Context: an optimization exercise on an open-source flow, tuned for a short achievable clock period and few clock cycles. The choices shown serve that exercise and are no tape-out recipe. Where RTL was checked, it was by simulation tests only, not by an equivalence proof against the original. Some runs may be left out. An edit can pass the tests and still lose a function that they never use. No functional check of the RTL was part of run 2.

==> flow/design.v <==
module Regfile(
    input clk,
    input reg_write,
    input [4:0] write_reg_addr,
    input [31:0] write_reg_data,
    input [4:0] read_reg0_addr,
    input [4:0] read_reg1_addr,
    output [31:0] read_reg0_data,
    output [31:0] read_reg1_data
);
reg [31:0] reg_mem [1:31];
always @(posedge clk) begin
    if (reg_write && write_reg_addr != 5'd0)
        reg_mem[write_reg_addr] <= write_reg_data;
end
assign read_reg0_data = (read_reg0_addr == 5'd0) ? 32'd0 :
                        (reg_write && write_reg_addr == read_reg0_addr) ? write_reg_data :
                        reg_mem[read_reg0_addr];
assign read_reg1_data = (read_reg1_addr == 5'd0) ? 32'd0 :
                        (reg_write && write_reg_addr == read_reg1_addr) ? write_reg_data :
                        reg_mem[read_reg1_addr];
endmodule
module ID(
    input [31:0] instruction,
    output reg [3:0] alu_op,
    output reg use_imm,
    output reg reg_write,
    output reg mem_read,
    output reg mem_write,
    output reg branch,
    output reg use_rs1,
    output reg use_rs2,
    output [2:0] funct3,
    output [4:0] rs1,
    output [4:0] rs2,
    output [4:0] rd,
    output reg [31:0] imm
);
wire [6:0] opcode = instruction[6:0];
wire [6:0] funct7 = instruction[31:25];
assign funct3 = instruction[14:12];
assign rs1 = instruction[19:15];
assign rs2 = instruction[24:20];
assign rd  = instruction[11:7];
always @(*) begin
    alu_op = 4'd0;
    use_imm = 1'b0;
    reg_write = 1'b0;
    mem_read = 1'b0;
    mem_write = 1'b0;
    branch = 1'b0;
    use_rs1 = 1'b0;
    use_rs2 = 1'b0;
    imm = 32'd0;
    case (opcode)
        7'b0110011: begin  
            use_rs1 = 1'b1;
            use_rs2 = 1'b1;
            if (funct7 == 7'b0000000) begin
                reg_write = 1'b1;
                case (funct3)
                    3'b000: alu_op = 4'd0;
                    3'b001: alu_op = 4'd2;
                    3'b100: alu_op = 4'd5;
                    3'b101: alu_op = 4'd3;
                    3'b110: alu_op = 4'd6;
                    3'b111: alu_op = 4'd7;
                    default: reg_write = 1'b0;
                endcase
            end else if (funct7 == 7'b0100000) begin
                reg_write = 1'b1;
                case (funct3)
                    3'b000: alu_op = 4'd1;
                    3'b101: alu_op = 4'd4;
                    default: reg_write = 1'b0;
                endcase
            end else if (funct7 == 7'b0000001) begin
                reg_write = 1'b1;
                case (funct3)
                    3'b000: alu_op = 4'd8;
                    3'b101: alu_op = 4'd9;
                    default: reg_write = 1'b0;
                endcase
            end
        end
        7'b0010011: begin  
            if (funct3 == 3'b000) begin
                use_rs1 = 1'b1;
                use_imm = 1'b1;
                reg_write = 1'b1;
                imm = {{20{instruction[31]}}, instruction[31:20]};
            end
        end
        7'b0000011: begin  
            if (funct3 == 3'b010) begin
                use_rs1 = 1'b1;
                use_imm = 1'b1;
                reg_write = 1'b1;
                mem_read = 1'b1;
                imm = {{20{instruction[31]}}, instruction[31:20]};
            end
        end
        7'b0100011: begin  
            if (funct3 == 3'b010) begin
                use_rs1 = 1'b1;
                use_rs2 = 1'b1;
                use_imm = 1'b1;
                mem_write = 1'b1;
                imm = {{20{instruction[31]}}, instruction[31:25], instruction[11:7]};
            end
        end
        7'b1100011: begin  
            if (funct3 == 3'b000 || funct3 == 3'b001 || funct3 == 3'b100 || funct3 == 3'b101) begin
                use_rs1 = 1'b1;
                use_rs2 = 1'b1;
                alu_op = 4'd1;
                branch = 1'b1;
                imm = {{20{instruction[31]}}, instruction[7], instruction[30:25], instruction[11:8], 1'b0};
            end
        end
        default: ;
    endcase
end
endmodule
module EX(
    input [3:0] alu_op,
    input [31:0] a,
    input [31:0] b,
    input [2:0] funct3,
    output reg [31:0] result,
    output reg taken
);
always @(*) begin
    case (alu_op)
        4'd0: result = a + b;
        4'd1: result = a - b;
        4'd2: result = a << b[4:0];
        4'd3: result = a >> b[4:0];
        4'd4: result = $signed(a) >>> b[4:0];
        4'd5: result = a ^ b;
        4'd6: result = a | b;
        4'd7: result = a & b;
        4'd8: result = a * b;
        4'd9: result = (b == 32'd0) ? 32'hffffffff : a / b;
        default: result = 32'd0;
    endcase
end
always @(*) begin
    case (funct3)
        3'b000: taken = (a == b);
        3'b001: taken = (a != b);
        3'b100: taken = ($signed(a) < $signed(b));
        3'b101: taken = ($signed(a) >= $signed(b));
        default: taken = 1'b0;
    endcase
end
endmodule
module Riscv(
    input clk,
    input rst_n,
    output [31:0] i_addr,
    input [31:0] i_data,
    output [31:0] d_addr,
    output [31:0] d_wdata,
    output d_we,
    input [31:0] d_rdata
);
reg [31:0] pc;
wire stall;
wire flush;
wire [31:0] branch_target;
assign i_addr = pc;
always @(posedge clk or negedge rst_n) begin
    if (~rst_n)
        pc <= 32'd0;
    else if (flush)
        pc <= branch_target;
    else if (~stall)
        pc <= pc + 32'd4;
end
reg ifid_valid;
reg [31:0] ifid_pc;
reg [31:0] ifid_ins;
always @(posedge clk or negedge rst_n) begin
    if (~rst_n) begin
        ifid_valid <= 1'b0;
        ifid_pc <= 32'd0;
        ifid_ins <= 32'd0;
    end else if (flush) begin
        ifid_valid <= 1'b0;
    end else if (~stall) begin
        ifid_valid <= 1'b1;
        ifid_pc <= pc;
        ifid_ins <= i_data;
    end
end
wire [3:0] d_alu_op;
wire d_use_imm, d_reg_write, d_mem_read, d_mem_write, d_branch, d_use_rs1, d_use_rs2;
wire [2:0] d_funct3;
wire [4:0] d_rs1, d_rs2, d_rd;
wire [31:0] d_imm;
ID ID0(
    .instruction(ifid_ins),
    .alu_op(d_alu_op),
    .use_imm(d_use_imm),
    .reg_write(d_reg_write),
    .mem_read(d_mem_read),
    .mem_write(d_mem_write),
    .branch(d_branch),
    .use_rs1(d_use_rs1),
    .use_rs2(d_use_rs2),
    .funct3(d_funct3),
    .rs1(d_rs1),
    .rs2(d_rs2),
    .rd(d_rd),
    .imm(d_imm)
);
wire wb_write;
wire [4:0] wb_rd;
wire [31:0] wb_data;
wire [31:0] d_rs1_val, d_rs2_val;
Regfile Regfile0(
    .clk(clk),
    .reg_write(wb_write),
    .write_reg_addr(wb_rd),
    .write_reg_data(wb_data),
    .read_reg0_addr(d_rs1),
    .read_reg1_addr(d_rs2),
    .read_reg0_data(d_rs1_val),
    .read_reg1_data(d_rs2_val)
);
reg idex_valid;
reg [31:0] idex_pc;
reg [3:0] idex_alu_op;
reg idex_use_imm, idex_reg_write, idex_mem_read, idex_mem_write, idex_branch;
reg [2:0] idex_funct3;
reg [4:0] idex_rs1, idex_rs2, idex_rd;
reg [31:0] idex_imm, idex_rs1_val, idex_rs2_val;
assign stall = ifid_valid && idex_valid && idex_mem_read && idex_rd != 5'd0 &&
               ((d_use_rs1 && d_rs1 == idex_rd) || (d_use_rs2 && d_rs2 == idex_rd));
always @(posedge clk or negedge rst_n) begin
    if (~rst_n) begin
        idex_valid <= 1'b0;
        idex_pc <= 32'd0;
        idex_alu_op <= 4'd0;
        idex_use_imm <= 1'b0;
        idex_reg_write <= 1'b0;
        idex_mem_read <= 1'b0;
        idex_mem_write <= 1'b0;
        idex_branch <= 1'b0;
        idex_funct3 <= 3'd0;
        idex_rs1 <= 5'd0;
        idex_rs2 <= 5'd0;
        idex_rd <= 5'd0;
        idex_imm <= 32'd0;
        idex_rs1_val <= 32'd0;
        idex_rs2_val <= 32'd0;
    end else begin
        idex_valid <= ifid_valid && ~flush && ~stall;
        idex_pc <= ifid_pc;
        idex_alu_op <= d_alu_op;
        idex_use_imm <= d_use_imm;
        idex_reg_write <= d_reg_write;
        idex_mem_read <= d_mem_read;
        idex_mem_write <= d_mem_write;
        idex_branch <= d_branch;
        idex_funct3 <= d_funct3;
        idex_rs1 <= d_rs1;
        idex_rs2 <= d_rs2;
        idex_rd <= d_rd;
        idex_imm <= d_imm;
        idex_rs1_val <= d_rs1_val;
        idex_rs2_val <= d_rs2_val;
    end
end
reg exmem_valid;
reg exmem_reg_write, exmem_mem_read, exmem_mem_write;
reg [4:0] exmem_rd;
reg [31:0] exmem_alu, exmem_store;
reg memwb_valid;
reg memwb_reg_write;
reg [4:0] memwb_rd;
reg [31:0] memwb_data;
wire fwd_ex_ok = exmem_valid && exmem_reg_write && ~exmem_mem_read && exmem_rd != 5'd0;
wire fwd_wb_ok = memwb_valid && memwb_reg_write && memwb_rd != 5'd0;
wire [31:0] ex_a = (fwd_ex_ok && exmem_rd == idex_rs1) ? exmem_alu :
                   (fwd_wb_ok && memwb_rd == idex_rs1) ? memwb_data : idex_rs1_val;
wire [31:0] ex_rs2 = (fwd_ex_ok && exmem_rd == idex_rs2) ? exmem_alu :
                     (fwd_wb_ok && memwb_rd == idex_rs2) ? memwb_data : idex_rs2_val;
wire [31:0] ex_b = (idex_use_imm) ? idex_imm : ex_rs2;
wire [31:0] ex_result;
wire ex_cond;
EX EX0(
    .alu_op(idex_alu_op),
    .a(ex_a),
    .b(ex_b),
    .funct3(idex_funct3),
    .result(ex_result),
    .taken(ex_cond)
);
assign flush = idex_valid && idex_branch && ex_cond;
assign branch_target = idex_pc + idex_imm;
always @(posedge clk or negedge rst_n) begin
    if (~rst_n) begin
        exmem_valid <= 1'b0;
        exmem_reg_write <= 1'b0;
        exmem_mem_read <= 1'b0;
        exmem_mem_write <= 1'b0;
        exmem_rd <= 5'd0;
        exmem_alu <= 32'd0;
        exmem_store <= 32'd0;
    end else begin
        exmem_valid <= idex_valid;
        exmem_reg_write <= idex_reg_write;
        exmem_mem_read <= idex_mem_read;
        exmem_mem_write <= idex_mem_write;
        exmem_rd <= idex_rd;
        exmem_alu <= ex_result;
        exmem_store <= ex_rs2;
    end
end
assign d_addr = exmem_alu;
assign d_wdata = exmem_store;
assign d_we = exmem_valid && exmem_mem_write;
always @(posedge clk or negedge rst_n) begin
    if (~rst_n) begin
        memwb_valid <= 1'b0;
        memwb_reg_write <= 1'b0;
        memwb_rd <= 5'd0;
        memwb_data <= 32'd0;
    end else begin
        memwb_valid <= exmem_valid;
        memwb_reg_write <= exmem_reg_write;
        memwb_rd <= exmem_rd;
        memwb_data <= exmem_mem_read ? d_rdata : exmem_alu;
    end
end
assign wb_write = memwb_valid && memwb_reg_write;
assign wb_rd = memwb_rd;
assign wb_data = memwb_data;
endmodule
==> flow/run.sh <==
#!/bin/bash
# synth_recipe.tcl (not shown) runs the flow's synth.tcl, then flattens the netlist and writes it again
# the make line also repeats each setting of config.mk as NAME=value (left out here)
make -C /OpenROAD-flow-scripts/flow DESIGN_CONFIG=/design/flow/config.mk WORK_HOME=/design/flow/orfs CLKGATE_MAP_FILE= SYNTH_SCRIPT=/design/flow/synth_recipe.tcl finish
==> flow/config.mk <==
export PLATFORM = sky130hd
export DESIGN_NAME = Riscv
export DESIGN_NICKNAME = Riscv
export VERILOG_FILES = /design/flow/design.v
export SDC_FILE = /design/flow/constraint.sdc
export NUM_CORES = 4
export LEC_CHECK = 0
export CAP_MARGIN = 20
export CORE_MARGIN = 2
export CORE_UTILIZATION = 40
export PLACE_DENSITY = 0.6
export SLEW_MARGIN = 20
==> flow/constraint.sdc <==
create_clock -name core_clock -period 75.0 [get_ports {clk}]
set_input_delay 15.0000 -clock core_clock [delete_from_list [all_inputs] [get_ports {clk}]]
set_output_delay 15.0000 -clock core_clock [all_outputs]
set_load 0.01 [all_outputs]
==> summary.txt, run 1 <==
status -> complete, no violations
sequential cell count -> 1338
final cell count without fillers -> 16980
met2 WL -> 234900 um
Largest cell class -> multi-input gates
EDFF count, synth -> 992
DP Wirelength -> 378900 um
initial antenna violation count -> 44
drt wl/cell -> 30.33 um
Area Growth Syn to Fin -> 25.02%
Final Cycle Share -> 96.31%
Seq/Total Area, Yosys -> 34.24%
most frequent cells in the layout -> 2172 x buf_4, 1038 x nor2_1, 1024 x nand2_1
number of clock buffers in the layout -> 176
CTS tree -> built
post-layout min period -> 72.23 ns
Reg2Reg Depth -> 377
Worst path most repeated cell -> o21a_1
final design utilization -> 50.24%
Top-Level Pins -> 163
Residual DRC -> 0
count of cell types in the netlist -> 122
Mapped Area -> 112300 um2
clk root buf -> clkbuf_16
largest net degree at the start of global routing -> 137
syn_area_per_cell -> 10.03 um2
Biggest register -> Regfile0.reg_mem
CP startpoint kind -> flop
Hold Path Stages -> 0
CTS sink cnt -> 1338
final wirelength -> 515000 um
Inverters excl. clock -> 717
commonest cells in the netlist -> 1095 x nor2_1, 1036 x nand2_1, 992 x edfxtp_1
commonest non-fill, non-tap cell in the layout -> buf_4
fraction of area in multi-input gates -> 50.99%
top sig layer -> met5
met3 Track Usage GR -> 6.033%
post-synthesis mux area share -> 13.23%
DR vias -> 103200
clock slew at reported path FFs -> 0.06 ns
Seq/total area -> 27.42%
Fmax -> 13.84 MHz
fin area -> 140400 um2
total stage count of the critical path -> 377
Testbench counts for the RTL of run 1, summed over its fixed seeds: cycles 29,252.
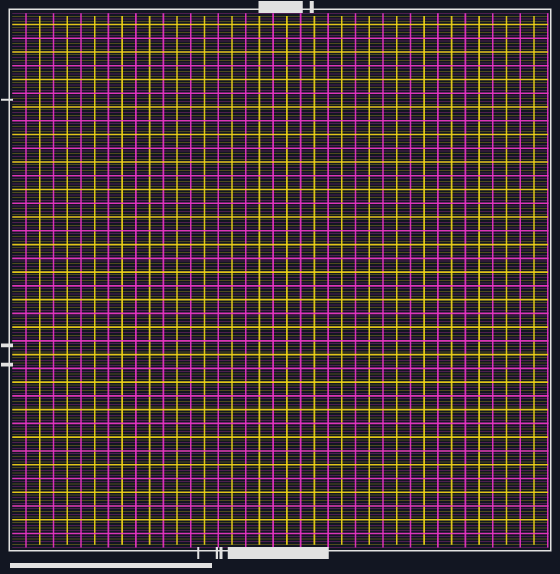
*Supply network, run 1*
Bar = 200 um. Pins as bars on the die edge.
[VDD] yellow
[VSS] magenta
signal pins: 163
met5 straps: 38
rows: 194
Die Ht: 533.8 um
Die Width: 533.8 um
CORE AREA: 279400 um2

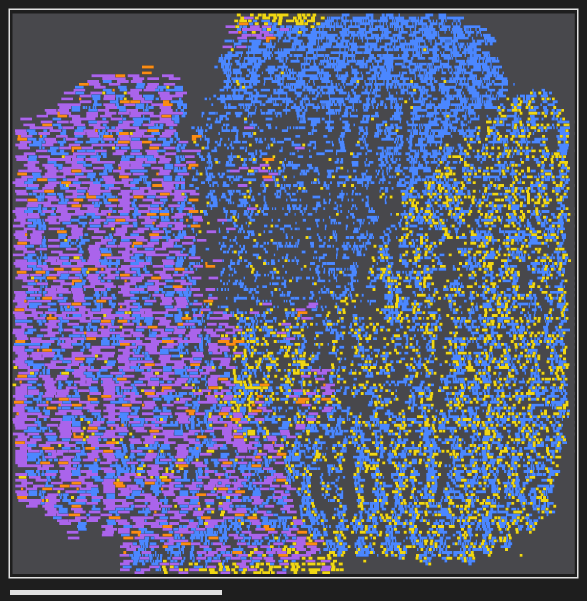
*Cell classes on the final placement, run 1*
Bar = 200 um. Fill, decap, tap and diode cells in grey.
[sequential cells] purple | cells: 1338
[clock drivers and dummy loads] orange | cells: 226
[remaining buffers and delay cells] yellow | cells: 2384
[combinational and other logic] blue | cells: 9258

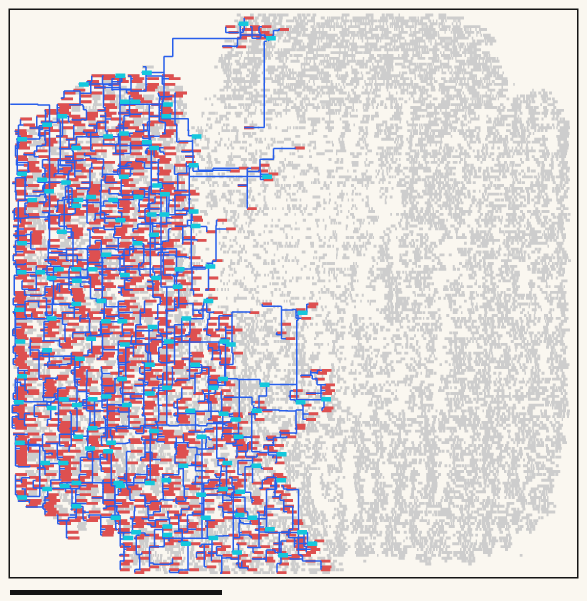
*Clock network drawn from the DEF, run 1*
Bar = 200 um.
[flip-flops] red | count: 1338
[clock drivers] cyan | count: 138
[clock wires] blue | length: 16700 um
routed clock nets: 139
Worst Skew: 0.06694 ns
clk latency of the worst-skew pair: 0.80 ns

### Clock wiring as the flow saved it, run 1

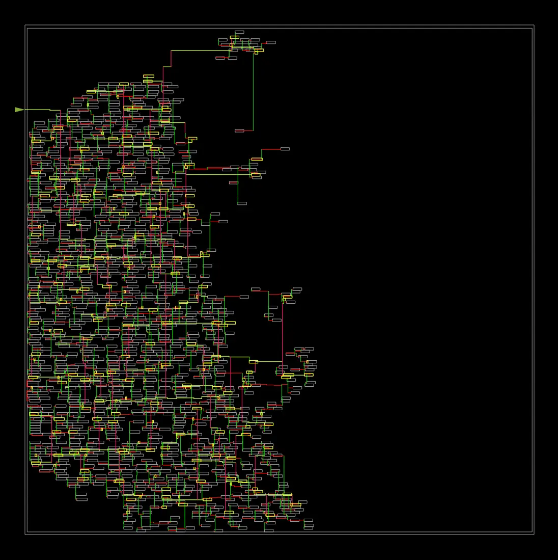

--- run 2 (changed files replaced; the others as in run 1) ---
removed: flow/run.sh
==> flow/design.v <==
module Regfile(
    input clk,
    input reg_write,
    input [4:0] write_reg_addr,
    input [31:0] write_reg_data,
    input [4:0] read_reg0_addr,
    input [4:0] read_reg1_addr,
    output [31:0] read_reg0_data,
    output [31:0] read_reg1_data
);
reg [31:0] reg_mem [1:31];
always @(posedge clk) begin
    if (reg_write && write_reg_addr != 5'd0)
        reg_mem[write_reg_addr] <= write_reg_data;
end
assign read_reg0_data = (read_reg0_addr == 5'd0) ? 32'd0 : reg_mem[read_reg0_addr];
assign read_reg1_data = (read_reg1_addr == 5'd0) ? 32'd0 : reg_mem[read_reg1_addr];
endmodule
module ID(
    input [31:0] instruction,
    output reg [3:0] alu_op,
    output reg use_imm,
    output reg reg_write,
    output reg mem_read,
    output reg mem_write,
    output reg branch,
    output reg use_rs1,
    output reg use_rs2,
    output [2:0] funct3,
    output [4:0] rs1,
    output [4:0] rs2,
    output [4:0] rd,
    output reg [31:0] imm
);
wire [6:0] opcode = instruction[6:0];
wire [6:0] funct7 = instruction[31:25];
assign funct3 = instruction[14:12];
assign rs1 = instruction[19:15];
assign rs2 = instruction[24:20];
assign rd  = instruction[11:7];
always @(*) begin
    alu_op = 4'd0;
    use_imm = 1'b0;
    reg_write = 1'b0;
    mem_read = 1'b0;
    mem_write = 1'b0;
    branch = 1'b0;
    use_rs1 = 1'b0;
    use_rs2 = 1'b0;
    imm = 32'd0;
    case (opcode)
        7'b0110011: begin  
            use_rs1 = 1'b1;
            use_rs2 = 1'b1;
            if (funct7 == 7'b0000000) begin
                reg_write = 1'b1;
                case (funct3)
                    3'b000: alu_op = 4'd0;
                    3'b001: alu_op = 4'd2;
                    3'b100: alu_op = 4'd5;
                    3'b101: alu_op = 4'd3;
                    3'b110: alu_op = 4'd6;
                    3'b111: alu_op = 4'd7;
                    default: reg_write = 1'b0;
                endcase
            end else if (funct7 == 7'b0100000) begin
                reg_write = 1'b1;
                case (funct3)
                    3'b000: alu_op = 4'd1;
                    3'b101: alu_op = 4'd4;
                    default: reg_write = 1'b0;
                endcase
            end else if (funct7 == 7'b0000001) begin
                reg_write = 1'b1;
                case (funct3)
                    3'b000: alu_op = 4'd8;
                    3'b101: alu_op = 4'd9;
                    default: reg_write = 1'b0;
                endcase
            end
        end
        7'b0010011: begin  
            if (funct3 == 3'b000) begin
                use_rs1 = 1'b1;
                use_imm = 1'b1;
                reg_write = 1'b1;
                imm = {{20{instruction[31]}}, instruction[31:20]};
            end
        end
        7'b0000011: begin  
            if (funct3 == 3'b010) begin
                use_rs1 = 1'b1;
                use_imm = 1'b1;
                reg_write = 1'b1;
                mem_read = 1'b1;
                imm = {{20{instruction[31]}}, instruction[31:20]};
            end
        end
        7'b0100011: begin  
            if (funct3 == 3'b010) begin
                use_rs1 = 1'b1;
                use_rs2 = 1'b1;
                use_imm = 1'b1;
                mem_write = 1'b1;
                imm = {{20{instruction[31]}}, instruction[31:25], instruction[11:7]};
            end
        end
        7'b1100011: begin  
            if (funct3 == 3'b000 || funct3 == 3'b001 || funct3 == 3'b100 || funct3 == 3'b101) begin
                use_rs1 = 1'b1;
                use_rs2 = 1'b1;
                alu_op = 4'd1;
                branch = 1'b1;
                imm = {{20{instruction[31]}}, instruction[7], instruction[30:25], instruction[11:8], 1'b0};
            end
        end
        default: ;
    endcase
end
endmodule
module PCSEL(
    input [31:0] ins,
    input [31:0] pc,
    input [24:0] pc_hi_m1,
    input en,
    input [31:0] other,
    output pred,
    output [31:0] pc_next
);
wire [12:0] off = {ins[31], ins[7], ins[30:25], ins[11:8], 1'b0};
assign pred = (ins[6:0] == 7'b1100011) && ~ins[13] && (&off[12:7]);
wire [7:0] lo = {1'b0, pc[6:0]} + {1'b0, off[6:0]};
wire sel = pred && en;
assign pc_next[6:0] = sel ? lo[6:0] : other[6:0];
assign pc_next[31:7] = sel ? (lo[7] ? pc[31:7] : pc_hi_m1) : other[31:7];
endmodule
module EX(
    input [3:0] alu_op,
    input [31:0] a,
    input [31:0] b,
    input [2:0] funct3,
    output reg [31:0] result,
    output reg taken
);
always @(*) begin
    case (alu_op)
        4'd0: result = a + b;
        4'd1: result = a - b;
        4'd2: result = a << b[4:0];
        4'd3: result = a >> b[4:0];
        4'd4: result = $signed(a) >>> b[4:0];
        4'd5: result = a ^ b;
        4'd6: result = a | b;
        4'd7: result = a & b;
        4'd8: result = a * b;
        default: result = 32'd0;
    endcase
end
always @(*) begin
    case (funct3)
        3'b000: taken = (a == b);
        3'b001: taken = (a != b);
        3'b100: taken = ($signed(a) < $signed(b));
        3'b101: taken = ($signed(a) >= $signed(b));
        default: taken = 1'b0;
    endcase
end
endmodule
module DIV(
    input clk,
    input rst_n,
    input req,
    input [31:0] a,
    input [31:0] b,
    output done,
    output [31:0] q
);
function [4:0] clz32;
    input [31:0] v;
    integer i;
    begin
        clz32 = 5'd31;
        for (i = 0; i < 32; i = i + 1)
            if (v[i]) clz32 = 5'd31 - i[4:0];
    end
endfunction
reg busy;
reg [4:0] cnt;
reg [31:0] rem_r, quo_r, div_r;
wire dz = (b == 32'd0);
wire lt = (a < b);
wire [4:0] d = clz32(b) - clz32(a);      
wire [4:0] pairs = {1'b0, d[4:1]} + 5'd1;  
wire [5:0] nbits = {pairs, 1'b0};
wire [31:0] rem0 = (nbits == 6'd32) ? 32'd0 : (a >> nbits);
wire [31:0] quo0 = a << (6'd32 - nbits);
reg [31:0] rem_s, quo_s;
reg [32:0] diff;
integer k;
always @(*) begin
    rem_s = rem_r;
    quo_s = quo_r;
    for (k = 0; k < 2; k = k + 1) begin
        diff = {rem_s, quo_s[31]} - {1'b0, div_r};
        if (!diff[32]) begin
            rem_s = diff[31:0];
            quo_s = {quo_s[30:0], 1'b1};
        end else begin
            rem_s = {rem_s[30:0], quo_s[31]};
            quo_s = {quo_s[30:0], 1'b0};
        end
    end
end
wire first_done = dz || lt;
assign done = req && (busy ? (cnt == 5'd1) : first_done);
assign q = busy ? quo_s : (dz ? 32'hffffffff : 32'd0);
always @(posedge clk or negedge rst_n) begin
    if (~rst_n) begin
        busy <= 1'b0;
        cnt <= 5'd0;
    end else if (req) begin
        if (busy) begin
            cnt <= cnt - 5'd1;
            if (cnt == 5'd1) busy <= 1'b0;
        end else if (!first_done) begin
            busy <= 1'b1;
            cnt <= pairs;
        end
    end
end
always @(posedge clk) begin
    if (req) begin
        if (busy) begin
            rem_r <= rem_s;
            quo_r <= quo_s;
        end else begin
            rem_r <= rem0;
            quo_r <= quo0;
            div_r <= b;
        end
    end
end
endmodule
module Riscv(
    input clk,
    input rst_n,
    output [31:0] i_addr,
    input [31:0] i_data,
    output [31:0] d_addr,
    output [31:0] d_wdata,
    output d_we,
    input [31:0] d_rdata
);
wire x_hold;
wire redirect;
wire [31:0] br_target;
reg [31:0] pc;
assign i_addr = pc;
wire f_pred;
wire [31:0] pc_next;
wire [31:0] pc_other = redirect ? br_target : x_hold ? pc : pc + 32'd4;
wire [24:0] pc_hi_m1 = pc[31:7] - 25'd1;
PCSEL PCSEL0(
    .ins(i_data),
    .pc(pc),
    .pc_hi_m1(pc_hi_m1),
    .en(~redirect && ~x_hold),
    .other(pc_other),
    .pred(f_pred),
    .pc_next(pc_next)
);
always @(posedge clk or negedge rst_n) begin
    if (~rst_n)
        pc <= 32'd0;
    else
        pc <= pc_next;
end
reg x_valid;
reg x_pred;
reg [31:0] x_ins;
reg [31:0] x_pc;
always @(posedge clk or negedge rst_n) begin
    if (~rst_n)
        x_valid <= 1'b0;
    else if (redirect)
        x_valid <= 1'b0;
    else if (~x_hold)
        x_valid <= 1'b1;
end
always @(posedge clk) begin
    if (~x_hold) begin
        x_ins <= i_data;
        x_pc <= pc;
        x_pred <= f_pred;
    end
end
wire [3:0] d_alu_op;
wire d_use_imm, d_reg_write, d_mem_read, d_mem_write, d_branch, d_use_rs1, d_use_rs2;
wire [2:0] d_funct3;
wire [4:0] d_rs1, d_rs2, d_rd;
wire [31:0] d_imm;
ID ID0(
    .instruction(x_ins),
    .alu_op(d_alu_op),
    .use_imm(d_use_imm),
    .reg_write(d_reg_write),
    .mem_read(d_mem_read),
    .mem_write(d_mem_write),
    .branch(d_branch),
    .use_rs1(d_use_rs1),
    .use_rs2(d_use_rs2),
    .funct3(d_funct3),
    .rs1(d_rs1),
    .rs2(d_rs2),
    .rd(d_rd),
    .imm(d_imm)
);
wire d_is_div = (d_alu_op == 4'd9);
reg m_ld, m_wen;
reg [4:0] m_rd;
reg [31:0] m_addr;
reg w_we;
reg [4:0] w_rd;
reg [31:0] w_data;
wire [31:0] rf_rs1, rf_rs2;
Regfile Regfile0(
    .clk(clk),
    .reg_write(w_we),
    .write_reg_addr(w_rd),
    .write_reg_data(w_data),
    .read_reg0_addr(d_rs1),
    .read_reg1_addr(d_rs2),
    .read_reg0_data(rf_rs1),
    .read_reg1_data(rf_rs2)
);
wire fwd_m1 = m_wen && ~m_ld && m_rd == d_rs1;
wire fwd_m2 = m_wen && ~m_ld && m_rd == d_rs2;
wire fwd_w1 = w_we && w_rd == d_rs1;
wire fwd_w2 = w_we && w_rd == d_rs2;
wire [31:0] rs1_val = fwd_m1 ? m_addr : fwd_w1 ? w_data : rf_rs1;
wire [31:0] rs2_val = fwd_m2 ? m_addr : fwd_w2 ? w_data : rf_rs2;
wire load_use = m_ld && ((d_use_rs1 && d_rs1 == m_rd) || (d_use_rs2 && d_rs2 == m_rd));
wire div_req = x_valid && d_is_div && ~load_use;
wire div_done;
wire [31:0] div_q;
assign x_hold = x_valid && (load_use || (d_is_div && ~div_done));
wire x_go = x_valid && ~x_hold;
wire [31:0] alu_b = d_use_imm ? d_imm : rs2_val;
wire [31:0] alu_res;
wire cond;
EX EX0(
    .alu_op(d_alu_op),
    .a(rs1_val),
    .b(alu_b),
    .funct3(d_funct3),
    .result(alu_res),
    .taken(cond)
);
DIV DIV0(
    .clk(clk),
    .rst_n(rst_n),
    .req(div_req),
    .a(rs1_val),
    .b(rs2_val),
    .done(div_done),
    .q(div_q)
);
wire taken = d_branch && cond;
assign redirect = x_go && (taken != x_pred);
assign br_target = x_pred ? x_pc + 32'd4 : x_pc + d_imm;
reg m_we;
reg [31:0] m_wdata;
assign d_addr = m_addr;
assign d_wdata = m_wdata;
assign d_we = m_we;
always @(posedge clk or negedge rst_n) begin
    if (~rst_n) begin
        m_we <= 1'b0;
        m_ld <= 1'b0;
        m_wen <= 1'b0;
    end else begin
        m_we <= x_go && d_mem_write;
        m_ld <= x_go && d_mem_read && d_rd != 5'd0;
        m_wen <= x_go && d_reg_write && d_rd != 5'd0;
    end
end
always @(posedge clk) begin
    m_rd <= d_rd;
    m_addr <= (d_mem_read || d_mem_write) ? rs1_val + d_imm :
              d_is_div ? div_q : alu_res;
    m_wdata <= rs2_val;
end
always @(posedge clk or negedge rst_n) begin
    if (~rst_n)
        w_we <= 1'b0;
    else
        w_we <= m_wen;
end
always @(posedge clk) begin
    w_rd <= m_rd;
    w_data <= m_ld ? d_rdata : m_addr;
end
endmodule
==> flow/flow/run.sh <==
#!/bin/bash
# The standard layout, with two changes to how it is made (same clock
# period and constraints): the timing repair steps aim for a setup slack of
# MARGIN ns instead of 0, and the port buffers are a stronger buffer cell.
set -euo pipefail
MARGIN=$(cat flow/margin.txt)
bash standard.sh "SETUP_SLACK_MARGIN=$MARGIN" \
  "BUFFER_PORTS_ARGS=-buffer_cell sky130_fd_sc_hd__buf_4" finish > flow_standard.log 2>&1
==> flow/flow/margin.txt <==
59
==> flow/standard.sh <==
#!/bin/bash
# synth_recipe.tcl (not shown) runs the flow's synth.tcl, then flattens the netlist and writes it again
# the make line also repeats each setting of config.mk as NAME=value (left out here)
make -C /OpenROAD-flow-scripts/flow DESIGN_CONFIG=/design/flow/config.mk WORK_HOME=/design/flow/orfs CLKGATE_MAP_FILE= SYNTH_SCRIPT=/design/flow/synth_recipe.tcl "${@:-finish}"
==> flow/config.mk <==
export PLATFORM = sky130hd
export DESIGN_NAME = Riscv
export DESIGN_NICKNAME = Riscv
export VERILOG_FILES = /design/flow/design.v
export SDC_FILE = /design/flow/constraint.sdc
export NUM_CORES = 4
export LEC_CHECK = 0
export CAP_MARGIN = 20
export CORE_MARGIN = 2
export CORE_UTILIZATION = 30
export PLACE_DENSITY = 0.5
export SLEW_MARGIN = 20
export SYNTH_HIERARCHICAL = 1
export SYNTH_MINIMUM_KEEP_SIZE = 0
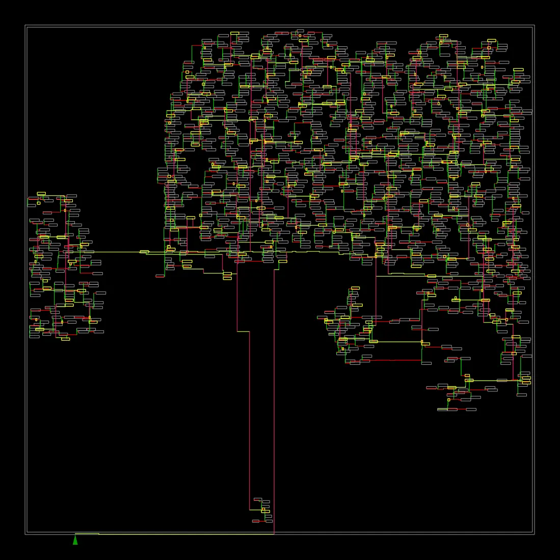
*Clock wiring as the flow saved it, run 2*
Num CTS Buffers: 156
sequential cell count: 1302

==> run 2 against run 1 <==
- still clean on timing, DRC and antenna
- global-route usage fell by 11 points
- maximum frequency rose to 4.4 times the previous value
- die area rose by 14%
- via count fell by 27%
- clock skew rose by 0.053 ns
- worst setup slack improved by 56 ns
- first-iteration DRC count fell by 9.9%
- critical path depth fell by 376
- hold slack got worse by 0.026 ns
==> summary.txt, run 2 <==
die area -> 326000 um2
Die Width -> 571.0 um (+7.0%)
drt wl/cell -> 30.73 um (+1.3%)
critical-path cell list -> buf_6
Setup Buffers After CTS -> 67
vias in the first global route -> 74800
Buffers, non-clock -> 515
post-cts hold buffer count -> 0
Inverters excl. clock -> 629 (-12%)
post-synthesis mux area share -> 16.52% (+3.3 points)
Synth area leaders -> edfxtp_1 36%, mux4_2 9.2%, fa_1 8.6%, mux2i_1 5.9%, ha_1 5.1%
# fillers -> 31850
commonest non-fill, non-tap cell in the layout -> edfxtp_1
CTS tree -> built
clk root buf -> clkbuf_16
final cell count without fillers -> 13220 (-22%)
post-DR vias/cell -> 5.730
Post-Syn Nets -> 9520
Post-Route M1 WL -> 171000 um
remaining antenna violation count -> 0
DP Wirelength -> 276100 um (-27%)
Area Growth Syn to Fin -> 13.78%
Mapped Area -> 96430 um2 (-14%)
initial antenna violation count -> 39 (-11%)
# resized after CTS -> 206
Final Hold Viols -> 0
DR vias -> 75770 (-27%)
crit end category -> output port
CTS sink cnt -> 1302 (-2.7%)
slew margin rel. -> 15.74%
Synth Area in XOR/XNOR -> 2.721%
final wirelength -> 406400 um (-21%)
EDFF count, synth -> 1153 (+16%)
Seq/Total Area, Yosys -> 39.22% (+5.0 points)
Synth area leader -> edfxtp_1
Reg2Reg Depth -> 36 (-90%)
total gr overflow -> 0
grt met1 use -> 33.50%
#FFs+latches synth -> 1302
met3 Track Usage GR -> 5.038% (-0.99 points)
post-layout min period -> 16.42 ns (-55.81 ns)
worst-path cell with the longest stage delay -> dfrtp_2
measured slew at the worst slew-check pin -> 1.251 ns
CP startpoint kind -> flop
Top-Level Pins -> 163 (unchanged)
area of the multi-input gates -> 54380 um2
count of cell types in the netlist -> 124 (+1.6%)
#MultiIn Comb -> 6149
met2 Use GR -> 36.72%
layout cells sized above 1 -> 17.82%
worst hold endpoint -> w_we$_DFF_PN0_
Hold Path Stages -> 0 (unchanged)
largest net degree at the start of global routing -> 99 (-28%)
Worst Skew -> 0.1204 ns (+0.05346 ns)
first-pass GRT wire length -> 568900 um
yosys warns -> 11
status -> complete, no violations
WP buf/inv -> 1
Main synth FF type -> edfxtp_1
Place WS -> 57.65 ns
Die Ht -> 571.0 um (+7.0%)
Residual DRC -> 0 (unchanged)
hold slack -> 0.3209 ns
Largest cell class -> multi-input gates
Hold Startpoint -> m_wen$_DFF_PN0_
Final Cycle Share -> 21.89% (-74 points)
met2 WL -> 177000 um (-25%)
Starting DRT DRC Count -> 9578
clk latency of the worst-skew pair -> 0.89 ns (+0.09 ns)
sequential standard cell area -> 37990 um2
post-synthesis simple-gate area fraction -> 10.84%
Worst Hold Class -> reg -> reg
Net count, final -> 9629
setup_tns -> 0 ns
DR pass1 iterations -> 8
max FFs per register -> 992
fraction of area in multi-input gates -> 49.56% (-1.4 points)
Biggest register -> Regfile0.reg_mem
H-tree depth -> 4
register-to-register setup slack -> 61.10 ns
# setup viols final -> 0
Reg2Reg Launch Point -> x_ins[16]$_DFFE_PN_
met3 wire length -> 38150 um
largest family of logic cells by synthesized area -> multiplexers
number of clock buffers in the layout -> 204 (+16%)
top sig layer -> met5
Fmax -> 60.90 MHz (+340%)
most frequent cells in the layout -> 1153 x edfxtp_1, 809 x nor2_1, 713 x nand2_1
syn_area_per_cell -> 11.16 um2 (+11%)
Max Slew Vio Count -> 0
Worst Path Arrival -> 1.42 ns
Synth Area in Compound Gates -> 11.66%
total stage count of the critical path -> 1 (-99.7%)
Ant. Diodes -> 41
commonest cells in the netlist -> 1153 x edfxtp_1, 846 x nor2_1, 713 x nand2_1
clock slew at reported path FFs -> 0.06 ns (about the same)
WP data required -> 60.00 ns
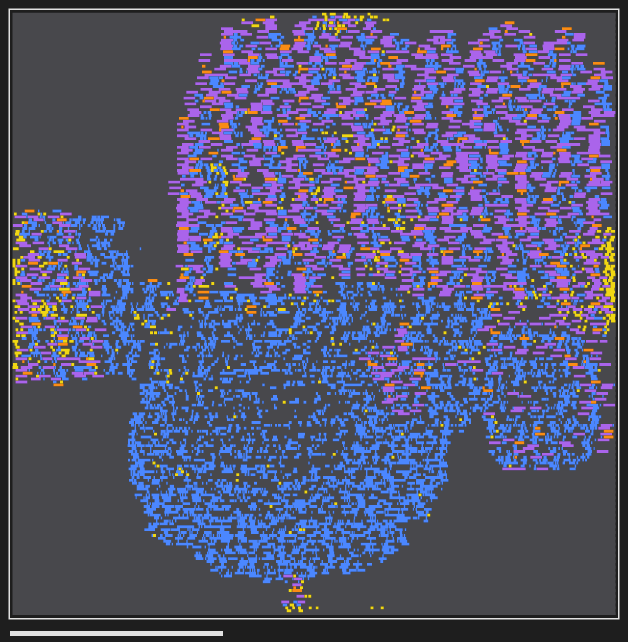
*Cell classes on the final placement, run 2*
Bar = 200 um. Fill, decap, tap and diode cells in grey.
[remaining buffers and delay cells] yellow | cells: 515
[clock drivers and dummy loads] orange | cells: 283
[combinational and other logic] blue | cells: 6778
[sequential cells] purple | cells: 1302
CORE AREA: 320400 um2
# rows: 208
fin area: 109700 um2
final design utilization: 34.25%
Seq/total area: 34.63%

### Clock network drawn from the DEF, run 2

Bar = 200 um.
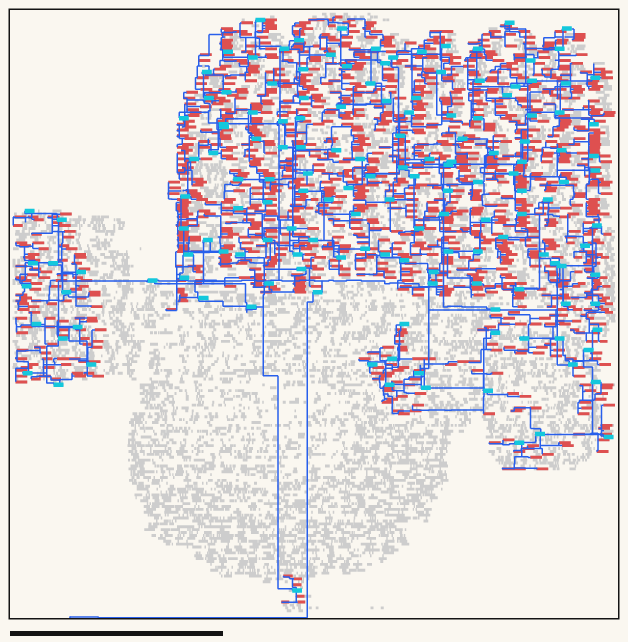

## Run 3: what changed since run 2
--- a/flow/design.v
+++ b/flow/design.v
@@ -123,4 +123,6 @@
     input [31:0] pc,
     input [24:0] pc_hi_m1,
+    input [24:0] pc_hi_p1,
+    input fwd_taken,
     input en,
     input [31:0] other,
@@ -129,9 +131,12 @@
 );
 wire [12:0] off = {ins[31], ins[7], ins[30:25], ins[11:8], 1'b0};
-assign pred = (ins[6:0] == 7'b1100011) && ~ins[13] && (&off[12:7]);
+wire s = off[12];
+wire near = s ? (&off[11:7]) : ~(|off[11:7]);
+assign pred = (ins[6:0] == 7'b1100011) && ~ins[13] && near && (s || fwd_taken);
 wire [7:0] lo = {1'b0, pc[6:0]} + {1'b0, off[6:0]};
 wire sel = pred && en;
+wire [24:0] hi = lo[7] ? (s ? pc[31:7] : pc_hi_p1) : (s ? pc_hi_m1 : pc[31:7]);
 assign pc_next[6:0] = sel ? lo[6:0] : other[6:0];
-assign pc_next[31:7] = sel ? (lo[7] ? pc[31:7] : pc_hi_m1) : other[31:7];
+assign pc_next[31:7] = sel ? hi : other[31:7];
 endmodule
 module EX(
@@ -257,12 +262,17 @@
 reg [31:0] pc;
 assign i_addr = pc;
+reg [1:0] bht [0:15];
 wire f_pred;
 wire [31:0] pc_next;
 wire [31:0] pc_other = redirect ? br_target : x_hold ? pc : pc + 32'd4;
 wire [24:0] pc_hi_m1 = pc[31:7] - 25'd1;
+wire [24:0] pc_hi_p1 = pc[31:7] + 25'd1;
+wire [1:0] f_ctr = bht[pc[5:2]];
 PCSEL PCSEL0(
     .ins(i_data),
     .pc(pc),
     .pc_hi_m1(pc_hi_m1),
+    .pc_hi_p1(pc_hi_p1),
+    .fwd_taken(f_ctr[1]),
     .en(~redirect && ~x_hold),
     .other(pc_other),
@@ -369,4 +379,19 @@
 assign redirect = x_go && (taken != x_pred);
 assign br_target = x_pred ? x_pc + 32'd4 : x_pc + d_imm;
+wire bht_upd = x_go && d_branch && ~d_imm[31];
+wire [1:0] bht_old = bht[x_pc[5:2]];
+wire [1:0] bht_new = taken ? ((bht_old == 2'd3) ? 2'd3 : bht_old + 2'd1)
+                           : ((bht_old == 2'd0) ? 2'd0 : bht_old - 2'd1);
+genvar gi;
+generate
+    for (gi = 0; gi < 16; gi = gi + 1) begin : g_bht
+        always @(posedge clk or negedge rst_n) begin
+            if (~rst_n)
+                bht[gi] <= 2'd1;
+            else if (bht_upd && x_pc[5:2] == gi)
+                bht[gi] <= bht_new;
+        end
+    end
+endgenerate
 reg m_we;
 reg [31:0] m_wdata;
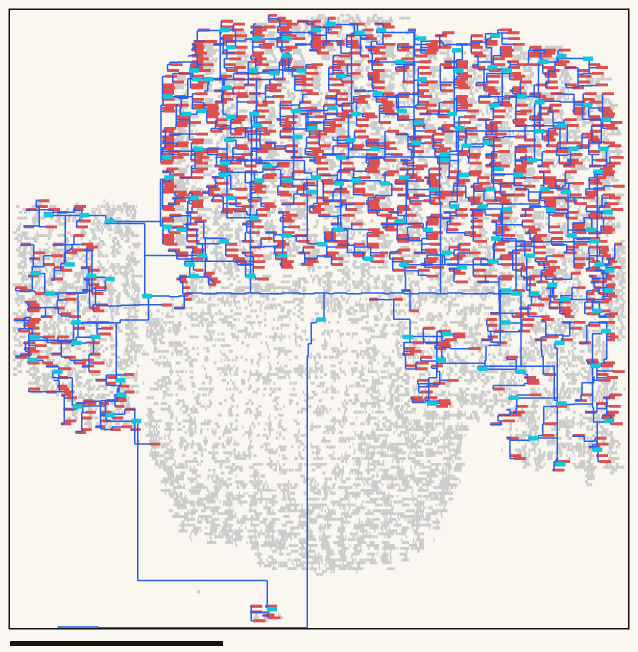
*Clock network drawn from the DEF, run 3*
Bar = 200 um.
[flip-flops] red | count: 1334
[clock drivers] cyan | count: 163
[clock wires] blue | length: 19800 um
routed clock nets: 164

==> run 3 against run 2 <==
- still clean
- register-to-register slack worse by 0.86 ns
- clock skew is 0.0037 ns lower
- maximum frequency is 0.17% lower
- largest cell class unchanged
- highest routed layer unchanged
==> summary.txt, run 3 <==
final cell count without fillers -> 13520 (+2.2%)
Place WS -> 57.54 ns (-0.1100 ns)
total gr overflow -> 0 (unchanged)
CORE AREA -> 330500 um2 (+3.2%)
Ant. Diodes -> 20 (-51%)
DR pass1 iterations -> 6 (-2)
Reg2Reg Launch Point -> x_ins[20]$_DFFE_PN_
Hold Path Stages -> 0 (unchanged)
clock slew at reported path FFs -> 0.06 ns (about the same)
largest family of logic cells by synthesized area -> multiplexers
worst-path cell with the longest stage delay -> dfrtp_2
sequential standard cell area -> 38820 um2 (+2.2%)
commonest non-fill, non-tap cell in the layout -> edfxtp_1
drt wl/cell -> 31.01 um (+0.93%)
Inverters excl. clock -> 609 (-3.2%)
Reg2Reg Depth -> 39 (+8.3%)
post-layout min period -> 16.45 ns (+0.02760 ns)
status -> complete, no violations
Worst Hold Class -> reg -> reg
total stage count of the critical path -> 1 (unchanged)
setup_tns -> 0 ns (unchanged)
commonest cells in the netlist -> 1153 x edfxtp_1, 816 x nor2_1, 751 x nand2_1
Setup Buffers After CTS -> 64 (-4.5%)
Worst Path Arrival -> 1.45 ns (+0.03 ns)
max FFs per register -> 992 (unchanged)
syn_area_per_cell -> 11.17 um2 (+0.15%)
Synth area leader -> edfxtp_1
met3 wire length -> 38390 um (+0.63%)
critical-path cell list -> buf_6
DR vias -> 78520 (+3.6%)
Residual DRC -> 0 (unchanged)
die area -> 336800 um2 (+3.3%)
Die Ht -> 580.4 um (+1.6%)
fin area -> 113100 um2 (+3.0%)
remaining antenna violation count -> 0 (unchanged)
Hold Startpoint -> m_wen$_DFF_PN0_
vias in the first global route -> 77610 (+3.8%)
count of cell types in the netlist -> 142 (+15%)
area of the multi-input gates -> 56650 um2 (+4.2%)
grt met1 use -> 33.72% (+0.22 points)
register-to-register setup slack -> 60.24 ns (-0.86 ns)
met2 Use GR -> 35.74% (-0.98 points)
slew margin rel. -> 14.73% (-1.0 points)
top sig layer -> met5
Final Hold Viols -> 0 (unchanged)
layout cells sized above 1 -> 18.61% (+0.79 points)
post-cts hold buffer count -> 0 (unchanged)
Top-Level Pins -> 163 (unchanged)
Starting DRT DRC Count -> 10350 (+8.0%)
Biggest register -> Regfile0.reg_mem
fraction of area in multi-input gates -> 50.11% (+0.55 points)
EDFF count, synth -> 1153 (unchanged)
Die Width -> 580.4 um (+1.6%)
CTS sink cnt -> 1334 (+2.5%)
crit end category -> output port
sequential cell count -> 1334 (+2.5%)
Fmax -> 60.80 MHz (-0.17%)
# rows -> 211 (+1.4%)
Mapped Area -> 99660 um2 (+3.3%)
# fillers -> 32940 (+3.4%)
Post-Route M1 WL -> 179900 um (+5.2%)
Testbench counts for the RTL of run 3, summed over its fixed seeds: cycles 25,481.
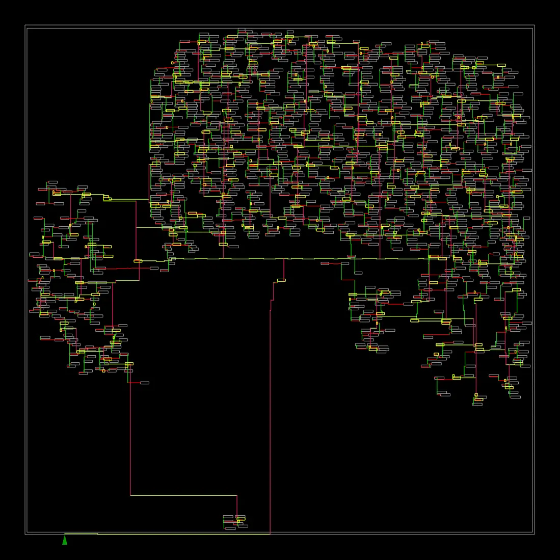
*Clock wiring as the flow saved it, run 3*
number of clock buffers in the layout: 207
Num CTS Buffers: 163
clk latency of the worst-skew pair: 0.90 ns
Worst Skew: 0.1167 ns

### Wires after detailed routing, run 3

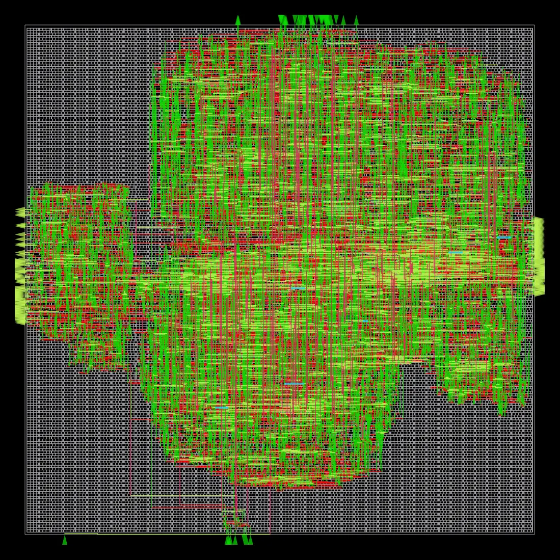

## Run 4: what changed since run 3
--- a/flow/design.v
+++ b/flow/design.v
@@ -125,4 +125,8 @@
     input [24:0] pc_hi_p1,
     input fwd_taken,
+    input xr_ok,
+    input [4:0] xr_rd,
+    input xr_zero,
+    input xr_neg,
     input en,
     input [31:0] other,
@@ -133,5 +137,8 @@
 wire s = off[12];
 wire near = s ? (&off[11:7]) : ~(|off[11:7]);
-assign pred = (ins[6:0] == 7'b1100011) && ~ins[13] && near && (s || fwd_taken);
+wire known = xr_ok && ins[24:20] == 5'd0 && ins[19:15] == xr_rd;
+wire outcome = ins[14] ? (xr_neg ^ ins[12]) : (xr_zero ^ ins[12]);
+wire dir = known ? outcome : (s || fwd_taken);
+assign pred = (ins[6:0] == 7'b1100011) && ~ins[13] && near && dir;
 wire [7:0] lo = {1'b0, pc[6:0]} + {1'b0, off[6:0]};
 wire sel = pred && en;
@@ -269,4 +276,6 @@
 wire [24:0] pc_hi_p1 = pc[31:7] + 25'd1;
 wire [1:0] f_ctr = bht[pc[5:2]];
+wire xr_ok;
+wire xr_zero, xr_neg;
 PCSEL PCSEL0(
     .ins(i_data),
@@ -275,4 +284,8 @@
     .pc_hi_p1(pc_hi_p1),
     .fwd_taken(f_ctr[1]),
+    .xr_ok(xr_ok),
+    .xr_rd(d_rd),
+    .xr_zero(xr_zero),
+    .xr_neg(xr_neg),
     .en(~redirect && ~x_hold),
     .other(pc_other),
@@ -376,4 +389,8 @@
     .q(div_q)
 );
+wire [31:0] x_res = d_is_div ? div_q : alu_res;
+assign xr_ok = x_valid && d_reg_write && ~d_mem_read && d_rd != 5'd0;
+assign xr_zero = (x_res == 32'd0);
+assign xr_neg = x_res[31];
 wire taken = d_branch && cond;
 assign redirect = x_go && (taken != x_pred);
@@ -413,5 +430,5 @@
     m_rd <= d_rd;
     m_addr <= (d_mem_read || d_mem_write) ? rs1_val + d_imm :
-              d_is_div ? div_q : alu_res;
+              x_res;
     m_wdata <= rs2_val;
 end
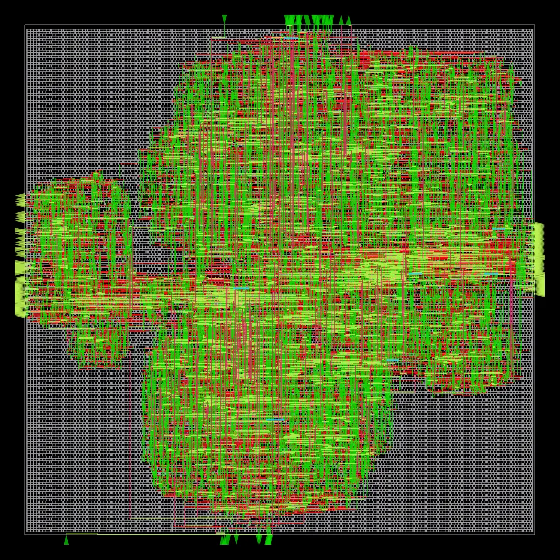
*Wires after detailed routing, run 4*
Post-Route M1 WL: 177300 um
global-route usage over all layers: 23.96%
met3 wire length: 39420 um

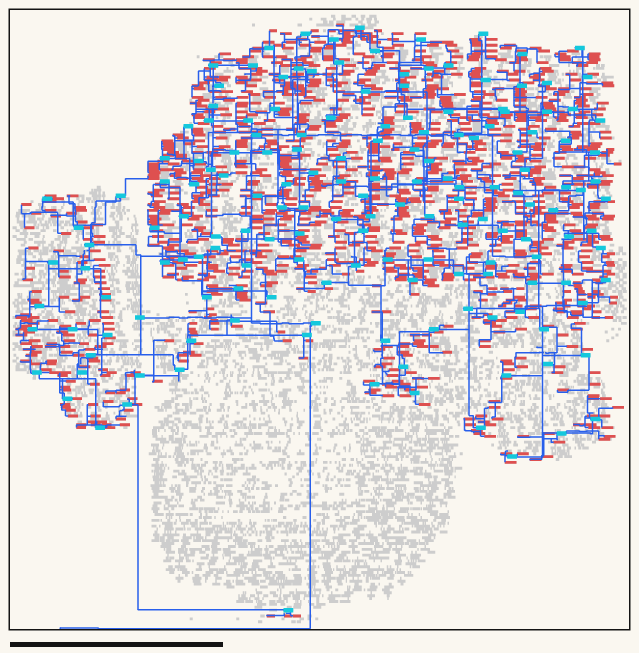
*Clock network drawn from the DEF, run 4*
Bar = 200 um.
[flip-flops] red | count: 1334
[clock drivers] cyan | count: 164
[clock wires] blue | length: 20.4 mm
routed clock nets: 165

==> run 4 against run 3 <==
- still clean
- synthesized area up 0.27%
- sequential share of layout area down 0.27 points
- final cell count up 0.57%
- largest cell class unchanged
- highest routed layer unchanged
==> summary.txt, run 4 <==
Biggest register -> Regfile0.reg_mem
slew margin rel. -> 19.75% (+5.0 points)
Num CTS Buffers -> 164 (+0.61%)
DR pass1 iterations -> 8 (+2)
count of cell types in the netlist -> 132 (-7.0%)
first-pass GRT wire length -> 589300 um
Synth top area share -> 34.65%
Fmax -> 60.43 MHz (-0.62%)
fin area -> 114000 um2 (+0.83%)
commonest non-fill, non-tap cell in the layout -> edfxtp_1
Worst Skew -> 0.09059 ns (-0.02616 ns)
Seq/total area -> 34.07%
Reg-to-Reg End -> pc[10]$_DFF_PN0_
Die Width -> 581.1 um (+0.14%)
Net count, final -> 9962
crit end category -> output port
Reg2Reg Launch Point -> x_ins[16]$_DFFE_PN_
met2 Use GR -> 35.90% (+0.16 points)
Residual DRC -> 0 (unchanged)
Mapped Area -> 99930 um2 (+0.27%)
top sig layer -> met5
clk latency of the worst-skew pair -> 0.90 ns (about the same)
Worst Hold Class -> reg -> reg
Final Cycle Share -> 22.07%
Place WS -> 57.26 ns (-0.2842 ns)
Seq/Total Area, Yosys -> 38.67%
final cell count without fillers -> 13590 (+0.57%)
initial antenna violation count -> 37
largest net degree at the start of global routing -> 107
Max Slew Vio Count -> 0
syn_area_per_cell -> 11.09 um2 (-0.77%)
max FFs per register -> 992 (unchanged)
yosys warns -> 12
Inverters excl. clock -> 624 (+2.5%)
register-to-register setup slack -> 59.56 ns (-0.68 ns)
Hold Startpoint -> m_wen$_DFF_PN0_
Top-Level Pins -> 163 (unchanged)
# rows -> 211 (unchanged)
PnR worst setup slack -> 58.45 ns
# resized after CTS -> 255
sequential cell count -> 1334 (unchanged)
grt met1 use -> 33.49% (-0.23 points)
placed cell count -> 13200
Ant. Diodes -> 15 (-25%)
H-tree depth -> 4
CTS sink cnt -> 1334 (unchanged)
clock slew at reported path FFs -> 0.06 ns (about the same)
total gr overflow -> 0 (unchanged)
Placed Instance Area -> 106800 um2
# setup viols final -> 0
post-layout min period -> 16.55 ns (+0.1021 ns)
DP Wirelength -> 278400 um
area of the multi-input gates -> 57170 um2 (+0.92%)
Post-Synthesis Cells -> 9013
critical-path cell list -> buf_6
Reg2Reg Depth -> 46 (+18%)
largest family of logic cells by synthesized area -> multiplexers
sequential standard cell area -> 38840 um2 (about the same)
die area -> 337700 um2 (+0.27%)
CORE AREA -> 331100 um2 (+0.16%)
measured slew at the worst slew-check pin -> 1.191 ns
#FFs+latches synth -> 1334
Setup Buffers After CTS -> 65 (+1.6%)
NonClk Buf Share -> 4.177%
number of clock buffers in the layout -> 216 (+4.3%)
# fillers -> 32810 (-0.41%)
Final Hold Viols -> 0 (unchanged)
Post-Syn Nets -> 9895
CP Launch Point -> m_we$_DFF_PN0_
Synth Area in XOR/XNOR -> 2.810%
Largest cell class -> multi-input gates
DR vias -> 79360 (+1.1%)
Synth area leader -> edfxtp_1
critical path class -> reg -> out
remaining antenna violation count -> 0 (unchanged)
layout cells sized above 1 -> 18.43% (-0.18 points)
post-synthesis simple-gate area fraction -> 10.97%
post-cts hold buffer count -> 0 (unchanged)
Worst Path Arrival -> 1.55 ns (+0.10 ns)
drt wl/cell -> 30.78 um (-0.77%)
worst-path cell with the longest stage delay -> dfrtp_2
Worst Setup EP -> d_we
vias in the first global route -> 78270 (+0.85%)
Buffers, non-clock -> 520
setup_tns -> 0 ns (unchanged)
met3 Track Usage GR -> 4.635%
Die Ht -> 581.1 um (+0.14%)
Hold Path Stages -> 0 (unchanged)
most frequent cell after synthesis -> edfxtp_1
status -> complete, no violations
total stage count of the critical path -> 1 (unchanged)
RSZ-0062 raised after global routing -> true
commonest cells in the netlist -> 1153 x edfxtp_1, 825 x nor2_1, 751 x nand2_1
post-DR vias/cell -> 5.838
Starting DRT DRC Count -> 10170 (-1.7%)
fraction of area in multi-input gates -> 50.15% (about the same)
EDFF count, synth -> 1153 (unchanged)
Testbench counts for the RTL of run 4, summed over its fixed seeds: cycles 25,024.
### Wiring by layer, run 4

Bar = 200 um. Only two layers are drawn.
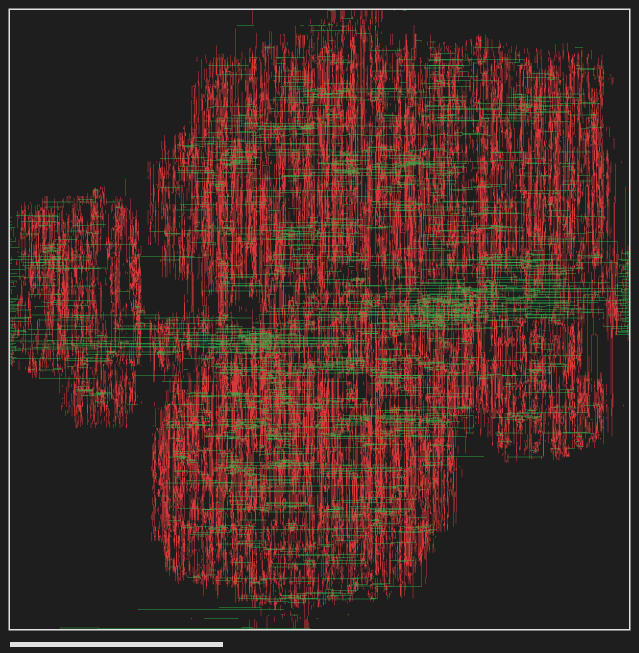

## Run 5: what changed since run 4
==> flow/flow/run.sh (replaced) <==
#!/bin/bash
# The standard layout, with three changes to how it is made (same clock
# period and constraints):
#  - the timing repair steps aim for a setup slack of MARGIN ns instead of 0;
#  - the port buffers are a stronger buffer cell;
#  - after placement, each flip-flop that drives an output port's buffer is
#    moved next to that buffer and the placement legalized again.
set -euo pipefail
MARGIN=$(cat flow/margin.txt)
KNOBS=("SETUP_SLACK_MARGIN=$MARGIN" "BUFFER_PORTS_ARGS=-buffer_cell sky130_fd_sc_hd__buf_4")
bash standard.sh "${KNOBS[@]}" place > flow_standard_place.log 2>&1
RES=orfs/results/$FLOW_PLATFORM/Riscv/base
cat > move_out_flops_run.tcl <<EOT
read_db $RES/3_place.odb
source flow/move_out_flops.tcl
detailed_placement
check_placement
write_db $RES/3_place.odb
EOT
openroad -no_init -exit move_out_flops_run.tcl > move_out_flops.log 2>&1
bash standard.sh "${KNOBS[@]}" finish > flow_standard.log 2>&1
==> flow/flow/move_out_flops.tcl (new file) <==
# Moves each flip-flop that drives an output port's buffer next to that
# buffer, then legalizes the placement.
set block [ord::get_db_block]
set moved 0
foreach bt [$block getBTerms] {
  if {[$bt getIoType] != "OUTPUT"} { continue }
  set net [$bt getNet]
  foreach it [$net getITerms] {
    if {![$it isOutputSignal]} { continue }
    set buf [$it getInst]
    foreach bin [$buf getITerms] {
      if {![$bin isInputSignal]} { continue }
      set n2 [$bin getNet]
      if {$n2 == "NULL"} { continue }
      foreach it2 [$n2 getITerms] {
        if {![$it2 isOutputSignal]} { continue }
        set ff [$it2 getInst]
        if {![string match "*df*" [[$ff getMaster] getName]]} { continue }
        set loc [$buf getLocation]
        $ff setLocation [lindex $loc 0] [lindex $loc 1]
        $ff setPlacementStatus PLACED
        incr moved
      }
    }
  }
}
puts "moved $moved output flip-flops"
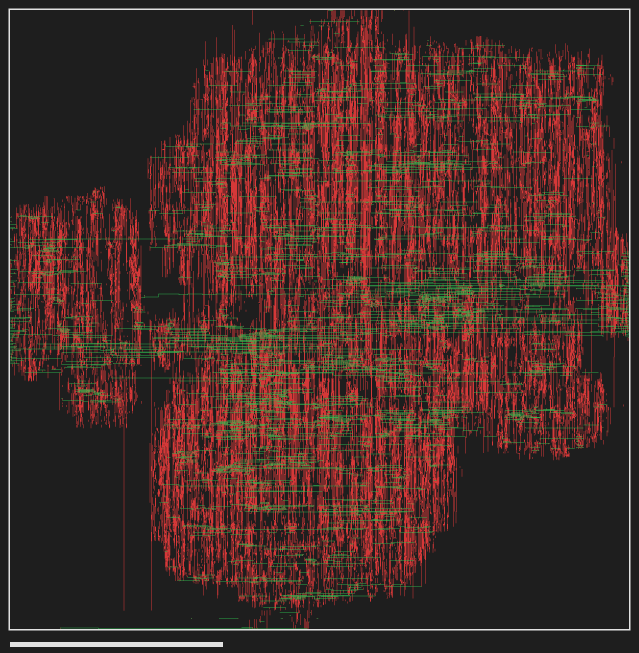
*Wiring by layer, run 5*
Bar = 200 um. Only two layers are drawn.
[metal 2] red | wire length: 184 mm
[metal 3] green | wire length: 37.3 mm
DR vias: 79470
final wirelength: 422100 um

==> run 5 against run 4 <==
- die area unchanged
- non-clock buffer count increased by 33
- clock skew increased by 0.016 ns
- count of clock-buffer cells in the layout decreased by 14
- critical path depth increased by 1
- flip-flop and latch count unchanged
- highest routed layer unchanged
- maximum frequency increased by 0.38%
==> summary.txt, run 5 <==
Post-Route M1 WL -> 181000 um (+2.1%)
Setup Buffers After CTS -> 78 (+20%)
Final Cycle Share -> 21.98% (-0.084 points)
count of cell types in the netlist -> 132 (unchanged)
Seq/Total Area, Yosys -> 38.67% (unchanged)
DR pass1 iterations -> 6 (-2)
total gr overflow -> 0 (unchanged)
post-DR vias/cell -> 5.835 (about the same)
Mapped Area -> 99930 um2 (unchanged)
Residual DRC -> 0 (unchanged)
register-to-register setup slack -> 59.34 ns (-0.22 ns)
# rows -> 211 (unchanged)
drt wl/cell -> 30.99 um (+0.70%)
crit end category -> output port
sequential standard cell area -> 38830 um2 (about the same)
Hold Startpoint -> m_rd[0]$_DFF_P_
# fillers -> 32700 (-0.32%)
vias in the first global route -> 78560 (+0.37%)
clk latency of the worst-skew pair -> 0.89 ns (about the same)
Reg-to-Reg End -> pc[22]$_DFF_PN0_
Largest cell class -> multi-input gates
largest net degree at the start of global routing -> 107 (unchanged)
status -> complete, no violations
met2 WL -> 183500 um
Num CTS Buffers -> 161 (-1.8%)
Post-Syn Nets -> 9895 (unchanged)
Worst Hold Class -> reg -> reg
Post-Synthesis Cells -> 9013 (unchanged)
critical path class -> reg -> out
Synth area leader -> edfxtp_1
Reg2Reg Depth -> 47 (+2.2%)
Biggest register -> Regfile0.reg_mem
Fmax -> 60.66 MHz (+0.38%)
clock slew at reported path FFs -> 0.06 ns (about the same)
CORE AREA -> 331100 um2 (unchanged)
# resized after CTS -> 307 (+20%)
EDFF count, synth -> 1153 (unchanged)
Worst Setup EP -> d_addr[30]
Worst Path Arrival -> 1.49 ns (-0.06 ns)
measured slew at the worst slew-check pin -> 1.390 ns (+0.1989 ns)
Max Slew Vio Count -> 0 (unchanged)
Synth Area in XOR/XNOR -> 2.810% (unchanged)
global-route usage over all layers -> 24.24% (+0.28 points)
Hold Path Stages -> 0 (unchanged)
CP Launch Point -> m_addr[30]$_DFF_P_
Placed Instance Area -> 106800 um2 (unchanged)
syn_area_per_cell -> 11.09 um2 (unchanged)
CTS tree -> built
Net count, final -> 9992 (+0.30%)
CP startpoint kind -> flop
Ant. Diodes -> 19 (+4)
Die Ht -> 581.1 um (unchanged)
Top-Level Pins -> 163 (unchanged)
area of the multi-input gates -> 57430 um2 (+0.46%)
number of clock buffers in the layout -> 202 (-6.5%)
met3 wire length -> 37290 um (-5.4%)
slew margin rel. -> 6.346% (-13 points)
first-pass GRT wire length -> 594900 um (+0.95%)
Synth top area share -> 34.65% (unchanged)
Reg2Reg Launch Point -> x_ins[16]$_DFFE_PN_
PnR worst setup slack -> 58.51 ns (+0.06290 ns)
met2 Use GR -> 36.33% (+0.43 points)
worst-path cell with the longest stage delay -> dfxtp_2
RSZ-0062 raised after global routing -> true
commonest non-fill, non-tap cell in the layout -> edfxtp_1
sequential cell count -> 1334 (unchanged)
Inverters excl. clock -> 624 (unchanged)
fraction of area in multi-input gates -> 50.12% (about the same)
NonClk Buf Share -> 4.537% (+0.36 points)
grt met1 use -> 34.23% (+0.74 points)
DP Wirelength -> 278400 um (unchanged)
total stage count of the critical path -> 2 (+1)
critical-path cell list -> buf_8, buf_6
layout cells sized above 1 -> 19.00% (+0.57 points)
placed cell count -> 13200 (unchanged)
post-layout min period -> 16.49 ns (-0.06290 ns)
H-tree depth -> 4 (unchanged)
Place WS -> 57.26 ns (unchanged)
area share of fa/ha/maj cells after synthesis -> 13.36%
CTS sink cnt -> 1334 (unchanged)
Die Width -> 581.1 um (unchanged)
max FFs per register -> 992 (unchanged)
# setup viols final -> 0 (unchanged)
commonest cells in the netlist -> 1153 x edfxtp_1, 825 x nor2_1, 751 x nand2_1
die area -> 337700 um2 (unchanged)
met3 Track Usage GR -> 4.096% (-0.54 points)
Starting DRT DRC Count -> 9915 (-2.5%)
post-synthesis simple-gate area fraction -> 10.97% (unchanged)
initial antenna violation count -> 43 (+16%)
top sig layer -> met5
remaining antenna violation count -> 0 (unchanged)
largest family of logic cells by synthesized area -> multiplexers
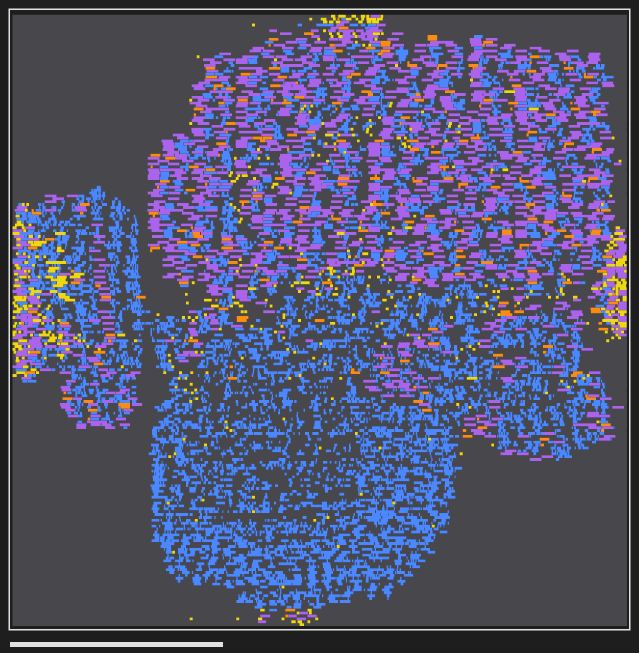
*Cell classes on the final placement, run 5*
Bar = 200 um. Fill, decap, tap and diode cells in grey.
fin area: 114600 um2
Seq/total area: 33.89%

### Clock wiring as the flow saved it, run 5

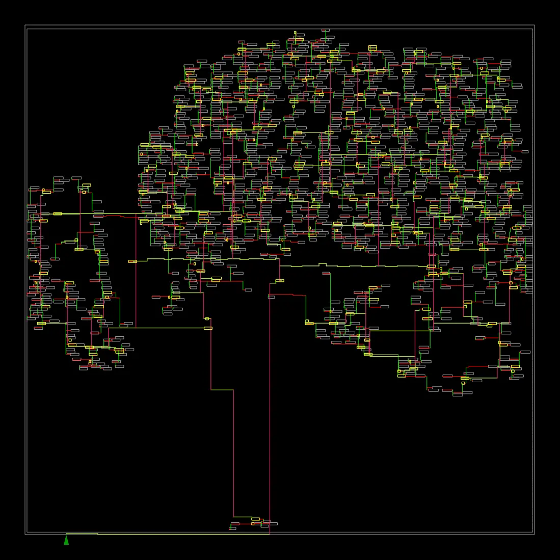

## Run 6: what changed since run 5
--- a/flow/design.v
+++ b/flow/design.v
@@ -342,5 +342,5 @@
 reg m_ld, m_wen;
 reg [4:0] m_rd;
-reg [31:0] m_addr;
+reg [31:0] m_addr, m_res;
 reg w_we;
 reg [4:0] w_rd;
@@ -361,6 +361,6 @@
 wire fwd_w1 = w_we && w_rd == d_rs1;
 wire fwd_w2 = w_we && w_rd == d_rs2;
-wire [31:0] rs1_val = fwd_m1 ? m_addr : fwd_w1 ? w_data : rf_rs1;
-wire [31:0] rs2_val = fwd_m2 ? m_addr : fwd_w2 ? w_data : rf_rs2;
+wire [31:0] rs1_val = fwd_m1 ? m_res : fwd_w1 ? w_data : rf_rs1;
+wire [31:0] rs2_val = fwd_m2 ? m_res : fwd_w2 ? w_data : rf_rs2;
 wire load_use = m_ld && ((d_use_rs1 && d_rs1 == m_rd) || (d_use_rs2 && d_rs2 == m_rd));
 wire div_req = x_valid && d_is_div && ~load_use;
@@ -429,6 +429,6 @@
 always @(posedge clk) begin
     m_rd <= d_rd;
-    m_addr <= (d_mem_read || d_mem_write) ? rs1_val + d_imm :
-              x_res;
+    m_addr <= rs1_val + d_imm;
+    m_res <= x_res;
     m_wdata <= rs2_val;
 end
@@ -441,5 +441,5 @@
 always @(posedge clk) begin
     w_rd <= m_rd;
-    w_data <= m_ld ? d_rdata : m_addr;
+    w_data <= m_ld ? d_rdata : m_res;
 end
 endmodule
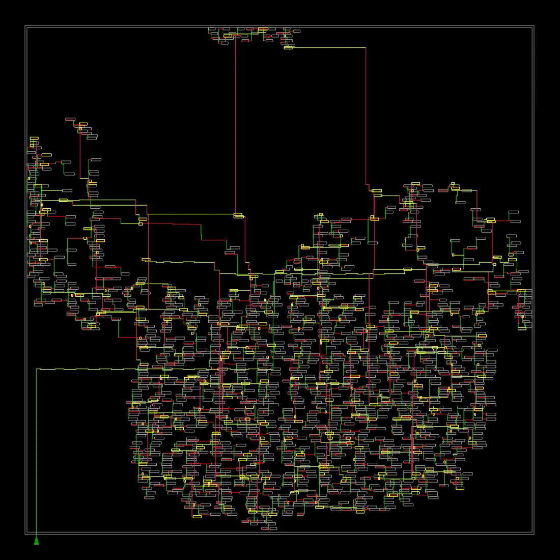
*Clock wiring as the flow saved it, run 6*
Num CTS Buffers: 166
sequential cell count: 1366
clk latency of the worst-skew pair: 0.91 ns

==> run 6 against run 5 <==
- register-to-register slack improved by 0.21 ns
- highest routed layer unchanged
- final cell count decreased by 0.44%
- critical path type unchanged
- worst setup slack improved by 0.034 ns
- count of clock-buffer cells in the layout increased by 10
- clock skew fell by 0.033 ns
- routed wire length fell by 1.5%
==> summary.txt, run 6 <==
Largest cell class -> multi-input gates
NonClk Buf Share -> 3.905% (-0.63 points)
Mapped Area -> 100200 um2 (+0.24%)
Residual DRC -> 0 (unchanged)
Ant. Diodes -> 28 (+9)
Synth Area in XOR/XNOR -> 2.847% (+0.037 points)
fraction of area in multi-input gates -> 50.00% (-0.12 points)
Die Width -> 581.8 um (+0.12%)
Post-Synthesis Cells -> 8963 (-0.55%)
total stage count of the critical path -> 1 (-1)
CTS tree -> built
EDFF count, synth -> 1153 (unchanged)
Worst Path Arrival -> 1.45 ns (-0.04 ns)
crit end category -> output port
Reg-to-Reg End -> pc[31]$_DFF_PN0_
Top-Level Pins -> 163 (unchanged)
max FFs per register -> 992 (unchanged)
Hold Startpoint -> m_rd[3]$_DFF_P_
clock slew at reported path FFs -> 0.07 ns (about the same)
Post-Syn Nets -> 9845 (-0.51%)
register-to-register setup slack -> 59.55 ns (+0.21 ns)
syn_area_per_cell -> 11.18 um2 (+0.80%)
area share of fa/ha/maj cells after synthesis -> 13.33% (-0.035 points)
Hold Path Stages -> 0 (unchanged)
RSZ-0062 raised after global routing -> true
area of the multi-input gates -> 57140 um2 (-0.51%)
post-synthesis simple-gate area fraction -> 10.88% (-0.089 points)
# rows -> 212 (+0.47%)
Net count, final -> 9893 (-0.99%)
H-tree depth -> 4 (unchanged)
total gr overflow -> 0 (unchanged)
Max Slew Vio Count -> 0 (unchanged)
measured slew at the worst slew-check pin -> 1.358 ns (-0.03193 ns)
initial antenna violation count -> 41 (-4.7%)
number of clock buffers in the layout -> 212 (+5.0%)
# setup viols final -> 0 (unchanged)
Seq/Total Area, Yosys -> 39.22% (+0.55 points)
Starting DRT DRC Count -> 9749 (-1.7%)
Synth top area share -> 34.56% (-0.084 points)
slew margin rel. -> 9.454% (+3.1 points)
met2 Use GR -> 36.30% (about the same)
layout cells sized above 1 -> 18.83% (-0.17 points)
first-pass GRT wire length -> 585500 um (-1.6%)
critical-path cell list -> buf_6
DP Wirelength -> 279000 um (+0.23%)
vias in the first global route -> 77610 (-1.2%)
CP startpoint kind -> flop
met2 WL -> 182000 um (-0.80%)
fin area -> 114300 um2 (-0.27%)
grt met1 use -> 32.59% (-1.6 points)
Seq/total area -> 34.48% (+0.59 points)
Inverters excl. clock -> 628 (+0.64%)
CORE AREA -> 332900 um2 (+0.55%)
status -> complete, no violations
worst-path cell with the longest stage delay -> dfrtp_2
critical path class -> reg -> out
DR pass1 iterations -> 7 (+1)
placed cell count -> 13160 (-0.24%)
CP Launch Point -> pc[16]$_DFF_PN0_
global-route usage over all layers -> 23.89% (-0.35 points)
CTS sink cnt -> 1366 (+2.4%)
Synth area leader -> edfxtp_1
Testbench counts for the RTL of run 6, summed over its fixed seeds: cycles 25,024.
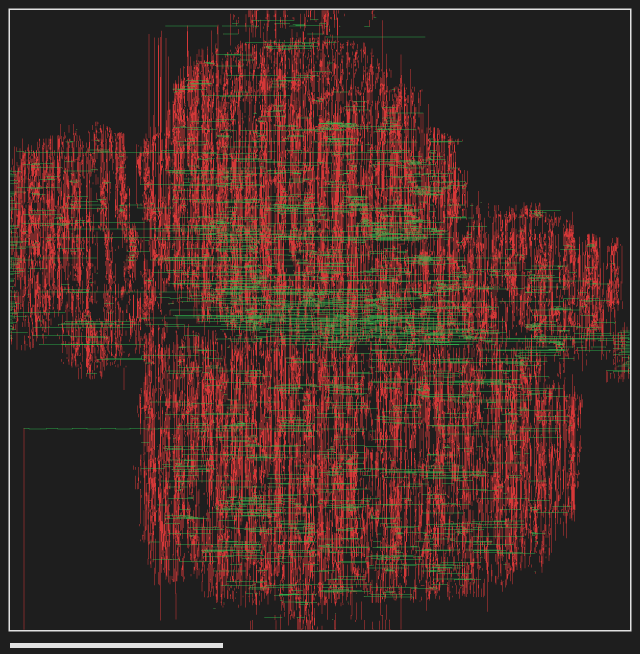
*Wiring by layer, run 6*
Bar = 200 um. Only two layers are drawn.
[metal 2] red | wire length: 182 mm
[metal 3] green | wire length: 38.7 mm


## Gallery

Cell classes on the final placement.
Bar = 200 um. Fill, decap, tap and diode cells in grey.
image #1
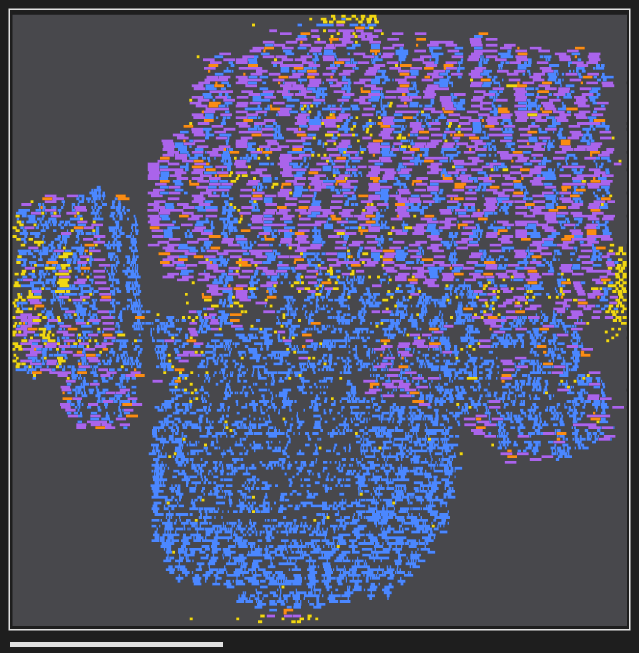
image #2
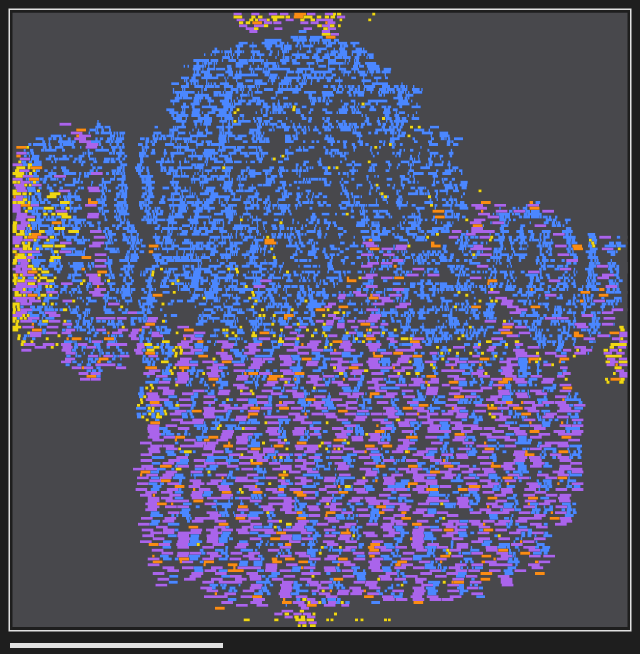
For run 4, see image #1.
For run 6, see image #2.

Key to image #1:
[combinational and other logic] blue | cells: 7060
[sequential cells] purple | cells: 1334
[remaining buffers and delay cells] yellow | cells: 520
[clock drivers and dummy loads] orange | cells: 298


==> screenshots <==
Wiring by layer.
Bar = 200 um. Only two layers are drawn.
panel A
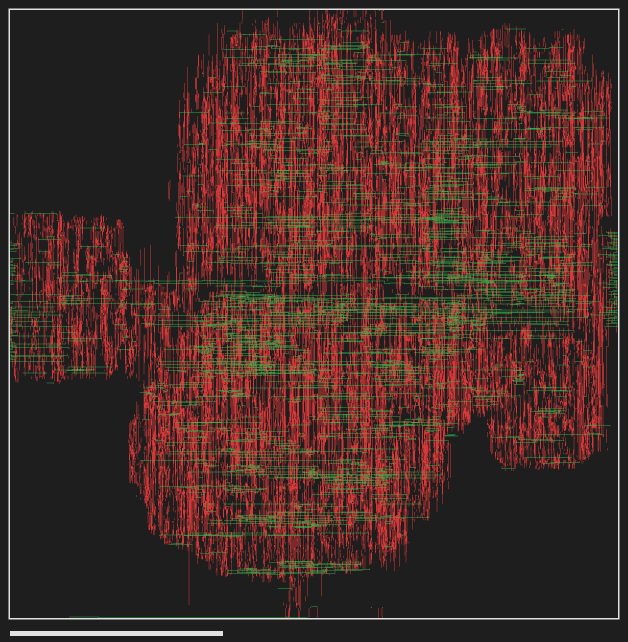
panel B
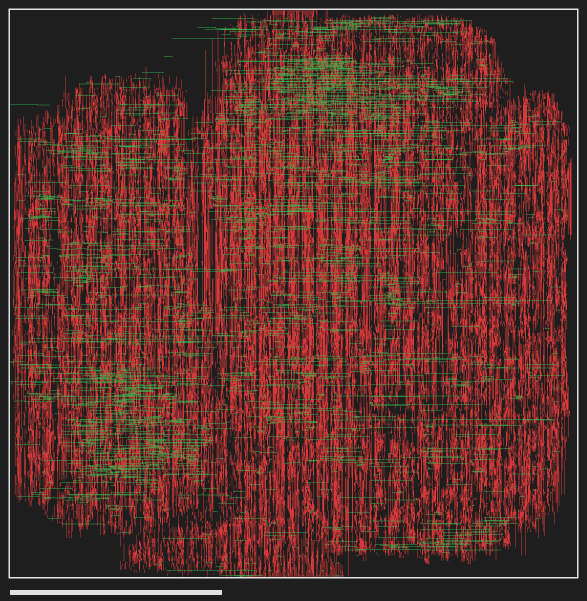
panel A: run 2
panel B: run 1
The one with the most wire is panel B.

## static timing again, ports no longer ideal
The results above use ideal ports. As a check the final layouts listed here were re-extracted and re-timed, cells and wires unchanged. Step 1 sets driving cells, clkbuf_16 on the clock port and buf_2 on the other inputs (assumed; they add their load-dependent delay and slew). Step 2 also shifts input and output timing later by t, the mid clock arrival at the registers, as if the neighbouring blocks saw the same clock. Three values: ideal ports, drivers, drivers and shift; two values: the first two.
run	t (ns)	setup slack, ns	clock arrival spread, ns
run 1	0.848	2.770 / 2.770 / 2.770	0.070 / 0.070
run 2	0.927	58.580 / 58.481 / 58.053	0.120 / 0.121
run 3	0.930	58.553 / 58.459 / 58.065	0.117 / 0.117
run 4	0.958	58.451 / 58.350 / 58.042	0.091 / 0.090
run 5	0.940	58.513 / 58.415 / 57.909	0.113 / 0.113
run 6	0.972	58.548 / 58.455 / 57.914	0.088 / 0.087
After both steps setup and hold are still met in every run listed. The setup slack of run 6, which loses most, moves by -0.093 ns with the drivers and by -0.634 ns with both steps.
